Context: an optimization exercise on an open-source flow, tuned for small area, a short achievable clock period and few clock cycles per item. The choices shown serve that exercise and are no tape-out recipe. At most, simulation tests tie the RTL to the original design; equivalence was not proved. Not every run is shown, and edits may drop behaviour that the tests do not exercise. For runs 3 to 6, only the layout was checked, not whether the RTL still works.

### Metal 1, run 1

Bar = 50 um.
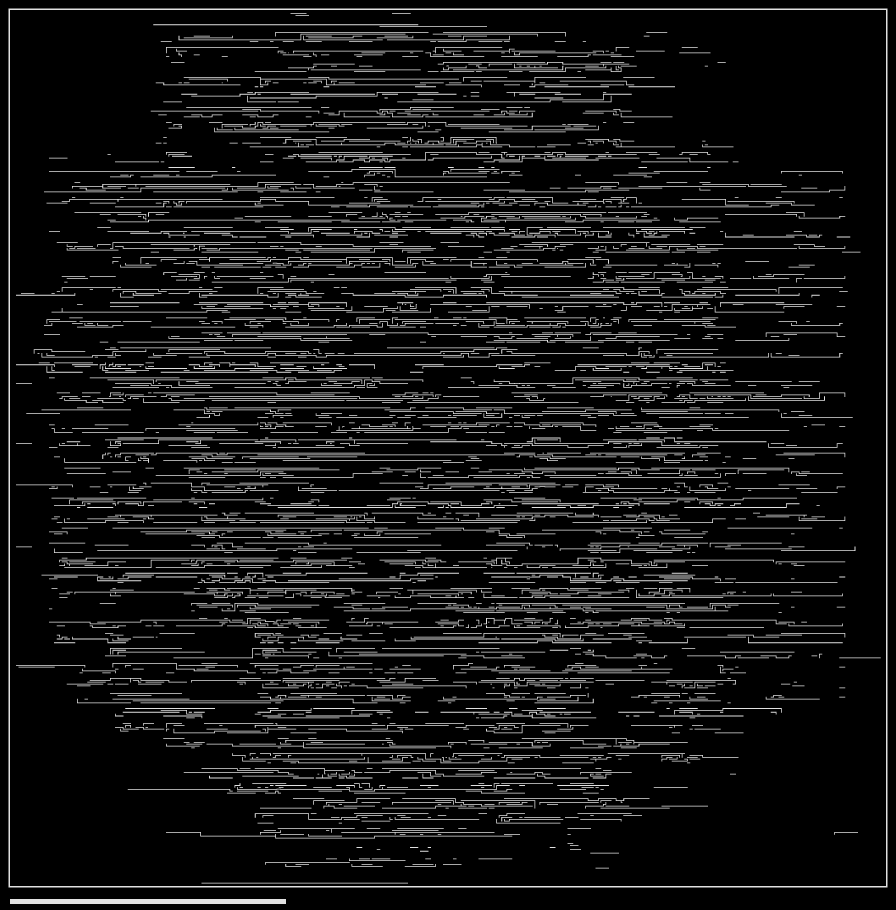
### Metal 2, run 1

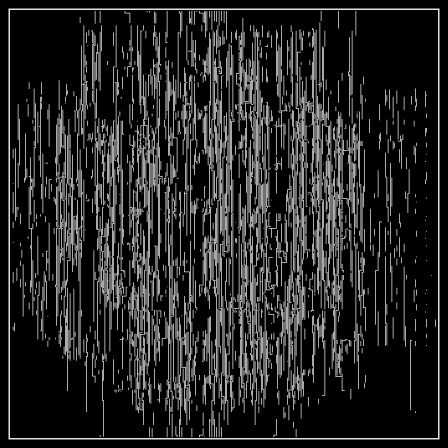
### Met3 routing, run 1

Bar = 50 um.
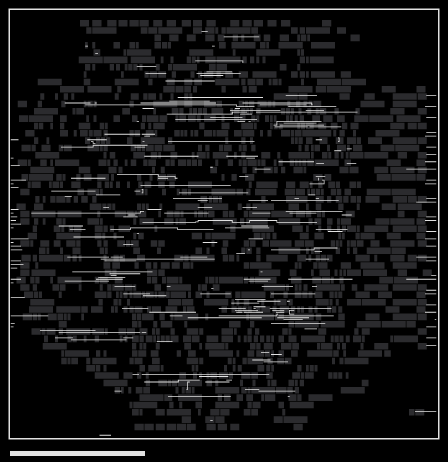
### Metal 4, run 1

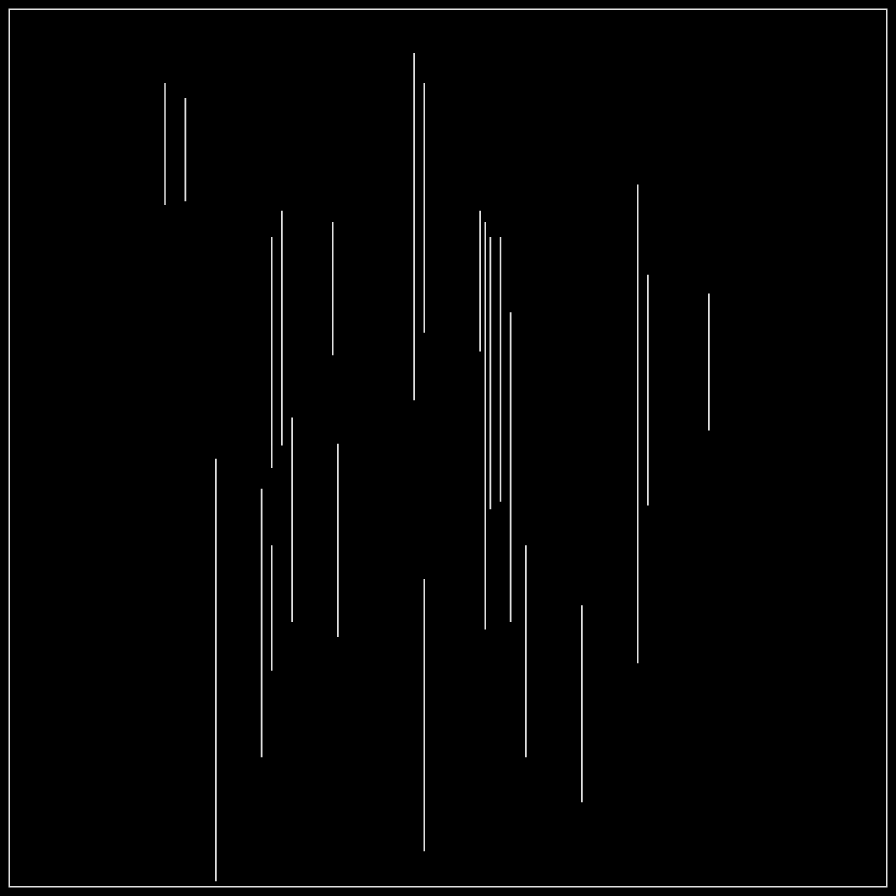
$ cat flow/config.mk
export PLATFORM = sky130hd
export DESIGN_NAME = gcd
export DESIGN_NICKNAME = gcd
export VERILOG_FILES = /design/flow/design.v
export SDC_FILE = /design/flow/constraint.sdc
export NUM_CORES = 4
export LEC_CHECK = 0
export CAP_MARGIN = 20
export CORE_MARGIN = 2
export CORE_UTILIZATION = 40
export PLACE_DENSITY = 0.6
export SLEW_MARGIN = 20
$ cat flow/constraint.sdc
create_clock -name core_clock -period 6.0 [get_ports {clk_i}]
set_input_delay 1.2000 -clock core_clock [delete_from_list [all_inputs] [get_ports {clk_i}]]
set_output_delay 1.2000 -clock core_clock [all_outputs]
set_load 0.01 [all_outputs]
$ cat flow/design.v
module gcd (
    input  logic        clk_i,
    input  logic        rst_i,
    input  logic        start_i,
    input  logic [31:0] a_i,
    input  logic [31:0] b_i,
    output logic        busy_o,
    output logic        valid_o,
    output logic [31:0] result_o
);
    logic [31:0] a, a_nxt;
    logic [31:0] b, b_nxt;
    logic [5:0]  k, k_nxt;           
    logic [31:0] result, result_nxt;
    typedef enum logic [3:0] {
        IDLE       = 4'b0000,
        LOAD       = 4'b0001,
        CHK_ZERO   = 4'b0010,
        FACTOR2    = 4'b0011,
        STRIP_A    = 4'b0100,
        STRIP_B    = 4'b0101,
        CMP        = 4'b0110,
        SUB        = 4'b0111,
        DONE       = 4'b1000
    } state_t;
    state_t state, state_nxt;
    logic a_is_zero, b_is_zero;
    logic both_even, a_even, b_even;
    logic a_gt_b;
    logic b_will_be_zero;           
    assign a_is_zero = (a == 0);
    assign b_is_zero = (b == 0);
    assign both_even = (a[0] == 0) && (b[0] == 0);
    assign a_even    = (a[0] == 0);
    assign b_even    = (b[0] == 0);
    assign a_gt_b    = (a > b);
    logic load_inputs, inc_k, shift_a, shift_b, swap, set_res;
    always_comb begin
        state_nxt   = state;
        load_inputs = 1'b0;
        inc_k       = 1'b0;
        shift_a     = 1'b0;
        shift_b     = 1'b0;
        swap        = 1'b0;
        set_res     = 1'b0;
        a_nxt      = a;
        b_nxt      = b;
        k_nxt      = k;
        result_nxt = result;
        b_will_be_zero = 1'b0;
        case (state)
            IDLE: begin
                if (start_i) begin
                    load_inputs = 1'b1;           
                    state_nxt   = LOAD;
                end
            end
            LOAD: begin
                a_nxt = a_i;                      
                b_nxt = b_i;
                k_nxt = 6'd0;                     
                state_nxt = CHK_ZERO;
            end
            CHK_ZERO: begin
                if (a_is_zero && b_is_zero) begin
                    set_res     = 1'b1;
                    result_nxt  = 32'd0;
                    state_nxt   = DONE;
                end else if (a_is_zero) begin
                    set_res     = 1'b1;
                    result_nxt  = b;
                    state_nxt   = DONE;
                end else if (b_is_zero) begin
                    set_res     = 1'b1;
                    result_nxt  = a;
                    state_nxt   = DONE;
                end else begin
                    state_nxt = FACTOR2;
                end
            end
            FACTOR2: begin
                if (both_even) begin
                    shift_a = 1'b1;
                    shift_b = 1'b1;
                    inc_k   = 1'b1;
                    a_nxt = a >> 1;
                    b_nxt = b >> 1;
                    k_nxt = k + 1'b1;
                    state_nxt = FACTOR2;           
                end else begin
                    state_nxt = STRIP_A;
                end
            end
            STRIP_A: begin
                if (a_even) begin
                    shift_a = 1'b1;
                    a_nxt   = a >> 1;
                    state_nxt = STRIP_A;
                end else begin
                    state_nxt = STRIP_B;
                end
            end
            STRIP_B: begin
                if (b_even) begin
                    shift_b = 1'b1;
                    b_nxt   = b >> 1;
                    state_nxt = STRIP_B;
                end else begin
                    state_nxt = CMP;
                end
            end
            CMP: begin
                if (a_gt_b) begin
                    swap  = 1'b1;
                    a_nxt = b;
                    b_nxt = a;
                end
                state_nxt = SUB;
            end
            SUB: begin
                b_nxt = b - a;                      
                b_will_be_zero = (b_nxt == 0);
                if (b_will_be_zero) begin
                    set_res     = 1'b1;
                    result_nxt  = a << k;         
                    state_nxt   = DONE;
                end else begin
                    state_nxt = STRIP_B;
                end
            end
            DONE: begin
                state_nxt = IDLE;                  
            end
            default: state_nxt = IDLE;            
        endcase
    end
    always_ff @(posedge clk_i or posedge rst_i) begin
        if (rst_i) begin
            a      <= 32'd0;
            b      <= 32'd0;
            k      <= 6'd0;
            result <= 32'd0;
        end else begin
            a      <= a_nxt;
            b      <= b_nxt;
            k      <= k_nxt;
            result <= result_nxt;
        end
    end
    always_ff @(posedge clk_i or posedge rst_i) begin
        if (rst_i)
            state <= IDLE;
        else
            state <= state_nxt;
    end
    always_ff @(posedge clk_i or posedge rst_i) begin
        if (rst_i) begin
            busy_o   <= 1'b0;
            valid_o  <= 1'b0;
            result_o <= 32'd0;
        end else begin
            busy_o   <= (state != IDLE) && (state != DONE);
            valid_o  <= set_res;                
            result_o <= result_nxt;
        end
    end
endmodule
$ cat flow/run.sh
#!/bin/bash
# synth_recipe.tcl (not shown) runs the flow's synth.tcl, then flattens the netlist and writes it again
# the make line also repeats each setting of config.mk as NAME=value (left out here)
make -C /OpenROAD-flow-scripts/flow DESIGN_CONFIG=/design/flow/config.mk WORK_HOME=/design/flow/orfs CLKGATE_MAP_FILE= SYNTH_SCRIPT=/design/flow/synth_recipe.tcl finish
==> flow_summary.json, run 1 <==
{
  "maxCapViolations": 0,
  "routabilityCongestion": 0.969,
  "cts_tree": "yes",
  "postRouteAntennaNets": 0,
  "synth_top_area_share_pct": 28.3,
  "netlist_area_mm2": 0.00956,
  "r2r_cells": 15,
  "seq_cell_count": 108,
  "synth_adder_area_share_pct": 4.79,
  "cp_cell_sequence": "inv_1, ha_1, inv_1, fa_1, a211oi_1, o21ai_1, a21oi_1, xor2_1, o21ai_0, or4_1, nor4b_1, nand4_1, or4_4, o32a_2, mux2_4",
  "ys_seq_area_share_pct": 28.3,
  "wl_per_cell_um": 22.2,
  "n_antenna_cell": 0,
  "yosysUniqueCellTypes": 75,
  "syn_to_final_growth_pct": 14.3,
  "cp.depth": 15,
  "grt_pass1_wl_um": 52600,
  "dpl.cell_count": 1510,
  "rsz0062_at_grt": "false",
  "inv_count": 47,
  "cp-end-kind": "register",
  "n_all_buffers": 121,
  "synthFlopType": "dfrtp_1",
  "drtPass1Iterations": 5,
  "worst_path_max_delay_cell": "o32a_2",
  "fin_crit_sh_pct": 81.9,
  "grt_use_total_pct": 27.4,
  "final_common_cell": "nand2_1",
  "path_max_fanout": 34,
  "wirelength_um": 33900,
  "ys_async_sr_fraction_pct": 100,
  "final_cell_mix": "nand2_1 (156), o21ai_0 (123), dfrtp_1 (107)",
  "finalCriticalPeriod_ns": 4.91,
  "num-clock-buffers": 13,
  "syn_inst": 1181,
  "synth_xor_area_share_pct": 2.83,
  "clock_area_share_pct": 2.81,
  "htreeDepth": 3,
  "max_freq_ghz": 0.204,
  "multi_input_area_share_pct": 56.5,
  "bufAreaShareNonClock_pct": 10.6,
  "multi_input_gates": 915,
  "synth_top_cell_by_area": "dfrtp_1",
  "yosysMostFrequentCell": "nand2_1",
  "clock_latency_ns": 0.37,
  "crit_buf_inv": 2,
  "sh_seq_area_pct": 24.8,
  "ys_ff_latch": 108,
  "worstMarginPinSlew_ns": 1.07,
  "clock-root-buffer": "clkbuf_16",
  "holdWs_ns": 0.511,
  "n_tap_cell": 319,
  "io_pins": 101,
  "multi_input_area_mm2": 0.00617,
  "status": "timing/DRC/antenna clean",
  "regArea_mm2": 0.00270,
  "slew_headroom_pct": 29.0,
  "cpPeakStageDelay_ns": 0.57,
  "drc": 0,
  "io_buffer_count": 100,
  "clock-sinks": 108,
  "syn_avg_cell_area_um2": 8.09,
  "synth_common_cells": "nand2_1 (156), o21ai_0 (123), dfrtp_1 (108)",
  "post-dp-hpwl_um": 25200,
  "cts-resized-gates": 0,
  "ys_warn_count": 1,
  "muxShareOfSynthArea_pct": 12.7,
  "crit_required_ns": 6.25,
  "worstSetupPathType": "register to register",
  "critPathLaunchType": "register",
  "worst_clock_skew_ns": 0.00735,
  "drive_above_1_share_pct": 9.61,
  "finalSetupViolCount": 0,
  "rows": 56,
  "largest_class": "multi-input combinational cells"
}
Testbench counts for the RTL of run 1, summed over its fixed seeds: cycles 237,910, items 2,400.
About 'Metal 1':
wire length on this layer: 15800 um
main direction: horizontal
longest straight run: 47.8 um

About 'Metal 2':
wire length on this layer: 14800 um
longest straight run: 59.5 um
main direction: vertical
nets with wire on the layer: 1014

About 'Met3 routing':
share of all routed wire: 6.6%
longest straight run: 55.9 um
nets with wire on the layer: 177

About 'Metal 4':
nets with wire on the layer: 20
share of all routed wire: 2.9%
main direction: vertical
wire length on this layer: 999 um

run 1: path summary, 6_finish.rpt:
check                                      start                      to  slack, ns
max in group asynchronous                  rst_i       b[18]$_DFFE_PP0P_       3.95
min                        result[1]$_DFFE_PP0P_   result[1]$_DFFE_PP0P_       0.51
min in group asynchronous                  rst_i       valid_o$_DFF_PP0_       1.16
max reg2reg                     b[0]$_DFFE_PP0P_  result[27]$_DFFE_PP0P_       1.09
min reg2reg                result[1]$_DFFE_PP0P_   result[1]$_DFFE_PP0P_       0.51
max                             b[0]$_DFFE_PP0P_  result[27]$_DFFE_PP0P_       1.09
run 1: routing by layer:
| layer | vias up | routed length (um) | track usage (%) |
|---|---|---|---|
| met5 | - | 0 | 0 |
| met4 | 0 | 998 | 10.0 |
| met3 | 54 | 2220 | 2.56 |
| met2 | 409 | 14800 | 41.8 |
| met1 | 4471 | 15800 | 40.2 |
| li1 | 4407 | - | - |
run 1: sequential cells by signal, summed over array words and instances, names as in the netlist:
name     count
a           32
b           32
busy_o       1
k            6
result      32
state        4
valid_o      1
### Routing congestion, run 1

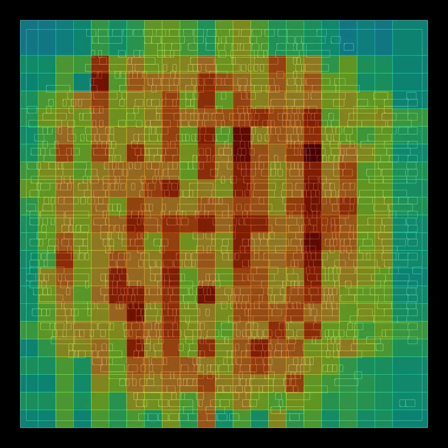

--- run 2 (diff from run 1) ---
==> flow/design.v (replaced) <==
module gcd #(
    parameter int M = 4
) (
    input  logic        clk_i,
    input  logic        rst_i,
    input  logic        start_i,
    input  logic [31:0] a_i,
    input  logic [31:0] b_i,
    output logic        busy_o,
    output logic        valid_o,
    output logic [31:0] result_o
);
    logic [31:0] a, b;
    logic [4:0]  k;
    logic        run;
    logic a_zero, k_zero;
    assign a_zero = (a == 32'd0);
    assign k_zero = (k == 5'd0);
    logic [32:0] t;
    logic        a_ge_b;
    logic [31:0] absd;
    assign t      = {1'b0, a} + {1'b0, ~b};
    assign a_ge_b = t[32];                  
    assign absd   = a_ge_b ? (t[31:0] + 32'd1) : ~t[31:0];
    logic [31:0] x;
    logic        both_even;
    assign both_even = ~a[0] & ~b[0];
    always_comb begin
        if (~a[0])      x = a;             
        else if (~b[0]) x = b;             
        else            x = absd;          
    end
    logic [31:0] xs;
    logic [M:0]  lowz;                     
    always_comb begin
        lowz[0] = 1'b1;
        for (int s = 1; s <= M; s++) lowz[s] = lowz[s-1] & ~x[s-1];
        xs = x >> 1;
        if (!both_even)
            for (int s = 2; s <= M; s++)
                if (lowz[s]) xs = x >> s;
    end
    always_ff @(posedge clk_i or posedge rst_i) begin
        if (rst_i) run <= 1'b0;
        else if (!run) run <= start_i;
        else if (a_zero && k_zero) run <= 1'b0;
    end
    always_ff @(posedge clk_i) begin
        if (!run) begin
            a <= a_i;
            b <= b_i;
            k <= 5'd0;
        end else if (a_zero) begin
            b <= b << 1;
            k <= k - 5'd1;
        end else begin
            a <= xs;
            if (both_even) begin
                b <= b >> 1;
                k <= k + 5'd1;
            end else if (a[0]) begin
                if (!b[0] || !a_ge_b) b <= a;    
            end
        end
    end
    assign busy_o   = run;
    assign valid_o  = run & a_zero & k_zero;
    assign result_o = b;
endmodule
### Routing congestion, run 2

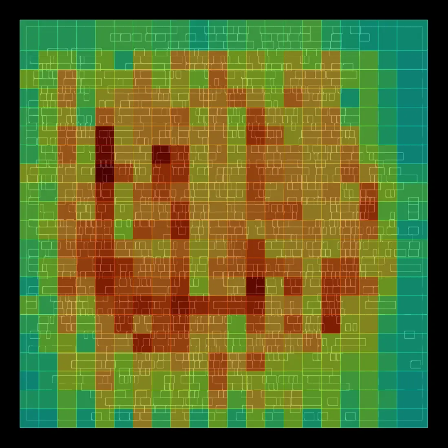
met3 GRT Util: 3.91%
routing usage on met1: 39.6%
routed length per instance: 22.0 um
met2 global-route usage: 43.1%

### Metal 4, run 2

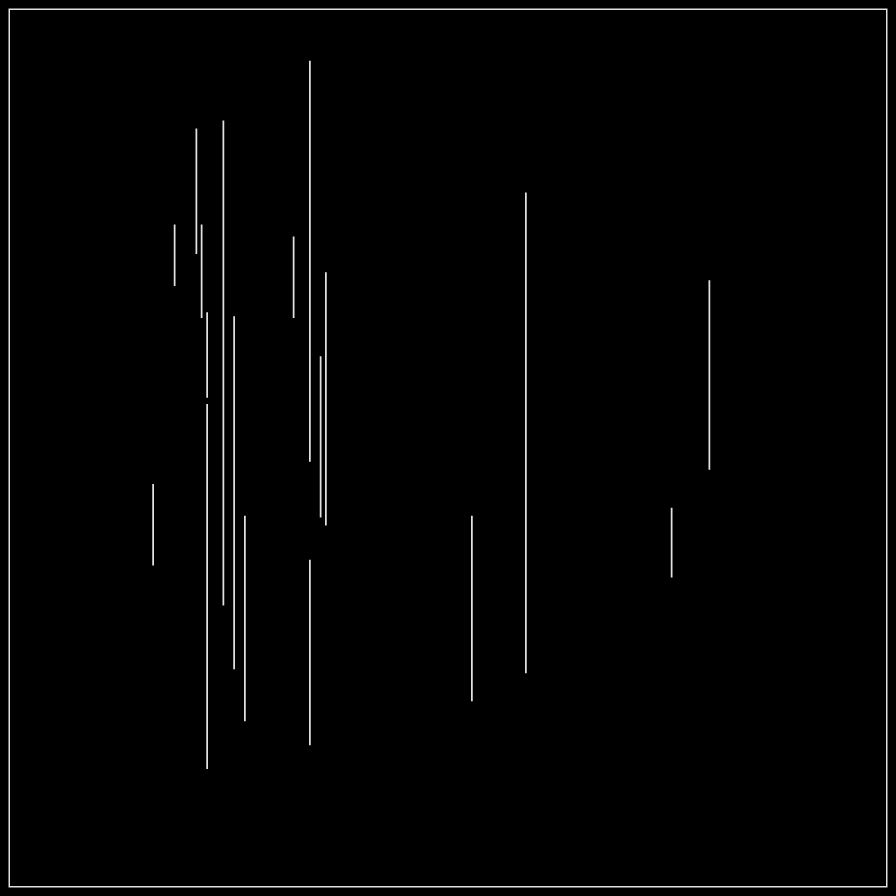
longest straight run: 82.3 um
wire length on this layer: 653 um
nets with wire on the layer: 15
main direction: vertical
share of all routed wire: 2.1%

### Met3 routing, run 2

Bar = 50 um.
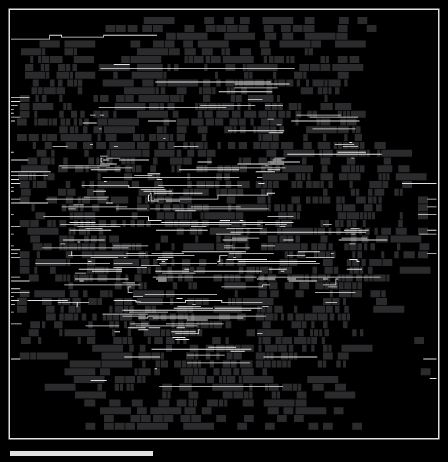
nets with wire on the layer: 178
wire length on this layer: 2780 um
share of all routed wire: 9.0%
main direction: horizontal
longest straight run: 67.4 um

==> run 2 against run 1 <==
  * Synthesized area shrank 12%
  * Die area shrank 11%
  * Highest routed layer unchanged
  * Global-route usage grew 0.29 points
  * Count of clock-buffer cells in the layout shrank 3
  * Largest cell class unchanged
  * Via count shrank 4.5%
  * Non-clock buffer count shrank 1
  * Sequential share of layout area shrank 4.3 points
  * Register-to-register slack lost 0.49 ns
  * Hold slack lost 0.031 ns
  * Critical endpoint is now a[22]$_DFFE_PN_
==> flow_summary.json, run 2 <==
{
  "worstMarginPinSlew_ns": 1.08,
  "clock-sinks": 70,
  "num-nets-final": 1227,
  "yosysUniqueCellTypes": 95,
  "dr_total_vias": 8919,
  "drt_iter0_markers": 1026,
  "clk_pin_slew_ns": 0.06,
  "die-area_mm2": 0.0223,
  "grt_pass1_vias": 8350,
  "path_max_fanout": 10,
  "min_path_type": "register to register",
  "cpPeakStageDelay_ns": 0.85,
  "slew_viol_final": 0,
  "dpl.cell_count": 1384,
  "worst_path_max_delay_cell": "a221oi_1",
  "syn_inst": 1053,
  "finalCriticalPeriod_ns": 5.40,
  "postRouteAntennaNets": 0,
  "wirelength_um": 30800,
  "synth_common_cells": "nand2_1 (108), nor2_1 (94), o21ai_0 (79)",
  "critPathLaunchType": "register",
  "overflow": 0,
  "final_common_cell": "nand2_1",
  "place_area_mm2": 0.00967,
  "max_freq_ghz": 0.185,
  "status": "timing/DRC/antenna clean",
  "netlist_area_mm2": 0.00843,
  "busiest_layer": "met2",
  "fin_setup_tns_ns": 0,
  "core_area_mm2": 0.0209,
  "cp-end-kind": "register",
  "cts_tree": "yes",
  "routabilityCongestion": 0.945,
  "io_pins": 101,
  "holdWs_ns": 0.480,
  "post-dp-hpwl_um": 22800,
  "drc": 0,
  "drive_above_1_share_pct": 10.2,
  "final_cell_mix": "nand2_1 (108), clkdlybuf4s50_1 (100), nor2_1 (93)",
  "cts-resized-gates": 0,
  "syn_avg_cell_area_um2": 8.01,
  "syn_to_final_growth_pct": 18.5,
  "design_area_mm2": 0.0100,
  "clock_latency_ns": 0.36,
  "ys_ff_latch": 70,
  "finalNonFillerCells": 1400,
  "synth_top_cell_by_area": "edfxtp_1",
  "ys_warn_count": 1,
  "cts_hold_buf": 0,
  "wl_met2_um": 13800,
  "synth.area.top_cells": "edfxtp_1 (23%), ha_1 (5.6%), mux2i_1 (5.0%)",
  "post_cts_buffers": 0,
  "synth_edf_count": 64,
  "crit_required_ns": 6.11,
  "tritoncts.num_buffers": 9,
  "worstSetupPathType": "register to register",
  "ys_async_sr_fraction_pct": 1.43,
  "synth_top_area_share_pct": 22.8,
  "ys_seq_area_share_pct": 24.3,
  "yosysMostFrequentCell": "nand2_1",
  "wl_met1_um": 13600,
  "die_width_um": 149,
  "drtPass1Iterations": 7,
  "synthesis.nets": 1160,
  "crit_family": "compound AO/OA/AOI/OAI gates",
  "io_buffer_count": 100,
  "reg_top3": "a: 32 flops, b: 32 flops, k: 5 flops",
  "start_util_pct": 40.4,
  "dp_slack_ns": 0.812,
  "timing.final.ws_setup_ns": 0.597,
  "n_antenna_cell": 0,
  "arrival_ns": 5.51,
  "met3_length_um": 2780,
  "htreeDepth": 3,
  "synthFlopType": "edfxtp_1",
  "clockBufferDepth": 2,
  "slew_headroom_pct": 27.7,
  "finalSetupViolCount": 0,
  "maxCapViolations": 0,
  "final_core_util_pct": 47.9,
  "rsz0062_at_grt": "false",
  "grt_pass1_wl_um": 47900,
  "dieHeight_um": 149,
  "worst_clock_skew_ns": 0.00949,
  "rows": 53,
  "crit_buf_inv": 0,
  "grt_use_total_pct": 27.7,
  "antenna_found_initial": 0,
  "fin_crit_sh_pct": 90.0,
  "cp_cell_sequence": "ha_1, a21oi_4, a21boi_2, nor4_4, a31oi_2, a2111oi_0, nor4bb_1, a41oi_1, xnor2_1, a221oi_1, o32a_1, nor2_1, a311o_1",
  "clock-root-buffer": "clkbuf_16",
  "top_layer_used": "met4",
  "vias_per_cell": 6.37,
  "grt_max_degree": 75,
  "hold_viol": 0
}
Testbench counts for the RTL of run 2, summed over its fixed seeds: cycles 59,861, items 2,400.
-- run 2: worst paths after layout --
check	start	cells after the start	end	slack, ns
min in group asynchronous	rst_i	2	run$_DFF_PP0_	0.97
setup / recovery	a[11]$_DFFE_PN_	13	a[22]$_DFFE_PN_	0.60
hold reg to reg	k[3]$_SDFFE_PN0N_	2	k[3]$_SDFFE_PN0N_	0.48
setup reg to reg	a[11]$_DFFE_PN_	13	a[22]$_DFFE_PN_	0.60
hold / removal	k[3]$_SDFFE_PN0N_	2	k[3]$_SDFFE_PN0N_	0.48
max in group asynchronous	rst_i	2	run$_DFF_PP0_	4.93
-- run 2: final cells by class --
class | instances | area (um2)
tap | 275 | 344
clock inverter | 6 | 95.1
multi-input combinational | 869 | 5940
fill | 2094 | 10900
timing repair buffer | 120 | 1150
sequential | 70 | 2050
clock buffer | 10 | 229
inverter | 50 | 188
-- run 2: logic make-up after synthesis --
kind of cell / count (synthesis) / synth area share, %
AO/OA/AOI/OAI: 347 / 29.0
XOR/XNOR: 37 / 3.84
adder cells (fa/ha/maj): 40 / 6.11
buffers and inverters: 114 / 5.53
flip-flops: 70 / 24.3
multiplexers: 76 / 9.52
AND/OR/NAND/NOR: 369 / 21.7
### Metal 1, run 2

Bar = 50 um.
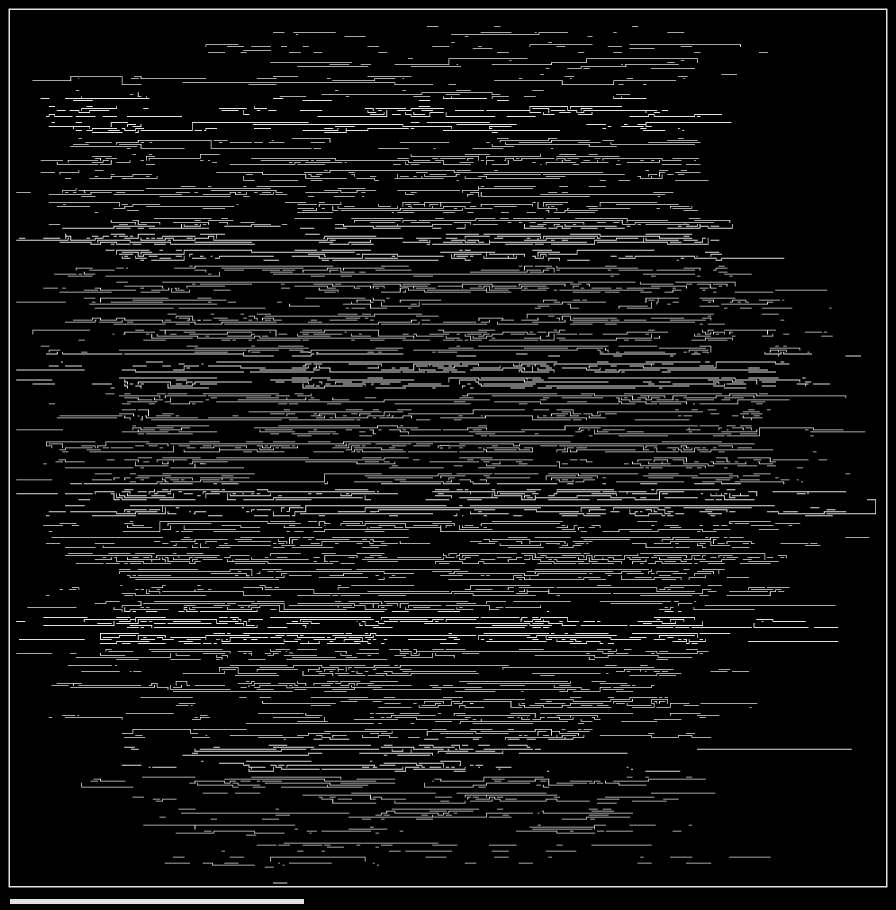

--- run 3 (diff from run 2) ---
==> flow/design.v (replaced) <==
module gcd (
    input  logic        clk_i,
    input  logic        rst_i,
    input  logic        start_i,
    input  logic [31:0] a_i,
    input  logic [31:0] b_i,
    output logic        busy_o,
    output logic        valid_o,
    output logic [31:0] result_o
);
    logic [31:0] a, b;
    logic [4:0]  k;
    logic        run;
    logic a_zero, k_zero;
    assign a_zero = ~|a;
    assign k_zero = ~|k;
    localparam int W = 31;
    logic [W-1:0] a1, b1, hp, hg, gg, pp, d;
    logic         cout;
    assign a1 = a[31:1];
    assign b1 = b[31:1];
    assign hg = a1 & ~b1;
    assign hp = ~(a1 ^ b1);             
    always_comb begin
        gg = hg;
        pp = hp;
        for (int l = 0; l < 5; l++)
            for (int i = 0; i < W; i++)
                if ((i >> l) & 1) begin
                    gg[i] = gg[i] | (pp[i] & gg[((i >> l) << l) - 1]);
                    pp[i] = pp[i] & pp[((i >> l) << l) - 1];
                end
    end
    assign cout = gg[W-1];              
    always_comb begin
        d[0] = ~hp[0];
        for (int i = 1; i < W; i++)
            d[i] = hp[i] ^ ~cout ^ (gg[i-1] | (cout & pp[i-1]));
    end
    logic both_odd, swap;
    assign both_odd = a[0] & b[0];
    assign swap     = a[0] & ~b[0];
    logic [31:0] y;
    logic [3:0]  ylow;                  
    always_comb begin
        if (both_odd) begin
            y    = {1'b0, d};
            ylow = a1[3:0] ^ b1[3:0];   
        end else if (swap) begin
            y    = b >> 1;
            ylow = b[4:1];
        end else begin
            y    = a >> 1;
            ylow = a[4:1];
        end
    end
    logic [1:0] s;
    always_comb begin
        if (~a[0] & ~b[0]) s = 2'd0;    
        else if (ylow[0])  s = 2'd0;
        else if (ylow[1])  s = 2'd1;
        else if (ylow[2])  s = 2'd2;
        else               s = 2'd3;
    end
    logic [31:0] ys;
    always_comb begin
        case (s)
            2'd0: ys = y;
            2'd1: ys = y >> 1;
            2'd2: ys = y >> 2;
            default: ys = y >> 3;
        endcase
    end
    always_ff @(posedge clk_i or posedge rst_i) begin
        if (rst_i) run <= 1'b0;
        else if (!run) run <= start_i;
        else if (a_zero && k_zero) run <= 1'b0;
    end
    always_ff @(posedge clk_i) begin
        if (!run) begin
            a <= a_i;
            b <= b_i;
            k <= 5'd0;
        end else if (a_zero) begin
            a <= ys;
            b <= b << 1;
            k <= k - 5'd1;
        end else begin
            a <= ys;
            if (~a[0] & ~b[0]) begin
                b <= b >> 1;
                k <= k + 5'd1;
            end else if (swap || (both_odd && !cout)) begin
                b <= a;
            end
        end
    end
    assign busy_o   = run;
    assign valid_o  = run & a_zero & k_zero;
    assign result_o = b;
endmodule
--- a/flow/config.mk
+++ b/flow/config.mk
@@ -10,3 +10,4 @@
 export CORE_UTILIZATION = 40
 export PLACE_DENSITY = 0.6
+export SETUP_SLACK_MARGIN = 3.0
 export SLEW_MARGIN = 20
### Metal 1, run 3

Bar = 50 um.
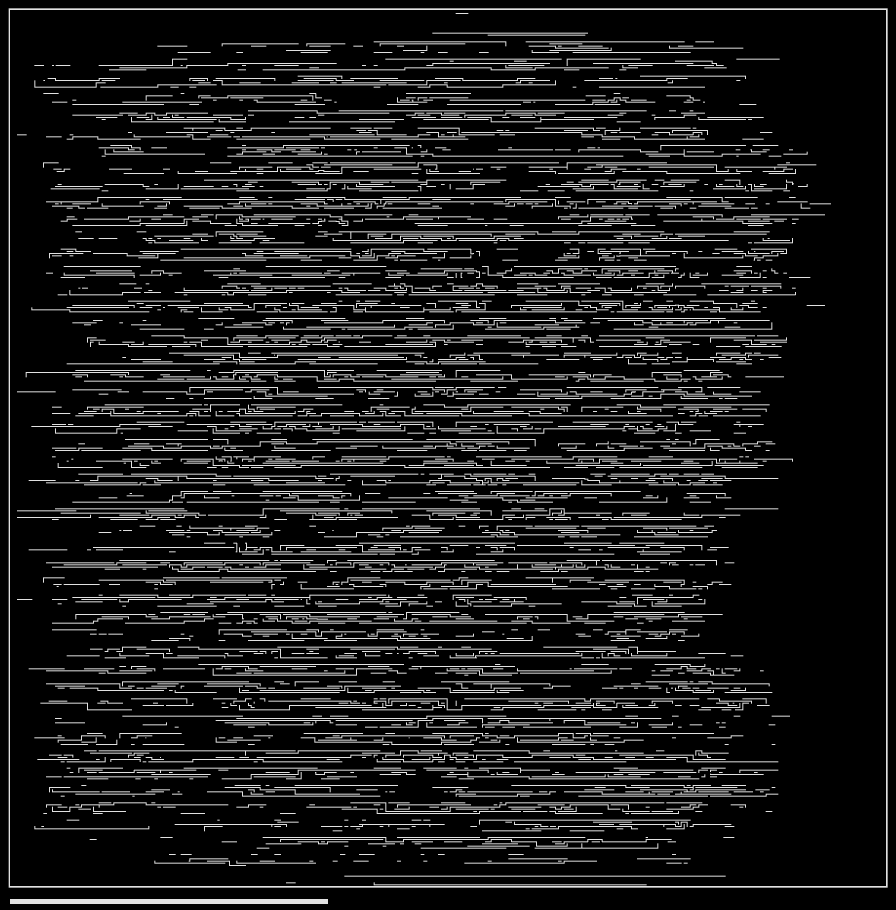
nets with wire on the layer: 1160
longest straight run: 59.8 um
wire length on this layer: 14000 um
main direction: horizontal
share of all routed wire: 43%

### Metal 2, run 3

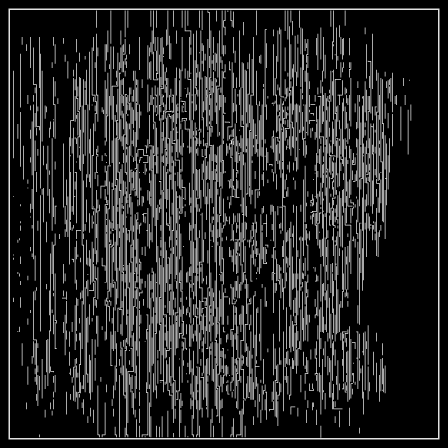
share of all routed wire: 42%
wire length on this layer: 13400 um

==> run 3 against run 2 <==
  * Global-route usage rose by 4.9 points
  * Hold slack improved by 0.057 ns
  * Critical endpoint is now a[21]$_DFF_P_
  * Count of clock-buffer cells in the layout did not move
  * Utilization rose by 16 points
  * First-iteration DRC count rose by 8.5%
  * Clock skew rose by 0.00068 ns
  * Critical path depth fell by 1
  * Sequential share of layout area fell by 4.7 points
==> flow_summary.json, run 3 <==
{
  "synth_common_cells": "nand2_1 (104), o21ai_0 (90), nor2_1 (73)",
  "slew_headroom_pct": 32.7,
  "synth_top_family_by_area": "compound AO/OA/AOI/OAI gates",
  "grt_pass1_wl_um": 46000,
  "synthFlopType": "dfxtp_1",
  "place_area_mm2": 0.00851,
  "holdWs_ns": 0.537,
  "rr_startpoint": "a[30]$_DFF_P_",
  "crit_family": "compound AO/OA/AOI/OAI gates",
  "fin_crit_sh_pct": 58.9,
  "min_path_type": "register to register",
  "wirelength_um": 32300,
  "num-nets-final": 1225,
  "met3_length_um": 3810,
  "routabilityCongestion": 0.949,
  "synth_compound_area_share_pct": 31.1,
  "synthesis.nets": 1033,
  "clock_latency_ns": 0.36,
  "slew_viol_final": 0,
  "rows": 48,
  "multi_input_area_mm2": 0.00626,
  "drc": 0,
  "path_max_fanout": 5,
  "design_area_mm2": 0.0111,
  "die_width_um": 138,
  "crit_required_ns": 6.24,
  "ys_async_sr_fraction_pct": 1.43,
  "drtPass1Iterations": 5,
  "syn_avg_cell_area_um2": 7.69,
  "cts_tree": "yes",
  "ys_seq_area_share_pct": 24.1,
  "wl_met1_um": 14000,
  "htreeDepth": 3,
  "dieHeight_um": 138,
  "reg_top3": "a: 32 flops, b: 32 flops, k: 5 flops",
  "dr_total_vias": 8594,
  "fin_setup_tns_ns": 0,
  "finalCriticalPeriod_ns": 3.54,
  "ys_warn_count": 1,
  "worstSetupPathType": "register to register",
  "die-area_mm2": 0.0190,
  "cp_cell_sequence": "ha_4, a21o_1, a221o_1, or2_4, nor4_4, nor2_4, buf_12, o2111a_1, a221o_1, a21o_1, a221o_1, a32o_1",
  "worst_clock_skew_ns": 0.0102,
  "synth_edf_count": 32,
  "drt_iter0_markers": 1113,
  "clock-root-buffer": "clkbuf_16",
  "n_antenna_cell": 0,
  "yosys.area_share.simple_pct": 18.8,
  "worst_path_max_delay_cell": "dfxtp_1",
  "clockBufferDepth": 2,
  "hold_end": "k[1]$_SDFFE_PN0P_",
  "dp_slack_ns": 1.84,
  "syn_to_final_growth_pct": 54.7,
  "grt_pass1_vias": 7701,
  "yosysMostFrequentCell": "nand2_1",
  "crit_buf_inv": 1,
  "io_buffer_count": 100,
  "critPathLaunchType": "register",
  "status": "timing/DRC/antenna clean",
  "grtUsageMet2_pct": 44.7,
  "n_fill_cell": 1499,
  "muxShareOfSynthArea_pct": 11.0,
  "drive_above_1_share_pct": 33.4,
  "clock-sinks": 70,
  "netlist_area_mm2": 0.00716,
  "synth_xor_area_share_pct": 3.18,
  "overflow": 0,
  "post-dp-hpwl_um": 20400,
  "regArea_mm2": 0.00175,
  "syn_inst": 931,
  "worstMarginPinSlew_ns": 1.01,
  "reg2reg_slack_ns": 2.46,
  "start_util_pct": 41.1,
  "synth_adder_area_share_pct": 6.22,
  "hold_viol": 0,
  "dpl.cell_count": 1213,
  "tritoncts.num_buffers": 9
}
### Routing congestion, run 3

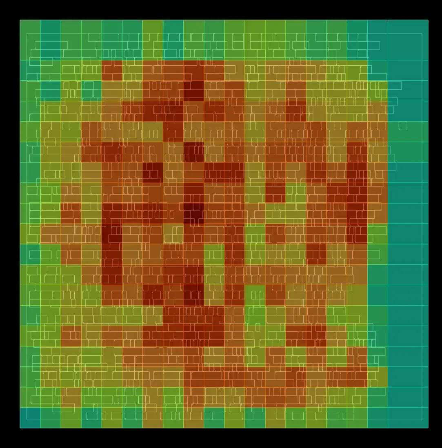
utilization after layout: 63.6%
GR peak layer: met1
routing usage on met1: 47.3%
met3 GRT Util: 10.6%

-- run 3: worst max path at each step --
stage,end,cells after the start,slack [ns],start
floorplan,b[0]$_DFFE_PP_,10,2.62,b[30]$_DFFE_PP_
global placement,b[1]$_DFFE_PP_,10,1.85,b[14]$_DFFE_PP_
detailed placement,b[1]$_DFFE_PP_,10,1.84,b[14]$_DFFE_PP_
CTS,a[21]$_DFF_P_,13,2.54,b[31]$_DFFE_PP_
global route,a[21]$_DFF_P_,13,2.42,b[30]$_DFFE_PP_
finish,a[21]$_DFF_P_,12,2.46,a[30]$_DFF_P_
-- run 3: timing repair --
action                     4_1_cts  5_1_grt
buffers inserted                59       61
setup endpoints to repair       67       66
hold buffers                     0        0
cloned                           4        0
pin swaps                       68       77
resized for setup              138      120
-- run 3: layout make-up --
| type | count | area share [%] |
|---|---|---|
| well taps | 225 | 2.54 |
| flip-flops and latches | 70 | 15.8 |
| clock buffers | 10 | 2.26 |
| repair buffers | 239 | 20.9 |
| multi-input cells | 760 | 56.6 |
| inverters | 43 | 1.48 |
| clock inverters | 6 | 0.396 |
### Metal 4, run 3

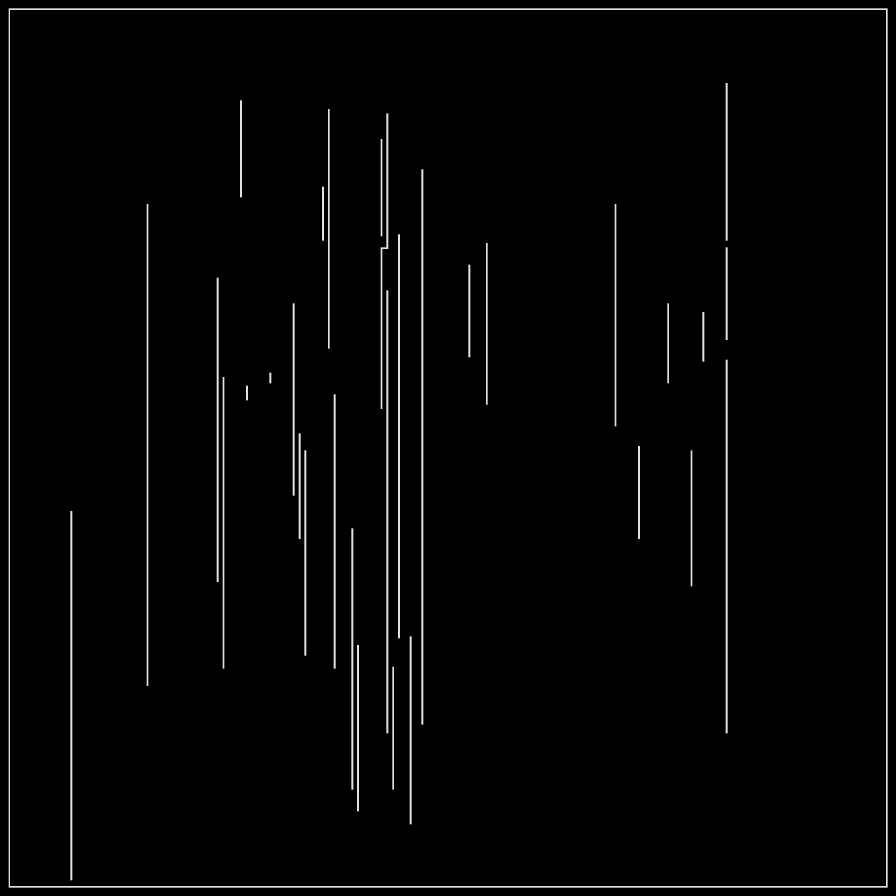

--- run 4 (diff from run 3) ---
--- a/flow/config.mk
+++ b/flow/config.mk
@@ -10,4 +10,4 @@
 export CORE_UTILIZATION = 40
 export PLACE_DENSITY = 0.6
-export SETUP_SLACK_MARGIN = 3.0
+export SETUP_SLACK_MARGIN = 3.8
 export SLEW_MARGIN = 20
### Metal 4, run 4

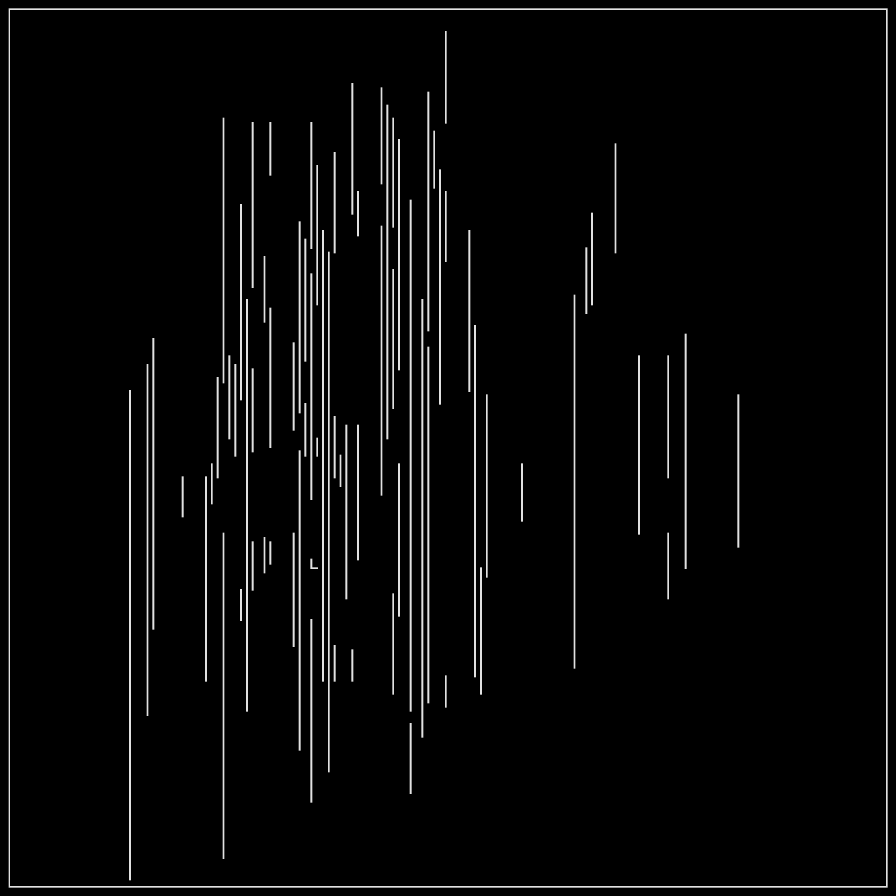
nets with wire on the layer: 68
main direction: vertical
share of all routed wire: 5.3%
longest straight run: 81.6 um
wire length on this layer: 1970 um

### Metal 2, run 4

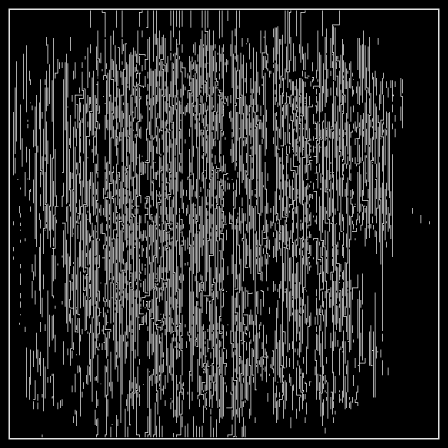
wire length on this layer: 15400 um
nets with wire on the layer: 1132
main direction: vertical
share of all routed wire: 42%

### Routing congestion, run 4

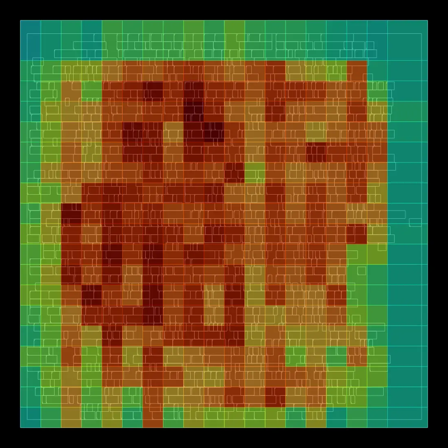
routing usage on met1: 51.6%
GR peak layer: met2
met2 global-route usage: 53.2%
routed length per instance: 25.9 um

==> run 4 against run 3 <==
  * Hold slack improved by 0.010 ns
  * Critical path depth increased by 1
  * Global-route usage increased by 4.9 points
  * Via count increased by 10%
  * Non-clock buffer count increased by 70
  * Critical endpoint unchanged
  * Highest routed layer unchanged
==> flow_summary.json, run 4 <==
{
  "synth_top_cell_by_area": "edfxtp_1",
  "synth_common_cells": "nand2_1 (104), o21ai_0 (90), nor2_1 (73)",
  "ys_warn_count": 1,
  "yosysMostFrequentCell": "nand2_1",
  "finalCriticalPeriod_ns": 3.57,
  "grt_pass1_wl_um": 52100,
  "dpl.cell_count": 1216,
  "worstSetupPathType": "register to register",
  "r2r_cells": 13,
  "routabilityCongestion": 0.930,
  "holdWs_ns": 0.547,
  "startpoint": "b[30]$_DFFE_PP_",
  "synth_top_area_share_pct": 13.4,
  "reg2reg_slack_ns": 2.43,
  "slew_headroom_pct": 22.8,
  "syn_avg_cell_area_um2": 7.69,
  "reg_top3": "a: 32 flops, b: 32 flops, k: 5 flops",
  "final_cell_mix": "buf_4 (118), nand2_1 (101), buf_6 (93)",
  "worstMarginPinSlew_ns": 1.15,
  "cp_cell_sequence": "inv_2, ha_4, a21o_1, a221o_1, or2_4, nor4_4, nor2_4, buf_12, o2111a_1, a221o_1, a21o_1, a221o_1, a32o_1",
  "post-dp-hpwl_um": 20700,
  "drive_above_1_share_pct": 40.5,
  "final_common_cell": "buf_4",
  "synth_edf_count": 32,
  "grt_use_total_pct": 37.4,
  "critPathLaunchType": "register",
  "htreeDepth": 3,
  "synth.area.top_cells": "edfxtp_1 (13%), dfxtp_1 (10%), o21ai_0 (6.3%)",
  "wirelength_um": 36900,
  "yosysUniqueCellTypes": 77,
  "status": "timing/DRC/antenna clean",
  "start_util_pct": 41.1,
  "cts_tree": "yes",
  "syn_to_final_growth_pct": 67.4,
  "hold_viol": 0,
  "antenna_found_initial": 0,
  "design_area_mm2": 0.0120,
  "worst_clock_skew_ns": 0.00694,
  "n_fill_cell": 1321,
  "finalNonFillerCells": 1423,
  "final_core_util_pct": 68.8,
  "drtPass1Iterations": 8,
  "grt_max_degree": 40,
  "crit_required_ns": 6.24,
  "clock-sinks": 70,
  "min_path_type": "register to register",
  "drc": 0,
  "postRouteAntennaNets": 0,
  "synthesis.nets": 1033,
  "cp-end-kind": "register",
  "core_area_mm2": 0.0174,
  "cpPeakStageDelay_ns": 0.45,
  "fin_setup_tns_ns": 0,
  "dieHeight_um": 138,
  "holdPathStages": 2,
  "clock-root-buffer": "clkbuf_16",
  "ys_seq_area_share_pct": 24.1,
  "place_area_mm2": 0.00857,
  "crit_path_frequent_cell": "a221o_1",
  "die-area_mm2": 0.0190,
  "maxCapViolations": 0,
  "path_max_fanout": 5,
  "rsz0062_at_grt": "true",
  "syn_inst": 931,
  "hold_end": "k[1]$_SDFFE_PN0P_",
  "rr_startpoint": "b[30]$_DFFE_PP_",
  "timing.final.ws_setup_ns": 2.43,
  "endpoint": "a[21]$_DFF_P_",
  "netlist_area_mm2": 0.00716,
  "r2r-end": "a[21]$_DFF_P_",
  "fin_crit_sh_pct": 59.5,
  "slew_viol_final": 0,
  "io_buffer_count": 100,
  "die_width_um": 138,
  "max_freq_ghz": 0.280,
  "clock_latency_ns": 0.35,
  "arrival_ns": 3.81,
  "post_cts_buffers": 143,
  "dp_slack_ns": 1.94,
  "crit_family": "compound AO/OA/AOI/OAI gates",
  "crit_buf_inv": 2,
  "cts-resized-gates": 374,
  "clk_pin_slew_ns": 0.06,
  "worst_path_max_delay_cell": "edfxtp_1",
  "num-nets-final": 1295,
  "io_pins": 101,
  "finalSetupViolCount": 0,
  "overflow": 0,
  "vias_per_cell": 6.65,
  "grt_pass1_vias": 8507,
  "drt_iter0_markers": 1415,
  "hold_start": "k[1]$_SDFFE_PN0P_",
  "rows": 48,
  "clockBufferDepth": 2,
  "n_antenna_cell": 0,
  "ys_async_sr_fraction_pct": 1.43,
  "synthFlopType": "dfxtp_1",
  "tritoncts.num_buffers": 9,
  "ys_ff_latch": 70,
  "cts_hold_buf": 0,
  "cp.depth": 13,
  "dr_total_vias": 9461
}
## run 4: layout make-up
type,instances,area [um2],share of cell area (%)
sequential,70,1750,14.6
timing repair buffer,309,3270,27.3
clock buffer,11,264,2.20
clock inverter,5,31.3,0.261
inverter,43,164,1.37
multi-input combinational,760,6220,51.9
tap,225,282,2.35
## run 4: worst min-delay path: cells and delay by family, from the launching register on
kind	cells	cell delay (ns)
and+or+nand+nor	1	0.11
DFF	1	0.34
AOI/OAI and AO/OA	1	0.05
## run 4: kinds of logic (layout without fill, tap and decap cells)
kind of cell,Yosys count,count (layout),synth area share [%]
fa+ha+maj,35,35,6.22
mux,74,74,11.0
simple gates,287,287,18.8
compound gates,338,338,31.1
buf+inv,101,368,5.63
flops,70,70,24.1
xor+xnor,26,26,3.18
## run 4: per-layer routing
| layer | global-route usage, % | part of all wire, % | wire length [um] | vias to the layer above |
|---|---|---|---|---|
| met5 | 0 | 0 | 0 | - |
| met4 | 17.2 | 5.3 | 1970 | 0 |
| met3 | 11.3 | 14 | 5340 | 164 |
| met2 | 53.2 | 42 | 15400 | 825 |
| met1 | 51.6 | 38 | 14200 | 4425 |
| li1 | - | - | - | 4047 |
### Met3 routing, run 4

Bar = 50 um.
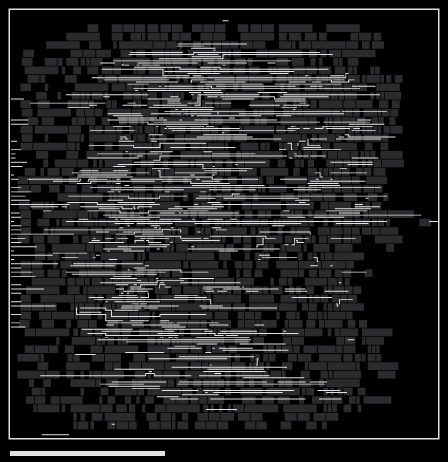

--- run 5 (diff from run 4) ---
==> flow/design.v (replaced) <==
module gcd (
    input  logic        clk_i,
    input  logic        rst_i,
    input  logic        start_i,
    input  logic [31:0] a_i,
    input  logic [31:0] b_i,
    output logic        busy_o,
    output logic        valid_o,
    output logic [31:0] result_o
);
    logic [31:0] a, b;
    logic [4:0]  k;
    logic        run;
    logic both_odd, both_even, swap;
    assign both_odd  = a[0] & b[0];
    assign both_even = ~a[0] & ~b[0];
    assign swap      = a[0] & ~b[0];
    localparam int W = 31;
    logic [W-1:0] x1, x2, hp, hg, gg, pp, d;
    logic         cout;
    assign x1 = a[31:1] & {W{~swap}};
    assign x2 = b[31:1] & {W{a[0]}};
    assign hg = x1 & ~x2;
    assign hp = ~(x1 ^ x2);             
    always_comb begin
        gg = hg;
        pp = hp;
        for (int l = 0; l < 5; l++)
            for (int i = 0; i < W; i++)
                if ((i >> l) & 1) begin
                    gg[i] = gg[i] | (pp[i] & gg[((i >> l) << l) - 1]);
                    pp[i] = pp[i] & pp[((i >> l) << l) - 1];
                end
    end
    assign cout = gg[W-1];              
    always_comb begin
        d[0] = ~hp[0];
        for (int i = 1; i < W; i++)
            d[i] = hp[i] ^ ~cout ^ (gg[i-1] | (cout & pp[i-1]));
    end
    logic eq, a_zero, k_zero, fin;
    assign eq     = both_odd & (&hp);
    assign a_zero = ~|a;
    assign k_zero = ~|k;
    assign fin    = a_zero | eq;
    logic [3:0] dlow;
    assign dlow = ~hp[3:0];
    logic [1:0] s;
    always_comb begin
        if (both_even)    s = 2'd0;
        else if (dlow[0]) s = 2'd0;
        else if (dlow[1]) s = 2'd1;
        else if (dlow[2]) s = 2'd2;
        else              s = 2'd3;
    end
    logic [31:0] ds;
    always_comb begin
        case (s)
            2'd0: ds = {1'b0, d};
            2'd1: ds = {2'b0, d[W-1:1]};
            2'd2: ds = {3'b0, d[W-1:2]};
            default: ds = {4'b0, d[W-1:3]};
        endcase
    end
    always_ff @(posedge clk_i or posedge rst_i) begin
        if (rst_i) run <= 1'b0;
        else if (!run) run <= start_i;
        else if (fin && k_zero) run <= 1'b0;
    end
    always_ff @(posedge clk_i) begin
        if (!run) begin
            a <= a_i;
            b <= b_i;
            k <= 5'd0;
        end else begin
            a <= ds;
            if (fin) begin
                b <= b << 1;
                k <= k - 5'd1;
            end else if (both_even) begin
                b <= b >> 1;
                k <= k + 5'd1;
            end else if (swap || (both_odd && !cout)) begin
                b <= a;
            end
        end
    end
    assign busy_o   = run;
    assign valid_o  = run & fin & k_zero;
    assign result_o = b;
endmodule
--- a/flow/config.mk
+++ b/flow/config.mk
@@ -10,4 +10,4 @@
 export CORE_UTILIZATION = 40
 export PLACE_DENSITY = 0.6
-export SETUP_SLACK_MARGIN = 3.8
+export SETUP_SLACK_MARGIN = 3.5
 export SLEW_MARGIN = 20
### Met3 routing, run 5

Bar = 50 um.
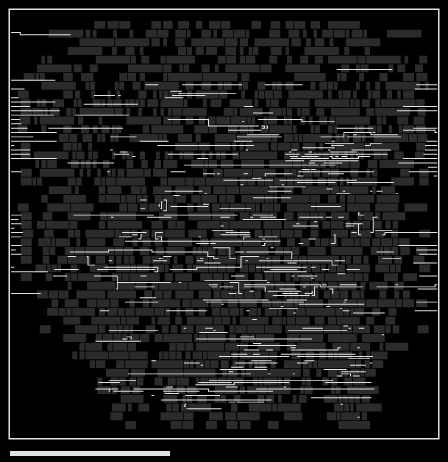
main direction: horizontal
nets with wire on the layer: 231
wire length on this layer: 2700 um
longest straight run: 48.3 um

### Metal 2, run 5

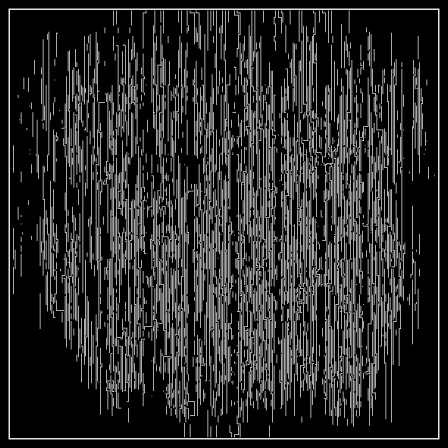
longest straight run: 47.6 um
share of all routed wire: 47%

==> run 5 against run 4 <==
  * Still clean on timing, DRC and antenna
  * Sequential cell count is the same
  * Global-route usage shrank 6.1 points
  * Fmax shrank 13%
  * Sequential share of layout area grew 1.2 points
  * Routed wire length shrank 16%
  * Highest routed layer unchanged
==> flow_summary.json, run 5 <==
{
  "reg_top3": "a: 32 flops, b: 32 flops, k: 5 flops",
  "maxCapViolations": 0,
  "synthesis.nets": 996,
  "num-nets-final": 1206,
  "fin_setup_tns_ns": 0,
  "hold_start": "k[3]$_SDFFE_PN0P_",
  "syn_to_final_growth_pct": 62.1,
  "worst_clock_skew_ns": 0.00987,
  "dr_total_vias": 8513,
  "slew_viol_final": 0,
  "r2r_cells": 16,
  "dp_slack_ns": 1.30,
  "bufAreaShareNonClock_pct": 24.3,
  "holdWs_ns": 0.533,
  "multi_input_area_mm2": 0.00583,
  "hold_end": "k[3]$_SDFFE_PN0P_",
  "slew_headroom_pct": 23.4,
  "finalSetupViolCount": 0,
  "cp.depth": 9,
  "crit_buf_inv": 1,
  "yosysUniqueCellTypes": 74,
  "synth_top_cell_by_area": "edfxtp_1",
  "drive_above_1_share_pct": 32.1,
  "wirelength_um": 31000,
  "syn_avg_cell_area_um2": 7.54,
  "cpPeakStageDelay_ns": 0.53,
  "io_buffer_count": 100,
  "postRouteAntennaNets": 0,
  "ys_async_sr_fraction_pct": 1.43,
  "synth_top_area_share_pct": 14.2,
  "sh_seq_area_pct": 15.8,
  "drtPass1Iterations": 8,
  "yosysMostFrequentCell": "nand2_1",
  "htreeDepth": 3,
  "die_width_um": 134,
  "ys_warn_count": 1,
  "place_area_mm2": 0.00799,
  "cp-end-kind": "primary output",
  "rr_startpoint": "b[0]$_DFFE_PP_",
  "critPathLaunchType": "register",
  "drc": 0,
  "tritoncts.num_buffers": 9,
  "status": "timing/DRC/antenna clean",
  "clock_latency_ns": 0.36,
  "multi_input_gates": 719,
  "n_fill_cell": 1328,
  "synth.area.top_cells": "edfxtp_1 (14%), dfxtp_1 (11%), nand2_1 (7.0%)",
  "regArea_mm2": 0.00173,
  "clk_pin_slew_ns": 0.06,
  "n_antenna_cell": 0,
  "holdPathStages": 2,
  "design_area_mm2": 0.0109,
  "start_util_pct": 40.8,
  "core_area_mm2": 0.0165,
  "timing.final.ws_setup_ns": 1.90,
  "die-area_mm2": 0.0179,
  "netlist_area_mm2": 0.00675,
  "antenna_found_initial": 0,
  "min_path_type": "register to register",
  "overflow": 0,
  "cts_tree": "yes",
  "ys_ff_latch": 70,
  "dieHeight_um": 134,
  "max_freq_ghz": 0.244,
  "syn_inst": 894,
  "seq_cell_count": 70,
  "endpoint": "valid_o",
  "reg2reg_slack_ns": 2.00
}
### Metal 1, run 5

Bar = 50 um.
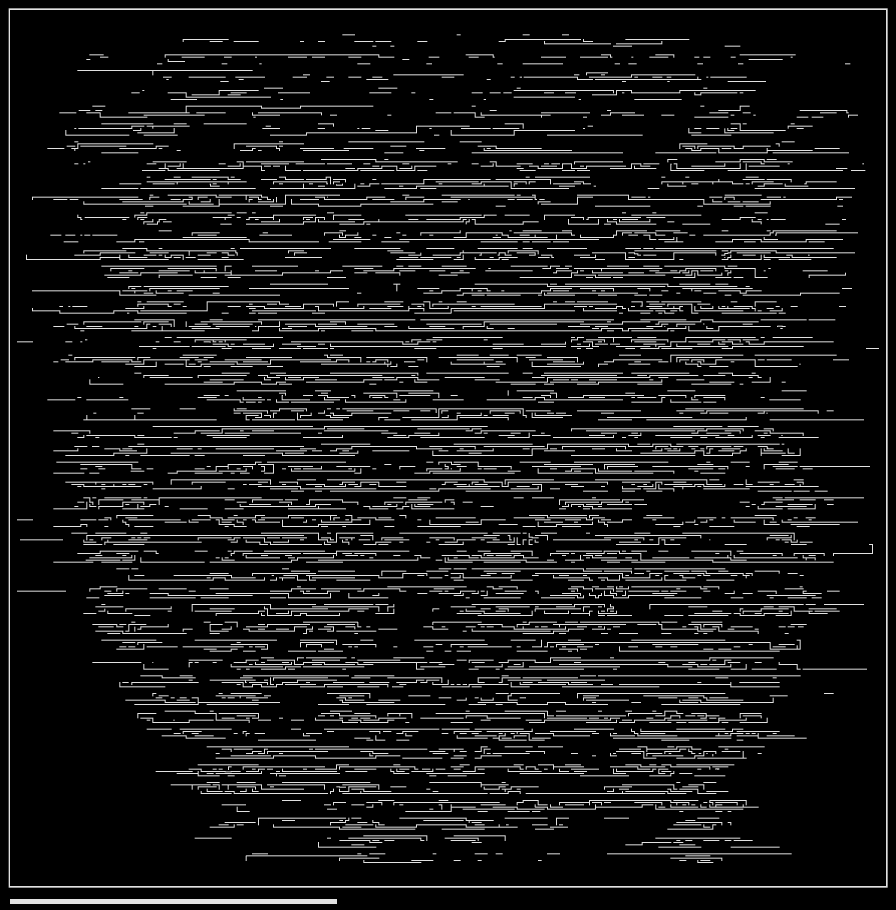
share of all routed wire: 38%
main direction: horizontal
nets with wire on the layer: 1110
longest straight run: 35.9 um

-- run 5: cell families after synthesis --
| kind of cell | synth area share [%] |
|---|---|
| AO/OA/AOI/OAI | 33.3 |
| XOR/XNOR | 4.12 |
| adder cells (fa/ha/maj) | 6.60 |
| buffers and inverters | 6.57 |
| flip-flops | 25.6 |
| multiplexers | 2.73 |
| AND/OR/NAND/NOR | 21.1 |
-- run 5: routing by layer --
layer | vias to the layer above | share of wire, % | GRT usage, %
met5 | - | 0 | 0
met4 | 0 | 6.9 | 16.7
met3 | 154 | 8.7 | 5.71
met2 | 549 | 47 | 51.9
met1 | 4040 | 38 | 38.7
li1 | 3770 | - | -
-- run 5: metrics by stage --
step,instances,utilization (%)
after global routing,1329,66.2
after CTS,1268,59.2
after detailed placement,1160,48.3
after global placement,1160,48.3
final,1329,66.2
after floorplan,894,-
### Routing congestion, run 5

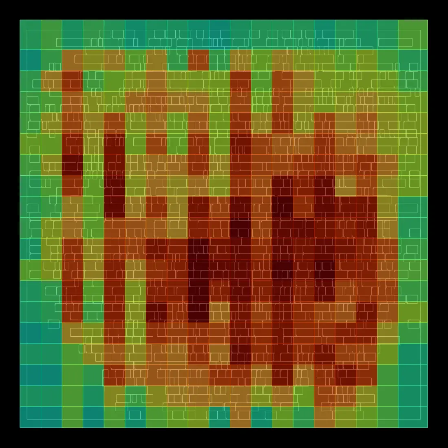

--- run 6 (diff from run 5) ---
==> flow/flow/run.sh (new file) <==
#!/bin/bash
# Standard layout, with the smallest buffer on each port.
export BUFFER_PORTS_ARGS="-buffer_cell sky130_fd_sc_hd__buf_1"
bash standard.sh > standard.log 2>&1
==> flow/standard.sh (new file) <==
#!/bin/bash
# synth_recipe.tcl (not shown) runs the flow's synth.tcl, then flattens the netlist and writes it again
# the make line also repeats each setting of config.mk as NAME=value (left out here)
make -C /OpenROAD-flow-scripts/flow DESIGN_CONFIG=/design/flow/config.mk WORK_HOME=/design/flow/orfs CLKGATE_MAP_FILE= SYNTH_SCRIPT=/design/flow/synth_recipe.tcl "${@:-finish}"
removed: flow/run.sh
### Routing congestion, run 6

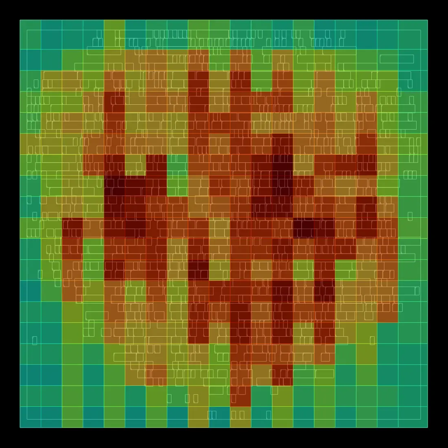
routed length per instance: 21.6 um
GRT Resource Usage Total: 30.5%
routing usage on met1: 39.0%

### Metal 4, run 6

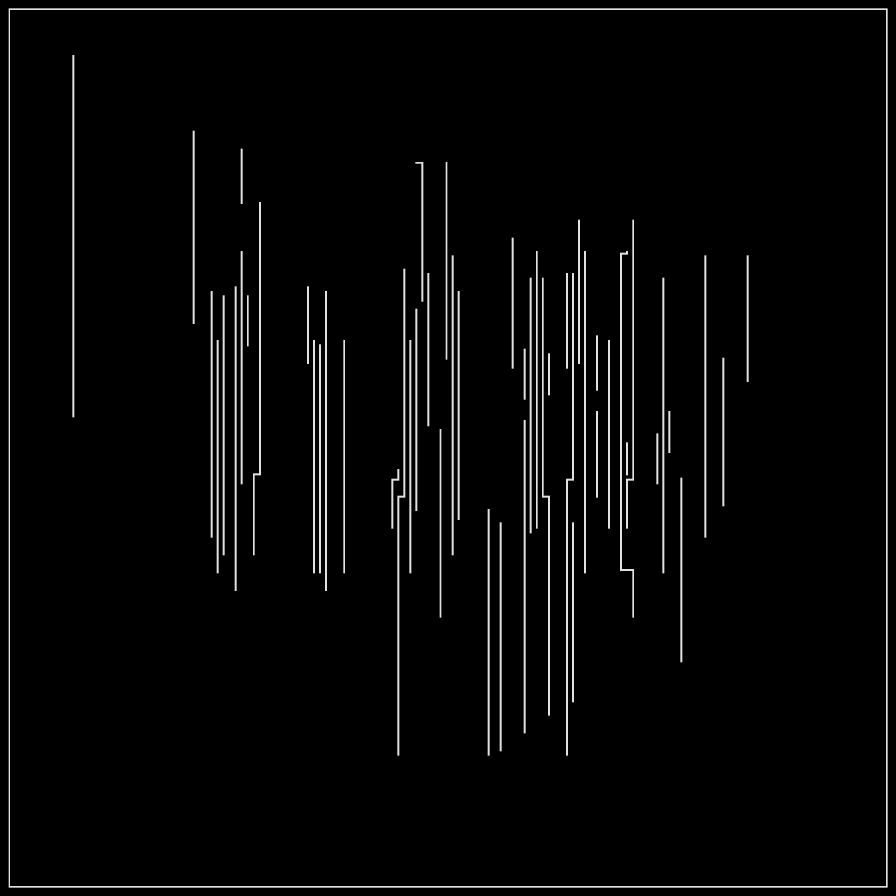
longest straight run: 55.1 um
nets with wire on the layer: 45
wire length on this layer: 1670 um
share of all routed wire: 6.1%

==> run 6 against run 5 <==
  * Hold slack gained 0.021 ns
  * Final cell count is 4.3% lower
==> flow_summary.json, run 6 <==
{
  "antenna_found_initial": 0,
  "rsz0062_at_grt": "true",
  "hold_start": "k[3]$_SDFFE_PN0P_",
  "worstSetupPathType": "register to primary output",
  "clock-sinks": 70,
  "synth_compound_area_share_pct": 33.3,
  "status": "timing/DRC/antenna clean",
  "final_core_util_pct": 57.1,
  "met3_length_um": 2280,
  "n_antenna_cell": 0,
  "path_max_fanout": 9,
  "top_layer_used": "met4",
  "synth_top_cell_by_area": "edfxtp_1",
  "min_path_type": "register to register",
  "routabilityCongestion": 0.918,
  "fin_setup_tns_ns": 0,
  "hold_viol": 0,
  "io_buffer_count": 100,
  "clock-root-buffer": "clkbuf_16",
  "drive_above_1_share_pct": 22.7,
  "rows": 47,
  "clk_pin_slew_ns": 0.06,
  "synthesis.nets": 996,
  "muxShareOfSynthArea_pct": 2.73,
  "synth_xor_area_share_pct": 4.12,
  "overflow": 0,
  "synth_top_family_by_area": "compound AO/OA/AOI/OAI gates",
  "endpoint": "valid_o",
  "synth_top_area_share_pct": 14.2,
  "syn_to_final_growth_pct": 40.0,
  "wirelength_um": 27500,
  "cp-end-kind": "primary output",
  "postRouteAntennaNets": 0,
  "holdPathStages": 2,
  "crit_family": "simple AND/OR/NAND/NOR gates",
  "finalCriticalPeriod_ns": 4.13,
  "num-nets-final": 1149,
  "ys_seq_area_share_pct": 25.6,
  "r2r_cells": 17,
  "startpoint": "b[0]$_DFFE_PP_",
  "ys_warn_count": 1,
  "crit_required_ns": 4.80,
  "timing.final.ws_setup_ns": 1.87,
  "fin_crit_sh_pct": 68.8,
  "busiest_layer": "met2",
  "holdWs_ns": 0.554,
  "drc": 0,
  "worst_clock_skew_ns": 0.0129,
  "yosys.area_share.simple_pct": 21.1,
  "clock_latency_ns": 0.36,
  "slew_headroom_pct": 36.4,
  "drtPass1Iterations": 5,
  "dpl.cell_count": 1159,
  "io_pins": 101,
  "design_area_mm2": 0.00944,
  "cpPeakStageDelay_ns": 0.50,
  "wl_met1_um": 11300,
  "worstMarginPinSlew_ns": 0.951,
  "reg2reg_slack_ns": 1.96,
  "finalSetupViolCount": 0,
  "yosysUniqueCellTypes": 74,
  "syn_inst": 894,
  "maxCapViolations": 0,
  "ys_async_sr_fraction_pct": 1.43,
  "yosysMostFrequentCell": "nand2_1",
  "arrival_ns": 2.93,
  "grt_max_degree": 61,
  "finalNonFillerCells": 1272,
  "max_freq_ghz": 0.242,
  "place_area_mm2": 0.00736,
  "synth_edf_count": 32,
  "synth.area.top_cells": "edfxtp_1 (14%), dfxtp_1 (11%), nand2_1 (7.0%)",
  "slew_viol_final": 0,
  "grtUsageMet3_pct": 6.76,
  "synth_common_cells": "nand2_1 (125), a21oi_1 (74), o21ai_0 (60)",
  "cts_tree": "yes",
  "post-dp-hpwl_um": 17000,
  "netlist_area_mm2": 0.00675,
  "ys_ff_latch": 70,
  "vias_per_cell": 6.39,
  "cp.depth": 10,
  "critPathLaunchType": "register",
  "rr_startpoint": "b[0]$_DFFE_PP_",
  "core_area_mm2": 0.0165,
  "wl_met2_um": 12300,
  "syn_avg_cell_area_um2": 7.54,
  "reg_top3": "a: 32 flops, b: 32 flops, k: 5 flops",
  "start_util_pct": 40.8,
  "grtUsageMet2_pct": 46.9,
  "drt_iter0_markers": 821,
  "tritoncts.num_buffers": 9,
  "final_common_cell": "nand2_1",
  "synthFlopType": "dfxtp_1",
  "grt_pass1_wl_um": 42800,
  "crit_buf_inv": 3,
  "dp_slack_ns": 1.37,
  "hold_end": "k[3]$_SDFFE_PN0P_",
  "htreeDepth": 3,
  "dieHeight_um": 134,
  "grt_pass1_vias": 7780,
  "cp_cell_sequence": "buf_6, nand2b_4, and2_1, ha_4, nand3_2, nor3_4, a41oi_4, buf_12, nor4_4, buf_2"
}
### Metal 1, run 6

Bar = 50 um.
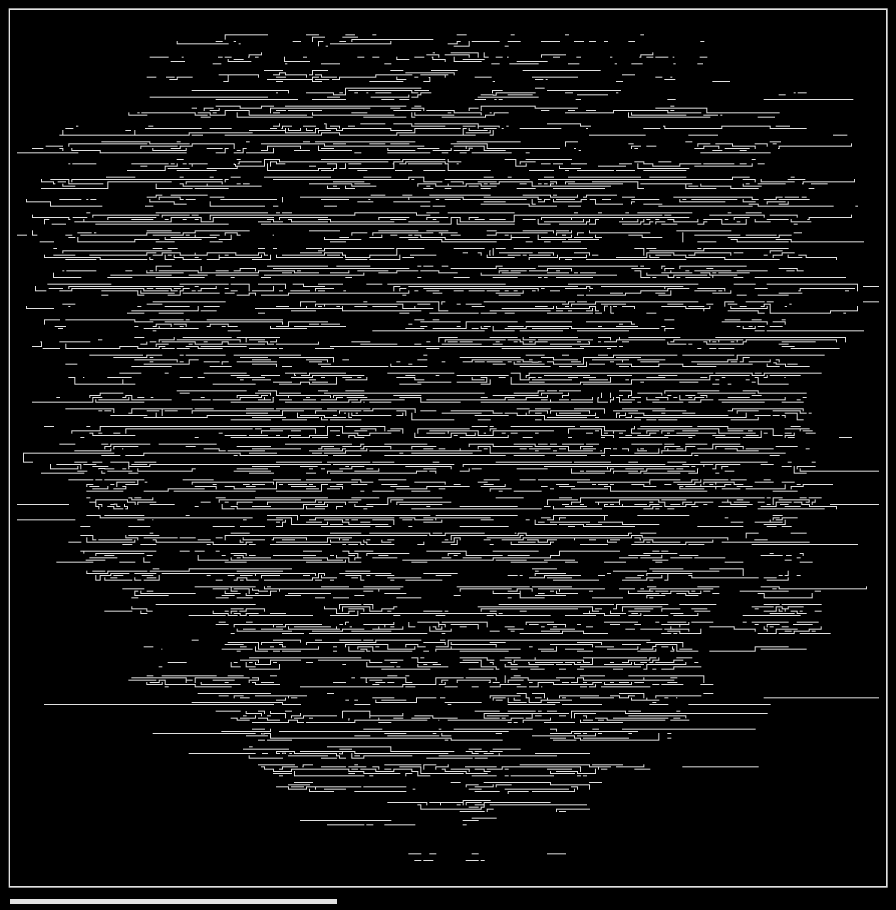
nets with wire on the layer: 1046
share of all routed wire: 41%
wire length on this layer: 11300 um

==> run 6: cell types whose count changed in the layout (fill, tap and decap cells not counted), moves of 11 or more <==
cell | before | now
dlygate4sd2_1 | 32 | 0
buf_6 | 28 | 17
o21ai_0 | 49 | 31
clkdlybuf4s50_1 | 66 | 0
buf_1 | 0 | 99
buf_4 | 113 | 70
o21ai_1 | 5 | 25
==> run 6: cell type report <==
class / instances / area [um2]
fill: 1473 / 7080
multi-input combinational: 720 / 5410
sequential: 70 / 1730
timing repair buffer: 207 / 1550
tap: 220 / 275
clock buffer: 12 / 246
inverter: 39 / 159
clock inverter: 4 / 71.3
==> run 6: timing repair <==
item                       in CTS  in global routing
hold endpoints to repair        0                  0
setup endpoints to repair     103                103
cloned                         13                  0
pin swaps                      53                 17
setup buffers                  75                  9
hold buffers                    0                  0
resized for setup             158                 33
### Met3 routing, run 6

Bar = 50 um.
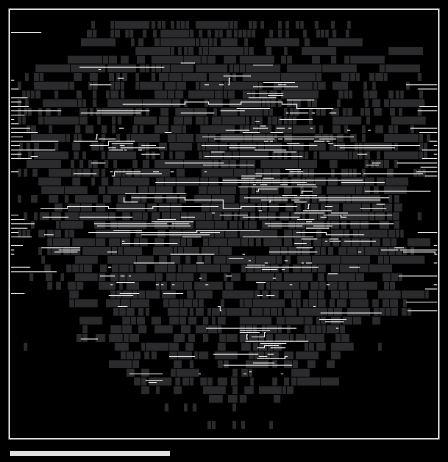

--- run 7 (diff from run 6) ---
--- a/flow/design.v
+++ b/flow/design.v
@@ -19,6 +19,6 @@
     logic [W-1:0] x1, x2, hp, hg, gg, pp, d;
     logic         cout;
-    assign x1 = a[31:1] & {W{~swap}};
-    assign x2 = b[31:1] & {W{a[0]}};
+    assign x1 = a[31:1];
+    assign x2 = b[31:1];
     assign hg = x1 & ~x2;
     assign hp = ~(x1 ^ x2);             
@@ -44,12 +44,15 @@
     assign k_zero = ~|k;
     assign fin    = a_zero | eq;
-    logic [3:0] dlow;
-    assign dlow = ~hp[3:0];
+    logic [31:0] ye, y;
+    logic [3:0]  ylow;
+    assign ye = swap ? (b >> 1) : (a >> 1);
+    assign y  = both_odd ? {1'b0, d} : ye;
+    assign ylow = both_odd ? ~hp[3:0] : ye[3:0];
     logic [1:0] s;
     always_comb begin
         if (both_even)    s = 2'd0;
-        else if (dlow[0]) s = 2'd0;
-        else if (dlow[1]) s = 2'd1;
-        else if (dlow[2]) s = 2'd2;
+        else if (ylow[0]) s = 2'd0;
+        else if (ylow[1]) s = 2'd1;
+        else if (ylow[2]) s = 2'd2;
         else              s = 2'd3;
     end
@@ -57,8 +60,8 @@
     always_comb begin
         case (s)
-            2'd0: ds = {1'b0, d};
-            2'd1: ds = {2'b0, d[W-1:1]};
-            2'd2: ds = {3'b0, d[W-1:2]};
-            default: ds = {4'b0, d[W-1:3]};
+            2'd0: ds = y;
+            2'd1: ds = y >> 1;
+            2'd2: ds = y >> 2;
+            default: ds = y >> 3;
         endcase
     end
==> flow/run.sh (new file) <==
#!/bin/bash
# synth_recipe.tcl (not shown) runs the flow's synth.tcl, then flattens the netlist and writes it again
# the make line also repeats each setting of config.mk as NAME=value (left out here)
make -C /OpenROAD-flow-scripts/flow DESIGN_CONFIG=/design/flow/config.mk WORK_HOME=/design/flow/orfs CLKGATE_MAP_FILE= SYNTH_SCRIPT=/design/flow/synth_recipe.tcl finish
--- a/flow/config.mk
+++ b/flow/config.mk
@@ -10,4 +10,4 @@
 export CORE_UTILIZATION = 40
 export PLACE_DENSITY = 0.6
-export SETUP_SLACK_MARGIN = 3.5
+export SETUP_SLACK_MARGIN = 3.0
 export SLEW_MARGIN = 20
removed: flow/flow/run.sh
removed: flow/standard.sh
### Met3 routing, run 7

Bar = 50 um.
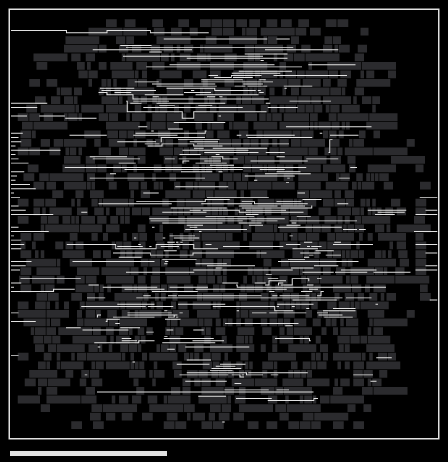
nets with wire on the layer: 225
main direction: horizontal
wire length on this layer: 3700 um
longest straight run: 76.5 um

### Metal 2, run 7

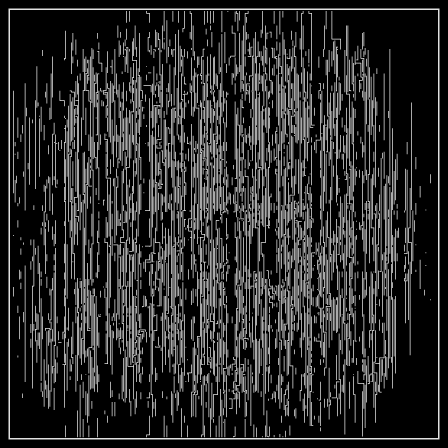
main direction: vertical
longest straight run: 48.3 um

### Metal 1, run 7

Bar = 50 um.
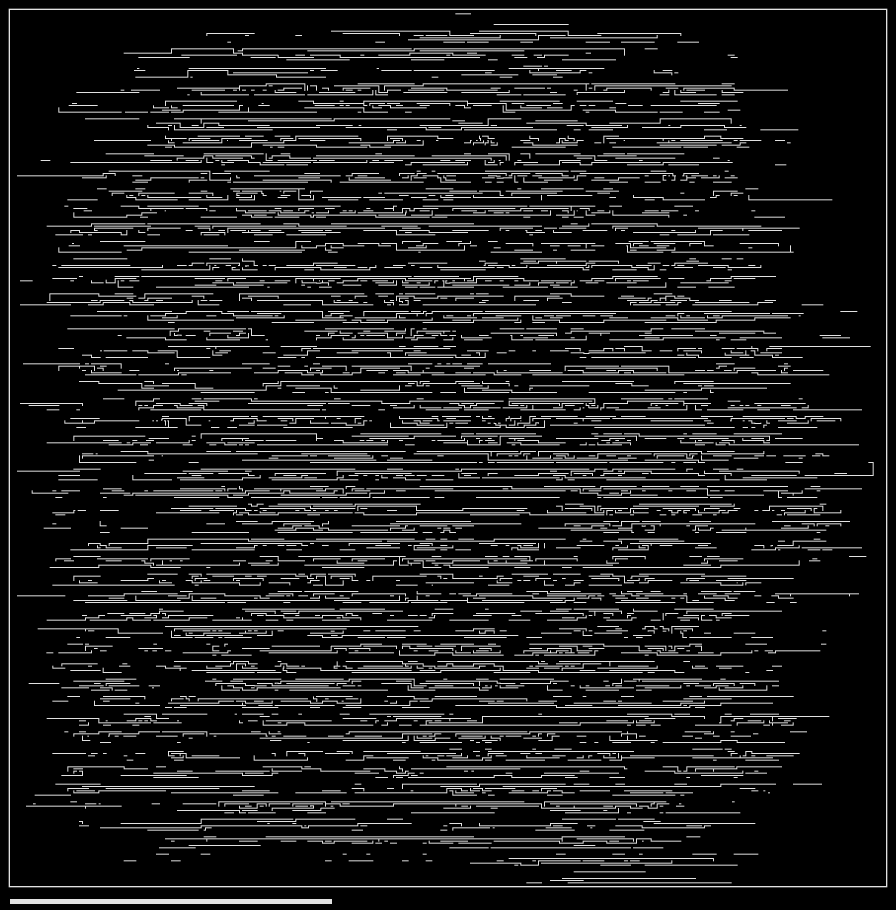
wire length on this layer: 13700 um
longest straight run: 61.6 um

==> run 7 against run 6 <==
  * Routed wire length increased by 21%
  * Final cell count up 2.8%
  * Hold slack improved by 0.0052 ns
  * Global-route usage is 4.0 points higher
  * Critical path type is now register to register
  * Still clean
==> flow_summary.json, run 7 <==
{
  "regArea_mm2": 0.00174,
  "yosysMostFrequentCell": "nor2_1",
  "met3_length_um": 3690,
  "multi_input_gates": 706,
  "synth_top_cell_by_area": "edfxtp_1",
  "cpPeakStageDelay_ns": 0.43,
  "largest_class": "multi-input combinational cells",
  "n_antenna_cell": 0,
  "rows": 48,
  "clock-sinks": 70,
  "worst_path_max_delay_cell": "edfxtp_1",
  "grtUsageMet3_pct": 7.12,
  "core_area_mm2": 0.0172,
  "synth_edf_count": 32,
  "grt_max_degree": 74,
  "status": "timing/DRC/antenna clean",
  "ys_warn_count": 1,
  "io_pins": 101,
  "synth_top_area_share_pct": 13.8,
  "syn_avg_cell_area_um2": 7.88,
  "fin_crit_sh_pct": 58.9,
  "yosysUniqueCellTypes": 86,
  "cts-resized-gates": 136,
  "worstMarginPinSlew_ns": 1.13,
  "slew_viol_final": 0,
  "worst_clock_skew_ns": 0.0113,
  "grt_use_total_pct": 34.4,
  "dieHeight_um": 136,
  "wirelength_um": 33400,
  "netlist_area_mm2": 0.00698,
  "final_cell_mix": "buf_4 (107), clkdlybuf4s50_1 (99), nor2_1 (85)",
  "max_freq_ghz": 0.283,
  "wl_per_cell_um": 25.6,
  "clock_area_share_pct": 2.91,
  "num-clock-buffers": 10,
  "multi_input_area_mm2": 0.00600,
  "rsz0062_at_grt": "true",
  "clock-root-buffer": "clkbuf_16",
  "antenna_found_initial": 1,
  "crit_path_frequent_cell": "a221o_1",
  "grtUsageMet2_pct": 52.4,
  "synthesis.nets": 987,
  "drc": 0,
  "start_util_pct": 40.6,
  "drt_iter0_markers": 1056,
  "inv_count": 50,
  "wl_met2_um": 14600,
  "cp_cell_sequence": "inv_2, ha_4, a211o_1, a21o_4, a221o_1, or3_4, a221o_1, o21ai_2, nor3_2, a2111oi_4, buf_4, a221oi_2, a221o_1",
  "dr_total_vias": 8807,
  "postRouteAntennaNets": 0,
  "drive_above_1_share_pct": 31.9,
  "num-nets-final": 1180,
  "top_layer_used": "met5",
  "syn_inst": 885,
  "grt_pass1_wl_um": 48300,
  "worstSetupPathType": "register to register",
  "overflow": 0,
  "vias_per_cell": 6.73,
  "dp_slack_ns": 1.78,
  "busiest_layer": "met2",
  "crit_required_ns": 6.24,
  "io_buffer_count": 100,
  "finalSetupViolCount": 0,
  "path_max_fanout": 6,
  "critPathLaunchType": "register",
  "finalCriticalPeriod_ns": 3.53,
  "clk_pin_slew_ns": 0.06,
  "cts_tree": "yes",
  "bufAreaShareNonClock_pct": 21.4,
  "yosys.area_share.simple_pct": 18.9,
  "muxShareOfSynthArea_pct": 2.03,
  "routabilityCongestion": 0.943,
  "sh_seq_area_pct": 16.0,
  "tritoncts.num_buffers": 9,
  "maxCapViolations": 0,
  "hold_viol": 0,
  "synth_top_family_by_area": "compound AO/OA/AOI/OAI gates",
  "final_core_util_pct": 63.2,
  "post_cts_buffers": 89,
  "arrival_ns": 3.77,
  "timing.final.ws_setup_ns": 2.47,
  "reg2reg_slack_ns": 2.47,
  "synth_compound_area_share_pct": 39.0,
  "clock_latency_ns": 0.36,
  "seq_cell_count": 70,
  "drtPass1Iterations": 6,
  "die-area_mm2": 0.0185,
  "ys_async_sr_fraction_pct": 1.43,
  "syn_to_final_growth_pct": 55.5,
  "reg_top3": "a: 32 flops, b: 32 flops, k: 5 flops",
  "fin_setup_tns_ns": 0,
  "cp-end-kind": "register",
  "die_width_um": 136,
  "multi_input_area_share_pct": 55.3,
  "grt_pass1_vias": 8233,
  "synth_adder_area_share_pct": 6.38,
  "slew_headroom_pct": 24.4,
  "n_tap_cell": 225,
  "cts_hold_buf": 0,
  "wl_met1_um": 13700,
  "ys_ff_latch": 70,
  "min_path_type": "register to register",
  "clockBufferDepth": 2,
  "grt_use_met1_pct": 47.7,
  "htreeDepth": 3,
  "synth_xor_area_share_pct": 2.46,
  "synth.area.top_cells": "edfxtp_1 (14%), dfxtp_1 (11%), ha_1 (6.1%)",
  "post-dp-hpwl_um": 20400,
  "holdWs_ns": 0.559,
  "n_fill_cell": 1495,
  "synth_common_cells": "nor2_1 (89), a21oi_1 (69), nand2_1 (56)"
}
Testbench counts for the RTL of run 7, summed over its fixed seeds: cycles 57,461, items 2,400.
-- run 7: worst max-delay path, delay by kind of cell, from the launching register on --
family                   cells  cell delay [ns]
adder cells (fa/ha/maj)      1             0.21
AND/OR/NAND/NOR              2             0.48
AO/OA/AOI/OAI                8             1.99
flip-flops                   1             0.43
buffers and inverters        2             0.30
-- run 7: through the flow --
| step | std cells | cell area [um2] |
|---|---|---|
| 4_1_cts | 1272 | 10100 |
| 3_3_place_gp | 1165 | 8360 |
| 2_1_floorplan | 885 | 7260 |
| 3_5_place_dp | 1165 | 8360 |
| 6_report | 1308 | 10800 |
| 5_1_grt | 1308 | 10800 |
-- run 7: final timing paths --
kind,from,to,cells past startpoint
max,b[2]$_DFFE_PP_,a[15]$_DFF_P_,13
min,k[4]$_SDFFE_PN0P_,k[4]$_SDFFE_PN0P_,2
max reg2reg,b[2]$_DFFE_PP_,a[15]$_DFF_P_,13
min reg2reg,k[4]$_SDFFE_PN0P_,k[4]$_SDFFE_PN0P_,2
max in group asynchronous,rst_i,run$_DFF_PP0_,2
min in group asynchronous,rst_i,run$_DFF_PP0_,2
### Metal 4, run 7

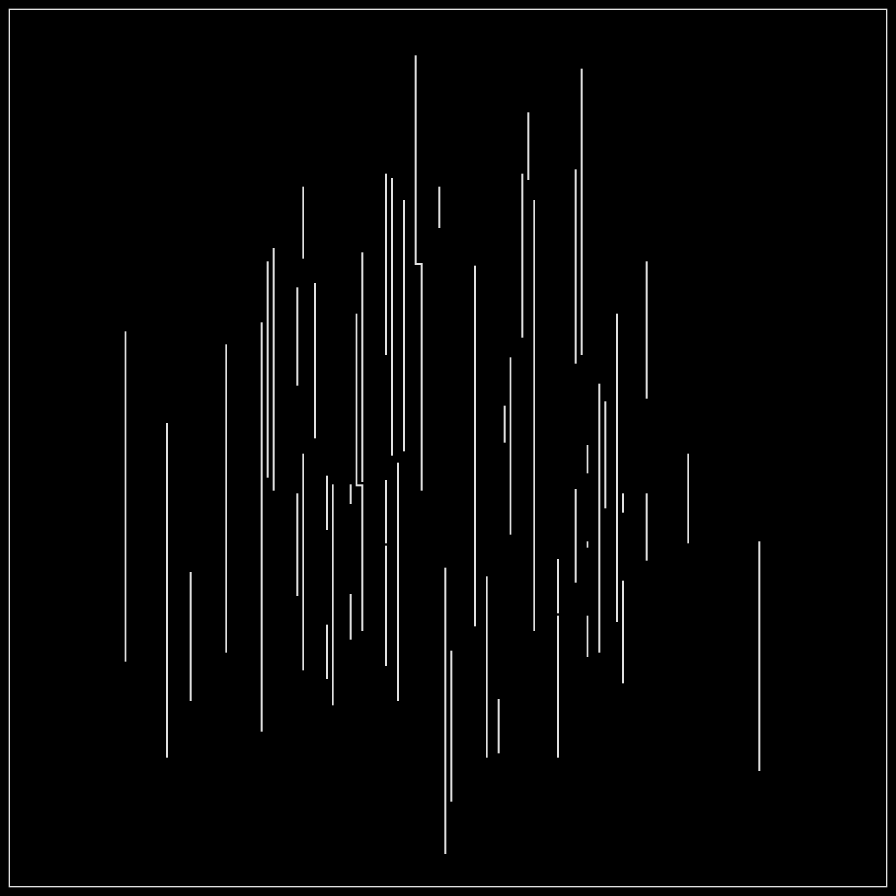

--- run 8 (diff from run 7) ---
==> flow/flow/run.sh (new file) <==
#!/bin/bash
# The standard layout (standard.sh, unchanged synthesis), except that
# the buffer put on each input and output port is the smallest buffer cell.
set -euo pipefail
export BUFFER_PORTS_ARGS="-buffer_cell sky130_fd_sc_hd__buf_1"
bash standard.sh > standard.log 2>&1
==> flow/standard.sh (new file) <==
#!/bin/bash
# synth_recipe.tcl (not shown) runs the flow's synth.tcl, then flattens the netlist and writes it again
# the make line also repeats each setting of config.mk as NAME=value (left out here)
make -C /OpenROAD-flow-scripts/flow DESIGN_CONFIG=/design/flow/config.mk WORK_HOME=/design/flow/orfs CLKGATE_MAP_FILE= SYNTH_SCRIPT=/design/flow/synth_recipe.tcl "${@:-finish}"
--- a/flow/config.mk
+++ b/flow/config.mk
@@ -10,4 +10,4 @@
 export CORE_UTILIZATION = 40
 export PLACE_DENSITY = 0.6
-export SETUP_SLACK_MARGIN = 3.0
+export SETUP_SLACK_MARGIN = 1.0
 export SLEW_MARGIN = 20
removed: flow/run.sh
### Metal 4, run 8

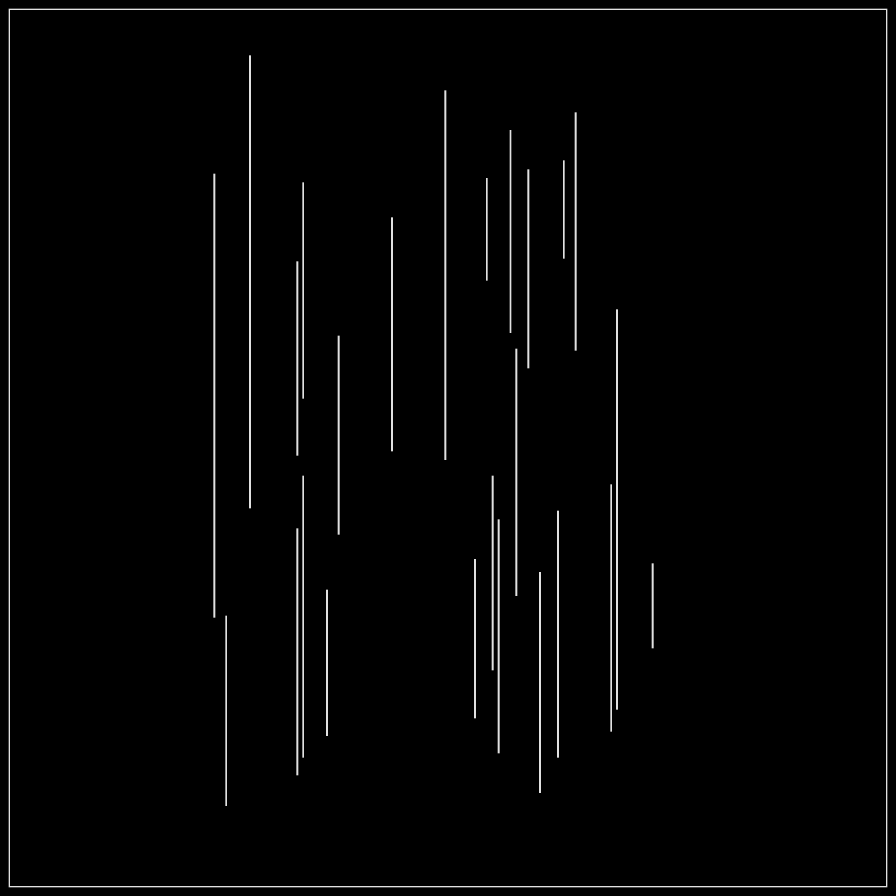
main direction: vertical
share of all routed wire: 3.3%
wire length on this layer: 902 um

### Metal 1, run 8

Bar = 50 um.
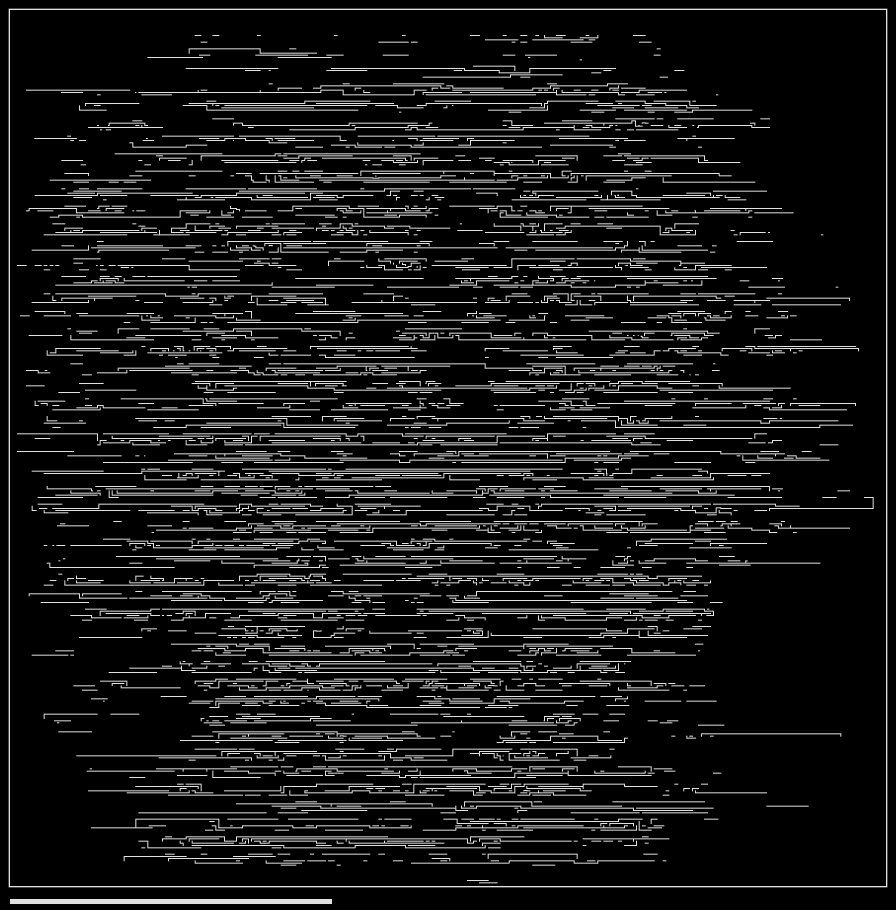
main direction: horizontal
nets with wire on the layer: 958
wire length on this layer: 12100 um
share of all routed wire: 44%

### Routing congestion, run 8

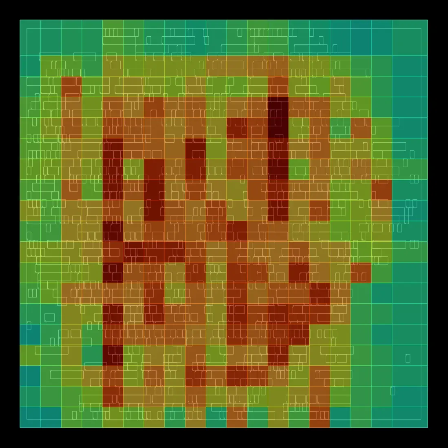
routing usage on met1: 41.6%
utilization after layout: 45.7%
met2 global-route usage: 46.3%
routed length per instance: 23.2 um
met3 GRT Util: 3.88%

==> run 8 against run 7 <==
  * Count of clock-buffer cells in the layout unchanged
  * Setup slack got worse by 0.91 ns
  * Via count is 12% lower
  * Global-route usage fell by 4.6 points
  * Sequential cell count did not move
  * Fmax is 20% lower
  * Critical path depth down 1
  * Synthesized area unchanged
  * Utilization decreased by 17 points
  * Final cell count decreased by 9.8%
  * Highest routed layer is now met4
==> flow_summary.json, run 8 <==
{
  "clk_pin_slew_ns": 0.06,
  "place_area_mm2": 0.00752,
  "timing.final.ws_setup_ns": 1.56,
  "synthesis.nets": 987,
  "die-area_mm2": 0.0185,
  "design_area_mm2": 0.00785,
  "wl_met2_um": 12100,
  "fin_crit_sh_pct": 74.0,
  "die_width_um": 136,
  "synthFlopType": "dfxtp_1",
  "cp_cell_sequence": "inv_1, ha_1, a211o_1, a21o_1, a221o_1, o21ai_2, nand2_2, xnor2_1, xnor2_1, a222oi_1, a21oi_1, a221o_1",
  "grt_pass1_vias": 7154,
  "r2r_cells": 12,
  "synth_xor_area_share_pct": 2.46,
  "num-nets-final": 1052,
  "synth_common_cells": "nor2_1 (89), a21oi_1 (69), nand2_1 (56)",
  "cts-resized-gates": 0,
  "clock_latency_ns": 0.36,
  "drive_above_1_share_pct": 7.12,
  "drtPass1Iterations": 5,
  "multi_input_area_mm2": 0.00484,
  "final_common_cell": "buf_1",
  "r2r-end": "a[18]$_DFF_P_",
  "yosys.area_share.simple_pct": 18.9,
  "dp_slack_ns": 1.76,
  "ys_seq_area_share_pct": 24.7,
  "slew_headroom_pct": 27.8,
  "tritoncts.num_buffers": 9,
  "grt_pass1_wl_um": 42300,
  "dieHeight_um": 136,
  "met3_length_um": 2310,
  "regArea_mm2": 0.00173,
  "maxCapViolations": 0,
  "holdWs_ns": 0.521,
  "hold_end": "k[4]$_SDFFE_PN0P_",
  "hold_viol": 0,
  "fin_setup_tns_ns": 0,
  "crit_buf_inv": 1,
  "yosysUniqueCellTypes": 86,
  "worstSetupPathType": "register to register",
  "syn_inst": 885,
  "drt_iter0_markers": 885,
  "busiest_layer": "met2",
  "cp-end-kind": "register",
  "ys_warn_count": 1,
  "synth_top_family_by_area": "compound AO/OA/AOI/OAI gates",
  "synth_top_area_share_pct": 13.8,
  "worst_clock_skew_ns": 0.00737,
  "io_pins": 101,
  "reg2reg_slack_ns": 1.56,
  "status": "timing/DRC/antenna clean",
  "rsz0062_at_grt": "false",
  "drc": 0,
  "clockBufferDepth": 2,
  "arrival_ns": 4.69,
  "worst_path_max_delay_cell": "o21ai_2",
  "cpPeakStageDelay_ns": 0.62,
  "clock-root-buffer": "clkbuf_16",
  "crit_required_ns": 6.25,
  "cts_hold_buf": 0,
  "reg_top3": "a: 32 flops, b: 32 flops, k: 5 flops",
  "start_util_pct": 40.6,
  "finalSetupViolCount": 0,
  "ys_ff_latch": 70,
  "crit_family": "compound AO/OA/AOI/OAI gates",
  "postRouteAntennaNets": 0,
  "holdPathStages": 2,
  "wirelength_um": 27400,
  "finalNonFillerCells": 1180,
  "cp.depth": 12,
  "rows": 48,
  "n_fill_cell": 1734,
  "post_cts_buffers": 0,
  "cts_tree": "yes",
  "synth_adder_area_share_pct": 6.38,
  "n_antenna_cell": 0,
  "rr_startpoint": "b[2]$_DFFE_PP_",
  "netlist_area_mm2": 0.00698,
  "overflow": 0,
  "final_cell_mix": "buf_1 (100), nor2_1 (88), a21oi_1 (69)",
  "critPathLaunchType": "register",
  "vias_per_cell": 6.54,
  "post-dp-hpwl_um": 19400,
  "yosysMostFrequentCell": "nor2_1",
  "core_area_mm2": 0.0172,
  "muxShareOfSynthArea_pct": 2.03,
  "worstMarginPinSlew_ns": 1.08,
  "hold_start": "k[4]$_SDFFE_PN0P_",
  "finalCriticalPeriod_ns": 4.44,
  "antenna_found_initial": 0,
  "max_freq_ghz": 0.225,
  "synth_compound_area_share_pct": 39.0,
  "wl_met1_um": 12100,
  "clock-sinks": 70,
  "syn_avg_cell_area_um2": 7.88,
  "synth.area.top_cells": "edfxtp_1 (14%), dfxtp_1 (11%), ha_1 (6.1%)",
  "synth_top_cell_by_area": "edfxtp_1",
  "io_buffer_count": 100,
  "dr_total_vias": 7720,
  "grt_max_degree": 74,
  "slew_viol_final": 0,
  "path_max_fanout": 14,
  "dpl.cell_count": 1164,
  "synth_edf_count": 32,
  "ys_async_sr_fraction_pct": 1.43,
  "top_layer_used": "met4",
  "syn_to_final_growth_pct": 12.5,
  "htreeDepth": 3,
  "min_path_type": "register to register",
  "grt_use_total_pct": 29.8,
  "routabilityCongestion": 1.01
}
run 8: area by class of cell:
cell class                 instances  share of cell area, %
clock buffer                      10                   3.04
clock inverter                     6                   1.13
inverter                          50                   2.39
multi-input combinational        705                   61.7
sequential                        70                   22.0
tap                              225                   3.59
timing repair buffer             114                   6.12
run 8: how the worst max path moves through the flow:
stage                                 to            start  slack [ns]
after floorplan           b[0]$_DFFE_PP_  b[22]$_DFFE_PP_        1.67
after detailed placement   a[18]$_DFF_P_   b[2]$_DFFE_PP_        1.76
after global routing       a[18]$_DFF_P_  b[10]$_DFFE_PP_        1.32
after global placement     a[29]$_DFF_P_  b[13]$_DFFE_PP_        1.67
after CTS                        valid_o  b[13]$_DFFE_PP_        1.49
final                      a[18]$_DFF_P_   b[2]$_DFFE_PP_        1.56
### Met3 routing, run 8

Bar = 50 um.
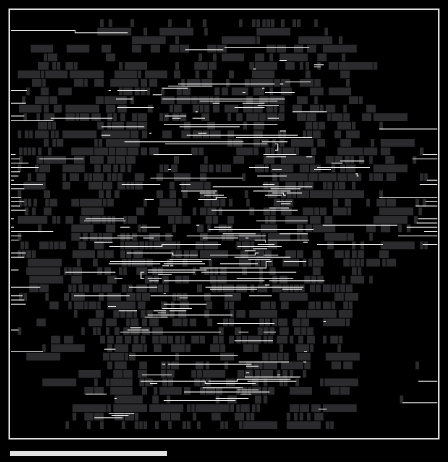

--- run 9 (diff from run 8) ---
--- a/flow/config.mk
+++ b/flow/config.mk
@@ -10,4 +10,4 @@
 export CORE_UTILIZATION = 40
 export PLACE_DENSITY = 0.6
-export SETUP_SLACK_MARGIN = 1.0
+export SETUP_SLACK_MARGIN = 2.5
 export SLEW_MARGIN = 20
### Met3 routing, run 9

Bar = 50 um.
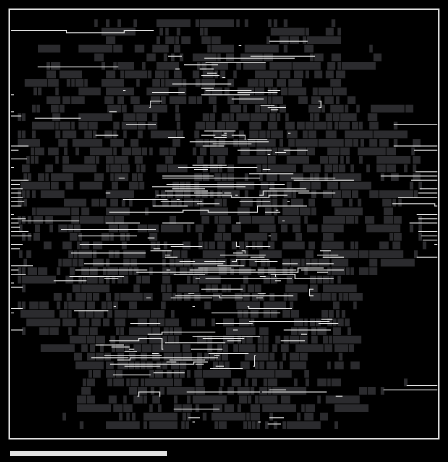
wire length on this layer: 2280 um
longest straight run: 51.3 um
nets with wire on the layer: 187
main direction: horizontal
share of all routed wire: 8.0%

### Metal 4, run 9

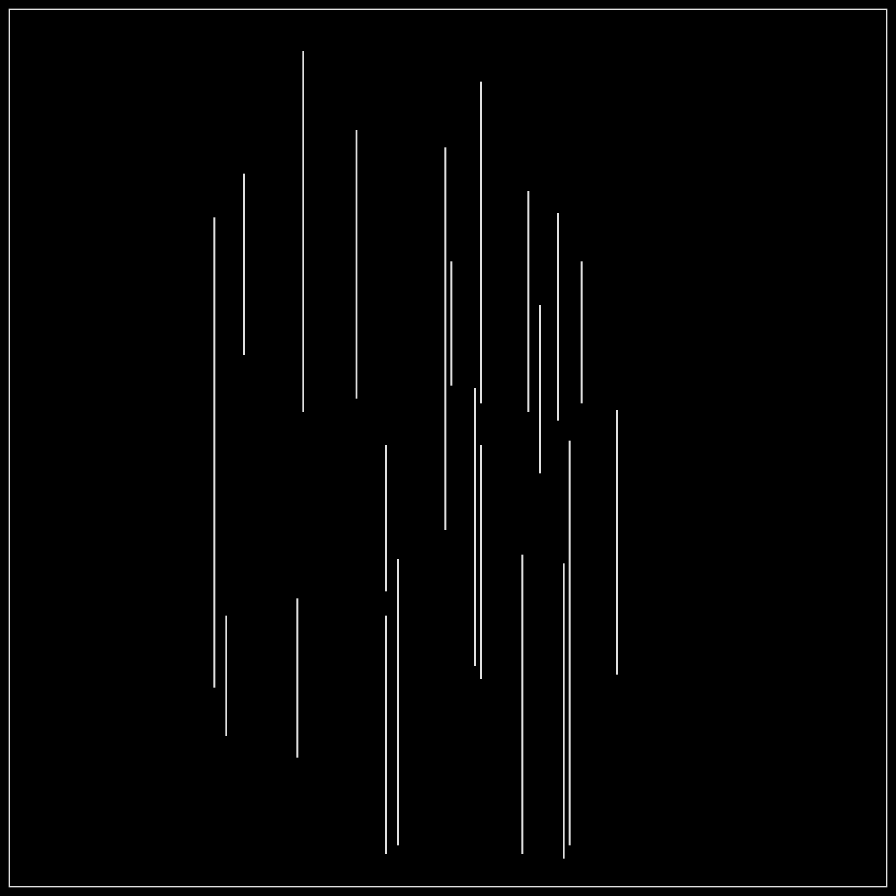
main direction: vertical
longest straight run: 72.8 um
share of all routed wire: 3.0%
wire length on this layer: 860 um
nets with wire on the layer: 19

==> run 9 against run 8 <==
  * Routed wire length increased by 3.9%
  * Critical path depth down 4
  * Utilization is 6.6 points higher
==> flow_summary.json, run 9 <==
{
  "met3_length_um": 2280,
  "rows": 48,
  "antenna_found_initial": 0,
  "synth.area.top_cells": "edfxtp_1 (14%), dfxtp_1 (11%), ha_1 (6.1%)",
  "vias_per_cell": 6.42,
  "path_max_fanout": 7,
  "die_width_um": 136,
  "maxCapViolations": 0,
  "synth_compound_area_share_pct": 39.0,
  "r2r-end": "a[18]$_DFF_P_",
  "grt_pass1_vias": 7257,
  "grt_use_met1_pct": 42.1,
  "die-area_mm2": 0.0185,
  "clk_pin_slew_ns": 0.07,
  "synth_adder_area_share_pct": 6.38,
  "r2r_cells": 13,
  "dr_total_vias": 8109,
  "final_core_util_pct": 52.3,
  "synthesis.nets": 987,
  "ys_warn_count": 1,
  "crit_family": "simple AND/OR/NAND/NOR gates",
  "wl_per_cell_um": 22.5,
  "cpPeakStageDelay_ns": 0.40,
  "grtUsageMet2_pct": 45.8,
  "clock-sinks": 70,
  "muxShareOfSynthArea_pct": 2.03,
  "worst_path_max_delay_cell": "edfxtp_1",
  "status": "timing/DRC/antenna clean",
  "critPathLaunchType": "register",
  "worst_clock_skew_ns": 0.00810,
  "finalCriticalPeriod_ns": 3.68,
  "io_pins": 101,
  "yosys.area_share.simple_pct": 18.9,
  "dp_slack_ns": 1.96,
  "synth_common_cells": "nor2_1 (89), a21oi_1 (69), nand2_1 (56)",
  "max_freq_ghz": 0.272,
  "drtPass1Iterations": 8,
  "startpoint": "b[17]$_DFFE_PP_",
  "wirelength_um": 28400,
  "netlist_area_mm2": 0.00698,
  "start_util_pct": 40.6,
  "worstSetupPathType": "register to primary output",
  "crit_buf_inv": 2,
  "fin_crit_sh_pct": 61.3,
  "slew_viol_final": 0,
  "io_buffer_count": 100,
  "synth_edf_count": 32,
  "routabilityCongestion": 1.01,
  "syn_to_final_growth_pct": 28.8,
  "dieHeight_um": 136,
  "dpl.cell_count": 1167,
  "grt_max_degree": 74,
  "wl_met2_um": 12700,
  "top_layer_used": "met4",
  "fin_setup_tns_ns": 0,
  "holdWs_ns": 0.541,
  "drive_above_1_share_pct": 20.4,
  "reg2reg_slack_ns": 2.43,
  "cts_hold_buf": 0,
  "final_cell_mix": "buf_1 (99), buf_4 (90), nor2_1 (86)",
  "num-nets-final": 1135,
  "syn_inst": 885,
  "crit_required_ns": 4.80,
  "overflow": 0,
  "clockBufferDepth": 2,
  "timing.final.ws_setup_ns": 2.32,
  "synthFlopType": "dfxtp_1",
  "ys_ff_latch": 70,
  "endpoint": "valid_o",
  "syn_avg_cell_area_um2": 7.88,
  "rsz0062_at_grt": "true",
  "min_path_type": "register to register",
  "finalSetupViolCount": 0,
  "grt_use_total_pct": 29.7,
  "clock_latency_ns": 0.36,
  "arrival_ns": 2.48,
  "busiest_layer": "met2",
  "worstMarginPinSlew_ns": 0.879,
  "final_common_cell": "buf_1",
  "drt_iter0_markers": 895,
  "n_antenna_cell": 0,
  "drc": 0,
  "cp.depth": 8,
  "postRouteAntennaNets": 0,
  "grtUsageMet3_pct": 3.95,
  "htreeDepth": 3,
  "post-dp-hpwl_um": 19100,
  "cp-end-kind": "primary output",
  "grt_pass1_wl_um": 42100,
  "wl_met1_um": 12500,
  "hold_viol": 0,
  "clock-root-buffer": "clkbuf_16",
  "reg_top3": "a: 32 flops, b: 32 flops, k: 5 flops",
  "synth_top_cell_by_area": "edfxtp_1",
  "cp_cell_sequence": "inv_1, ha_4, and4_4, nand3_4, nor3_4, a31oi_4, nor4_4, buf_2",
  "place_area_mm2": 0.00755,
  "tritoncts.num_buffers": 9,
  "yosysUniqueCellTypes": 86,
  "finalNonFillerCells": 1263,
  "ys_async_sr_fraction_pct": 1.43,
  "synth_top_family_by_area": "compound AO/OA/AOI/OAI gates",
  "core_area_mm2": 0.0172,
  "synth_xor_area_share_pct": 2.46,
  "synth_top_area_share_pct": 13.8,
  "yosysMostFrequentCell": "nor2_1",
  "ys_seq_area_share_pct": 24.7,
  "cts_tree": "yes",
  "rr_startpoint": "b[2]$_DFFE_PP_",
  "slew_headroom_pct": 41.2,
  "design_area_mm2": 0.00899
}
### Metal 2, run 9

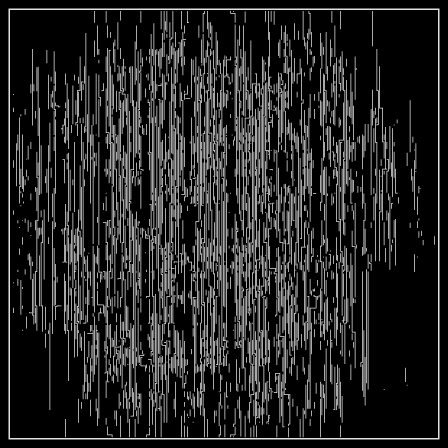
nets with wire on the layer: 951
main direction: vertical
longest straight run: 60.5 um
wire length on this layer: 12700 um
share of all routed wire: 45%

-- run 9: cell counts after synthesis --
No cell type changed its count.
-- run 9: cell type report --
type,count,area (um2)
Clock buffer,9,225
Clock inverter,7,97.6
Fill cell,1690,8190
Inverter,50,188
Multi-Input combinational cell,705,5310
Sequential cell,70,1730
Tap cell,225,282
Timing Repair Buffer,197,1160
-- run 9: timing repair --
item,4_1_cts,5_1_grt
pin swaps,24,24
buffers inserted,29,51
resized for setup,35,65
endpoints found under the setup margin,57,33
-- run 9: how the worst min path moves through the flow --
stage,start,depth (start not counted),end
detailed placement,k[3]$_SDFFE_PN0P_,2,k[3]$_SDFFE_PN0P_
CTS,k[3]$_SDFFE_PN0P_,2,k[3]$_SDFFE_PN0P_
floorplan,k[3]$_SDFFE_PN0P_,2,k[3]$_SDFFE_PN0P_
global placement,k[2]$_SDFFE_PN0P_,2,k[2]$_SDFFE_PN0P_
finish,k[3]$_SDFFE_PN0P_,2,k[3]$_SDFFE_PN0P_
global route,k[3]$_SDFFE_PN0P_,2,k[3]$_SDFFE_PN0P_
-- run 9: tightest hold or removal path, stage by stage (launching register included) --
cell and delay (ns):
dfxtp_1 0.33, mux2i_1 0.12, nor2_1 0.05
### Metal 1, run 9

Bar = 50 um.
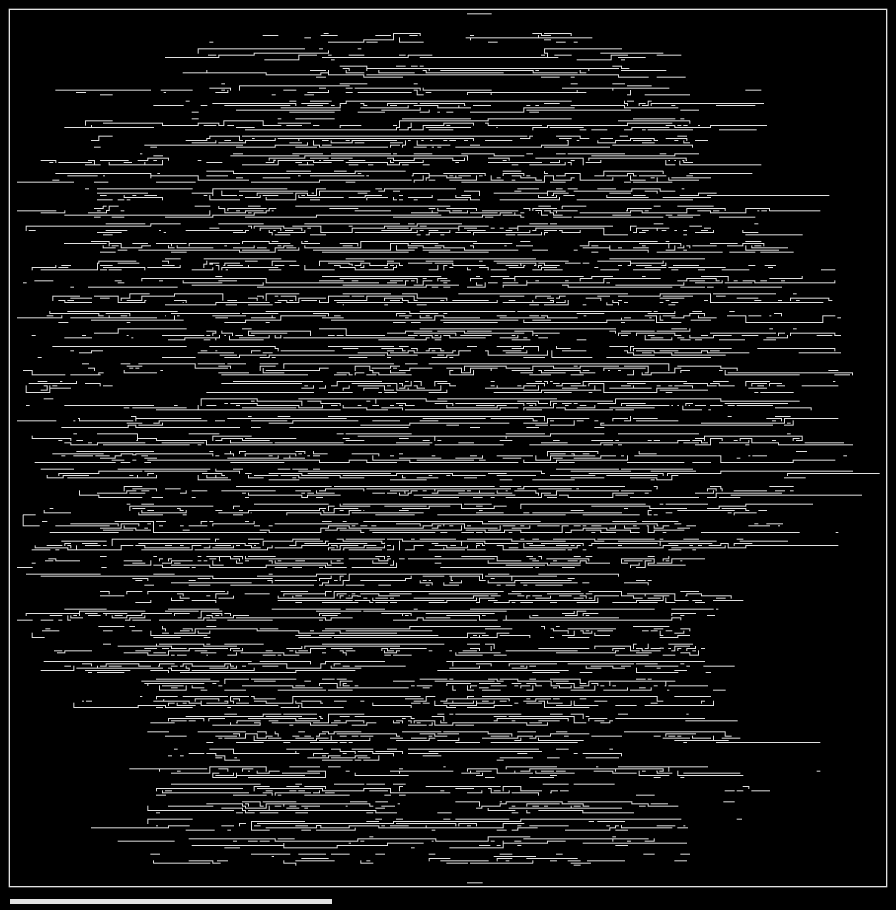

--- run 10 (diff from run 9) ---
--- a/flow/config.mk
+++ b/flow/config.mk
@@ -10,4 +10,4 @@
 export CORE_UTILIZATION = 40
 export PLACE_DENSITY = 0.6
-export SETUP_SLACK_MARGIN = 2.5
+export SETUP_SLACK_MARGIN = 3.0
 export SLEW_MARGIN = 20
### Metal 1, run 10

Bar = 50 um.
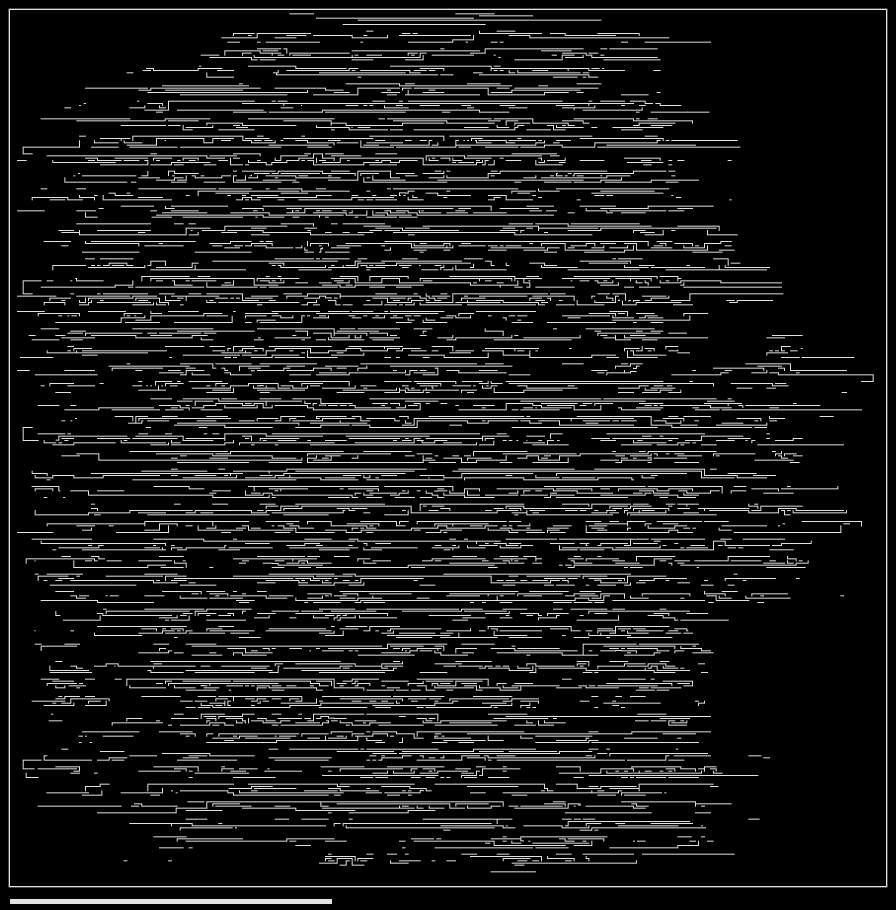
share of all routed wire: 42%
wire length on this layer: 13100 um
main direction: horizontal
longest straight run: 60.7 um
nets with wire on the layer: 1084

### Metal 4, run 10

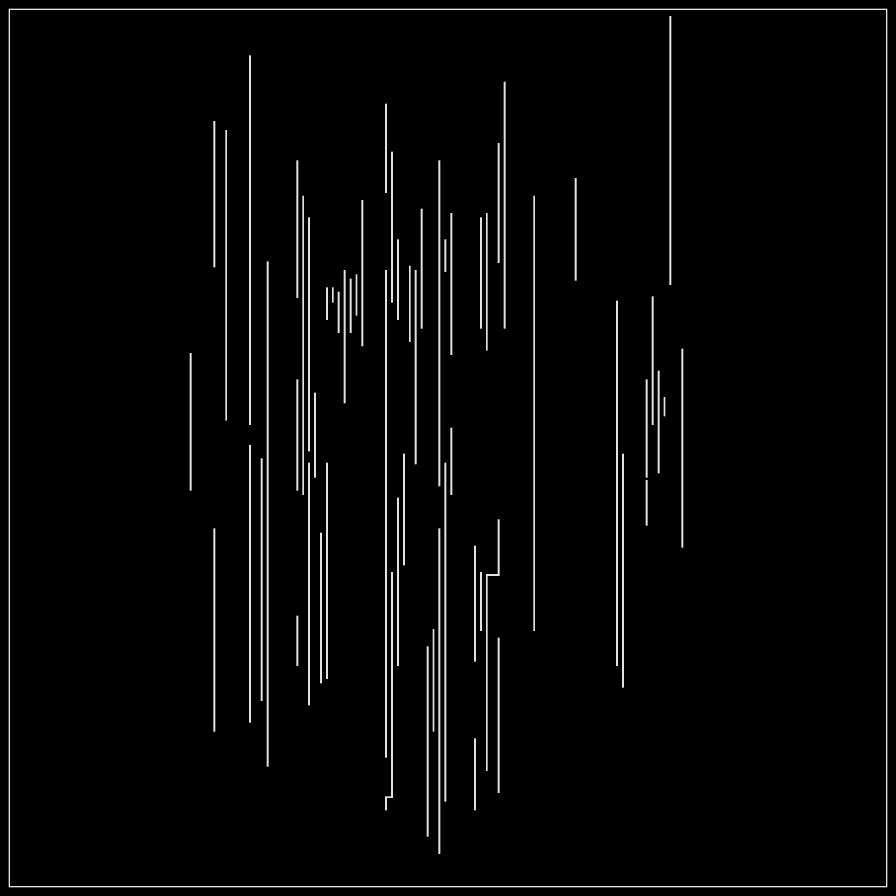
nets with wire on the layer: 50
longest straight run: 78.2 um
wire length on this layer: 1640 um
share of all routed wire: 5.2%

### Met3 routing, run 10

Bar = 50 um.
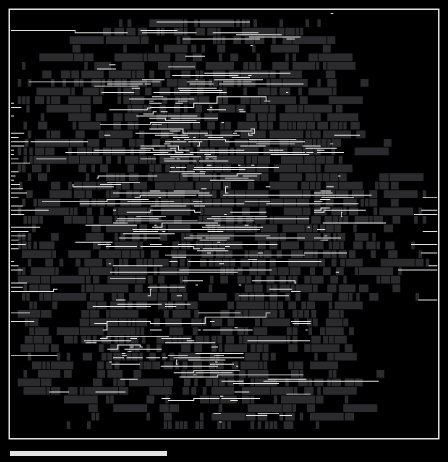
nets with wire on the layer: 198
wire length on this layer: 3120 um
longest straight run: 52.0 um

==> run 10 against run 9 <==
  * Critical endpoint unchanged
  * Critical path depth shrank 1
  * Final cell count up 1.7%
  * Utilization is 4.1 points higher
  * Register-to-register slack better by 0.03 ns
  * Via count up 4.6%
  * Global-route usage is 4.0 points higher
  * Synthesized cell count unchanged
==> flow_summary.json, run 10 <==
{
  "overflow": 0,
  "fin_setup_tns_ns": 0,
  "slew_viol_final": 0,
  "finalSetupViolCount": 0,
  "muxShareOfSynthArea_pct": 2.03,
  "cts_tree": "yes",
  "synth_edf_count": 32,
  "slew_headroom_pct": 39.4,
  "syn_inst": 885,
  "num-nets-final": 1157,
  "max_freq_ghz": 0.272,
  "routabilityCongestion": 0.987,
  "critPathLaunchType": "register",
  "synthesis.nets": 987,
  "n_antenna_cell": 0,
  "synth_top_family_by_area": "compound AO/OA/AOI/OAI gates",
  "grt_pass1_wl_um": 47700,
  "grt_max_degree": 75,
  "worst_path_max_delay_cell": "nor4_1",
  "n_fill_cell": 1618,
  "synthFlopType": "dfxtp_1",
  "min_path_type": "register to register",
  "clock-root-buffer": "clkbuf_16",
  "status": "timing/DRC/antenna clean",
  "tritoncts.num_buffers": 9,
  "clock_latency_ns": 0.36,
  "holdPathStages": 2,
  "drc": 0,
  "grt_use_total_pct": 33.7,
  "finalNonFillerCells": 1285,
  "io_buffer_count": 100,
  "yosysMostFrequentCell": "nor2_1",
  "post-dp-hpwl_um": 20000,
  "synth_top_area_share_pct": 13.8,
  "antenna_found_initial": 0
}
==> run 10: final cells by class <==
| class | count | area share (%) |
|---|---|---|
| multi-input combinational | 706 | 59.3 |
| sequential | 70 | 17.9 |
| timing repair buffer | 218 | 14.3 |
| tap | 225 | 2.91 |
| clock buffer | 11 | 2.61 |
| inverter | 50 | 1.94 |
| clock inverter | 5 | 1.07 |
==> run 10: per-layer routing <==
| metal | vias up | track usage [%] | share of wire (%) |
|---|---|---|---|
| li1 | 3796 | - | - |
| met1 | 4001 | 45.8 | 42 |
| met2 | 549 | 50.9 | 43 |
| met3 | 135 | 6.97 | 10 |
| met4 | 0 | 16.3 | 5.2 |
| met5 | - | 0 | 0 |
==> run 10: metrics by stage <==
| stage | area (um2) | hold slack, ns | utilization (%) |
|---|---|---|---|
| after global routing | 9690 | 0.546 | 56.4 |
| after floorplan | 7260 | 0.481 | - |
| after global placement | 7740 | 0.512 | 45.1 |
| final | 9690 | 0.529 | 56.4 |
| after detailed placement | 7740 | 0.520 | 45.1 |
| after CTS | 9190 | 0.535 | 53.5 |

==> layout pictures side by side <==
Metal 2.
shot_01.png
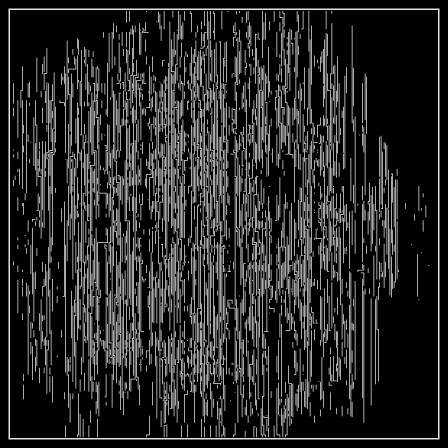
shot_02.png
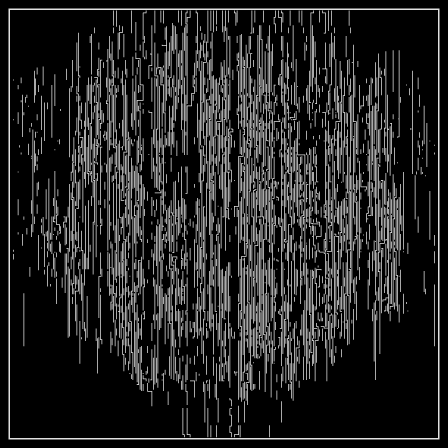
shot_03.png
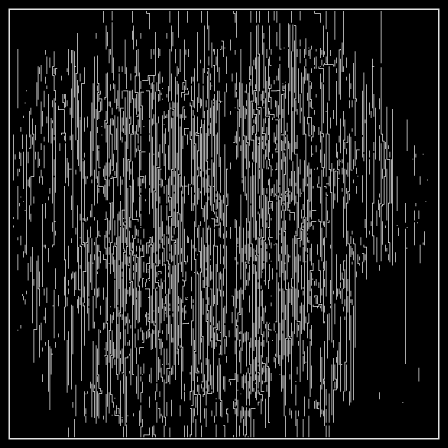
shot_01.png is run 10.
shot_03.png is run 8.
shot_02.png is run 6.

Key to shot_01.png:
wire length on this layer: 13500 um
main direction: vertical
longest straight run: 49.0 um
share of all routed wire: 43%
nets with wire on the layer: 976


==> notes/layouts.md <==
Pictures saved along the way, in no particular order.

Routing congestion.
picture 1
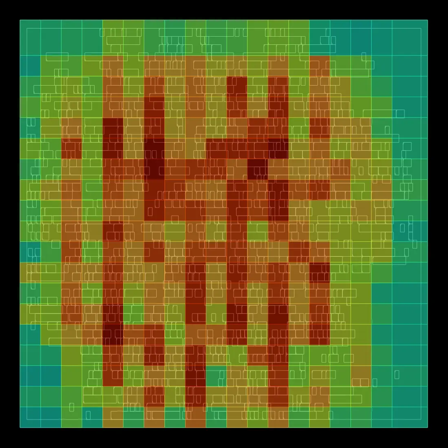
picture 2
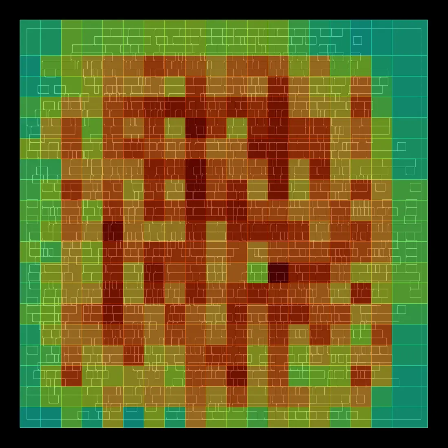
| from | picture |
|---|---|
| run 7 | picture 2 |
| run 9 | picture 1 |
Of these, highest track usage: picture 2

static timing again, ports no longer ideal:
How much do the figures lean on ideal ports? The routed layouts below were timed once more, with nothing changed but the port constraints.
Step 1 assumes that a clkbuf_16 drives the clock port and a buf_2 every other input.
Step 2 also shifts input and output timing later by t, the mid clock arrival at the registers, as if the neighbouring blocks saw the same clock.
Slacks: no drivers / after step 1 / after step 2; pairs: no drivers / after step 1.
run | shift t [ns] | slack for setup (ns) | worst setup path at the end
run 1 | 0.411 | 1.088 / 1.088 / 1.088 | register to register
run 2 | 0.406 | 0.597 / 0.597 / 0.597 | register to register
run 3 | 0.396 | 2.465 / 2.465 / 2.465 | register to register
run 4 | 0.394 | 2.432 / 2.432 / 2.432 | register to register
run 5 | 0.408 | 1.903 / 1.852 / 2.000 | register to register
run 6 | 0.396 | 1.871 / 1.826 / 1.962 | register to register
run 7 | 0.401 | 2.466 / 2.426 / 2.466 | register to register
run 8 | 0.403 | 1.557 / 1.557 / 1.557 | register to register
run 9 | 0.404 | 2.321 / 2.276 / 2.428 | register to register
run 10 | 0.399 | 2.327 / 2.283 / 2.456 | register to register
After both steps every run listed still meets setup and hold.
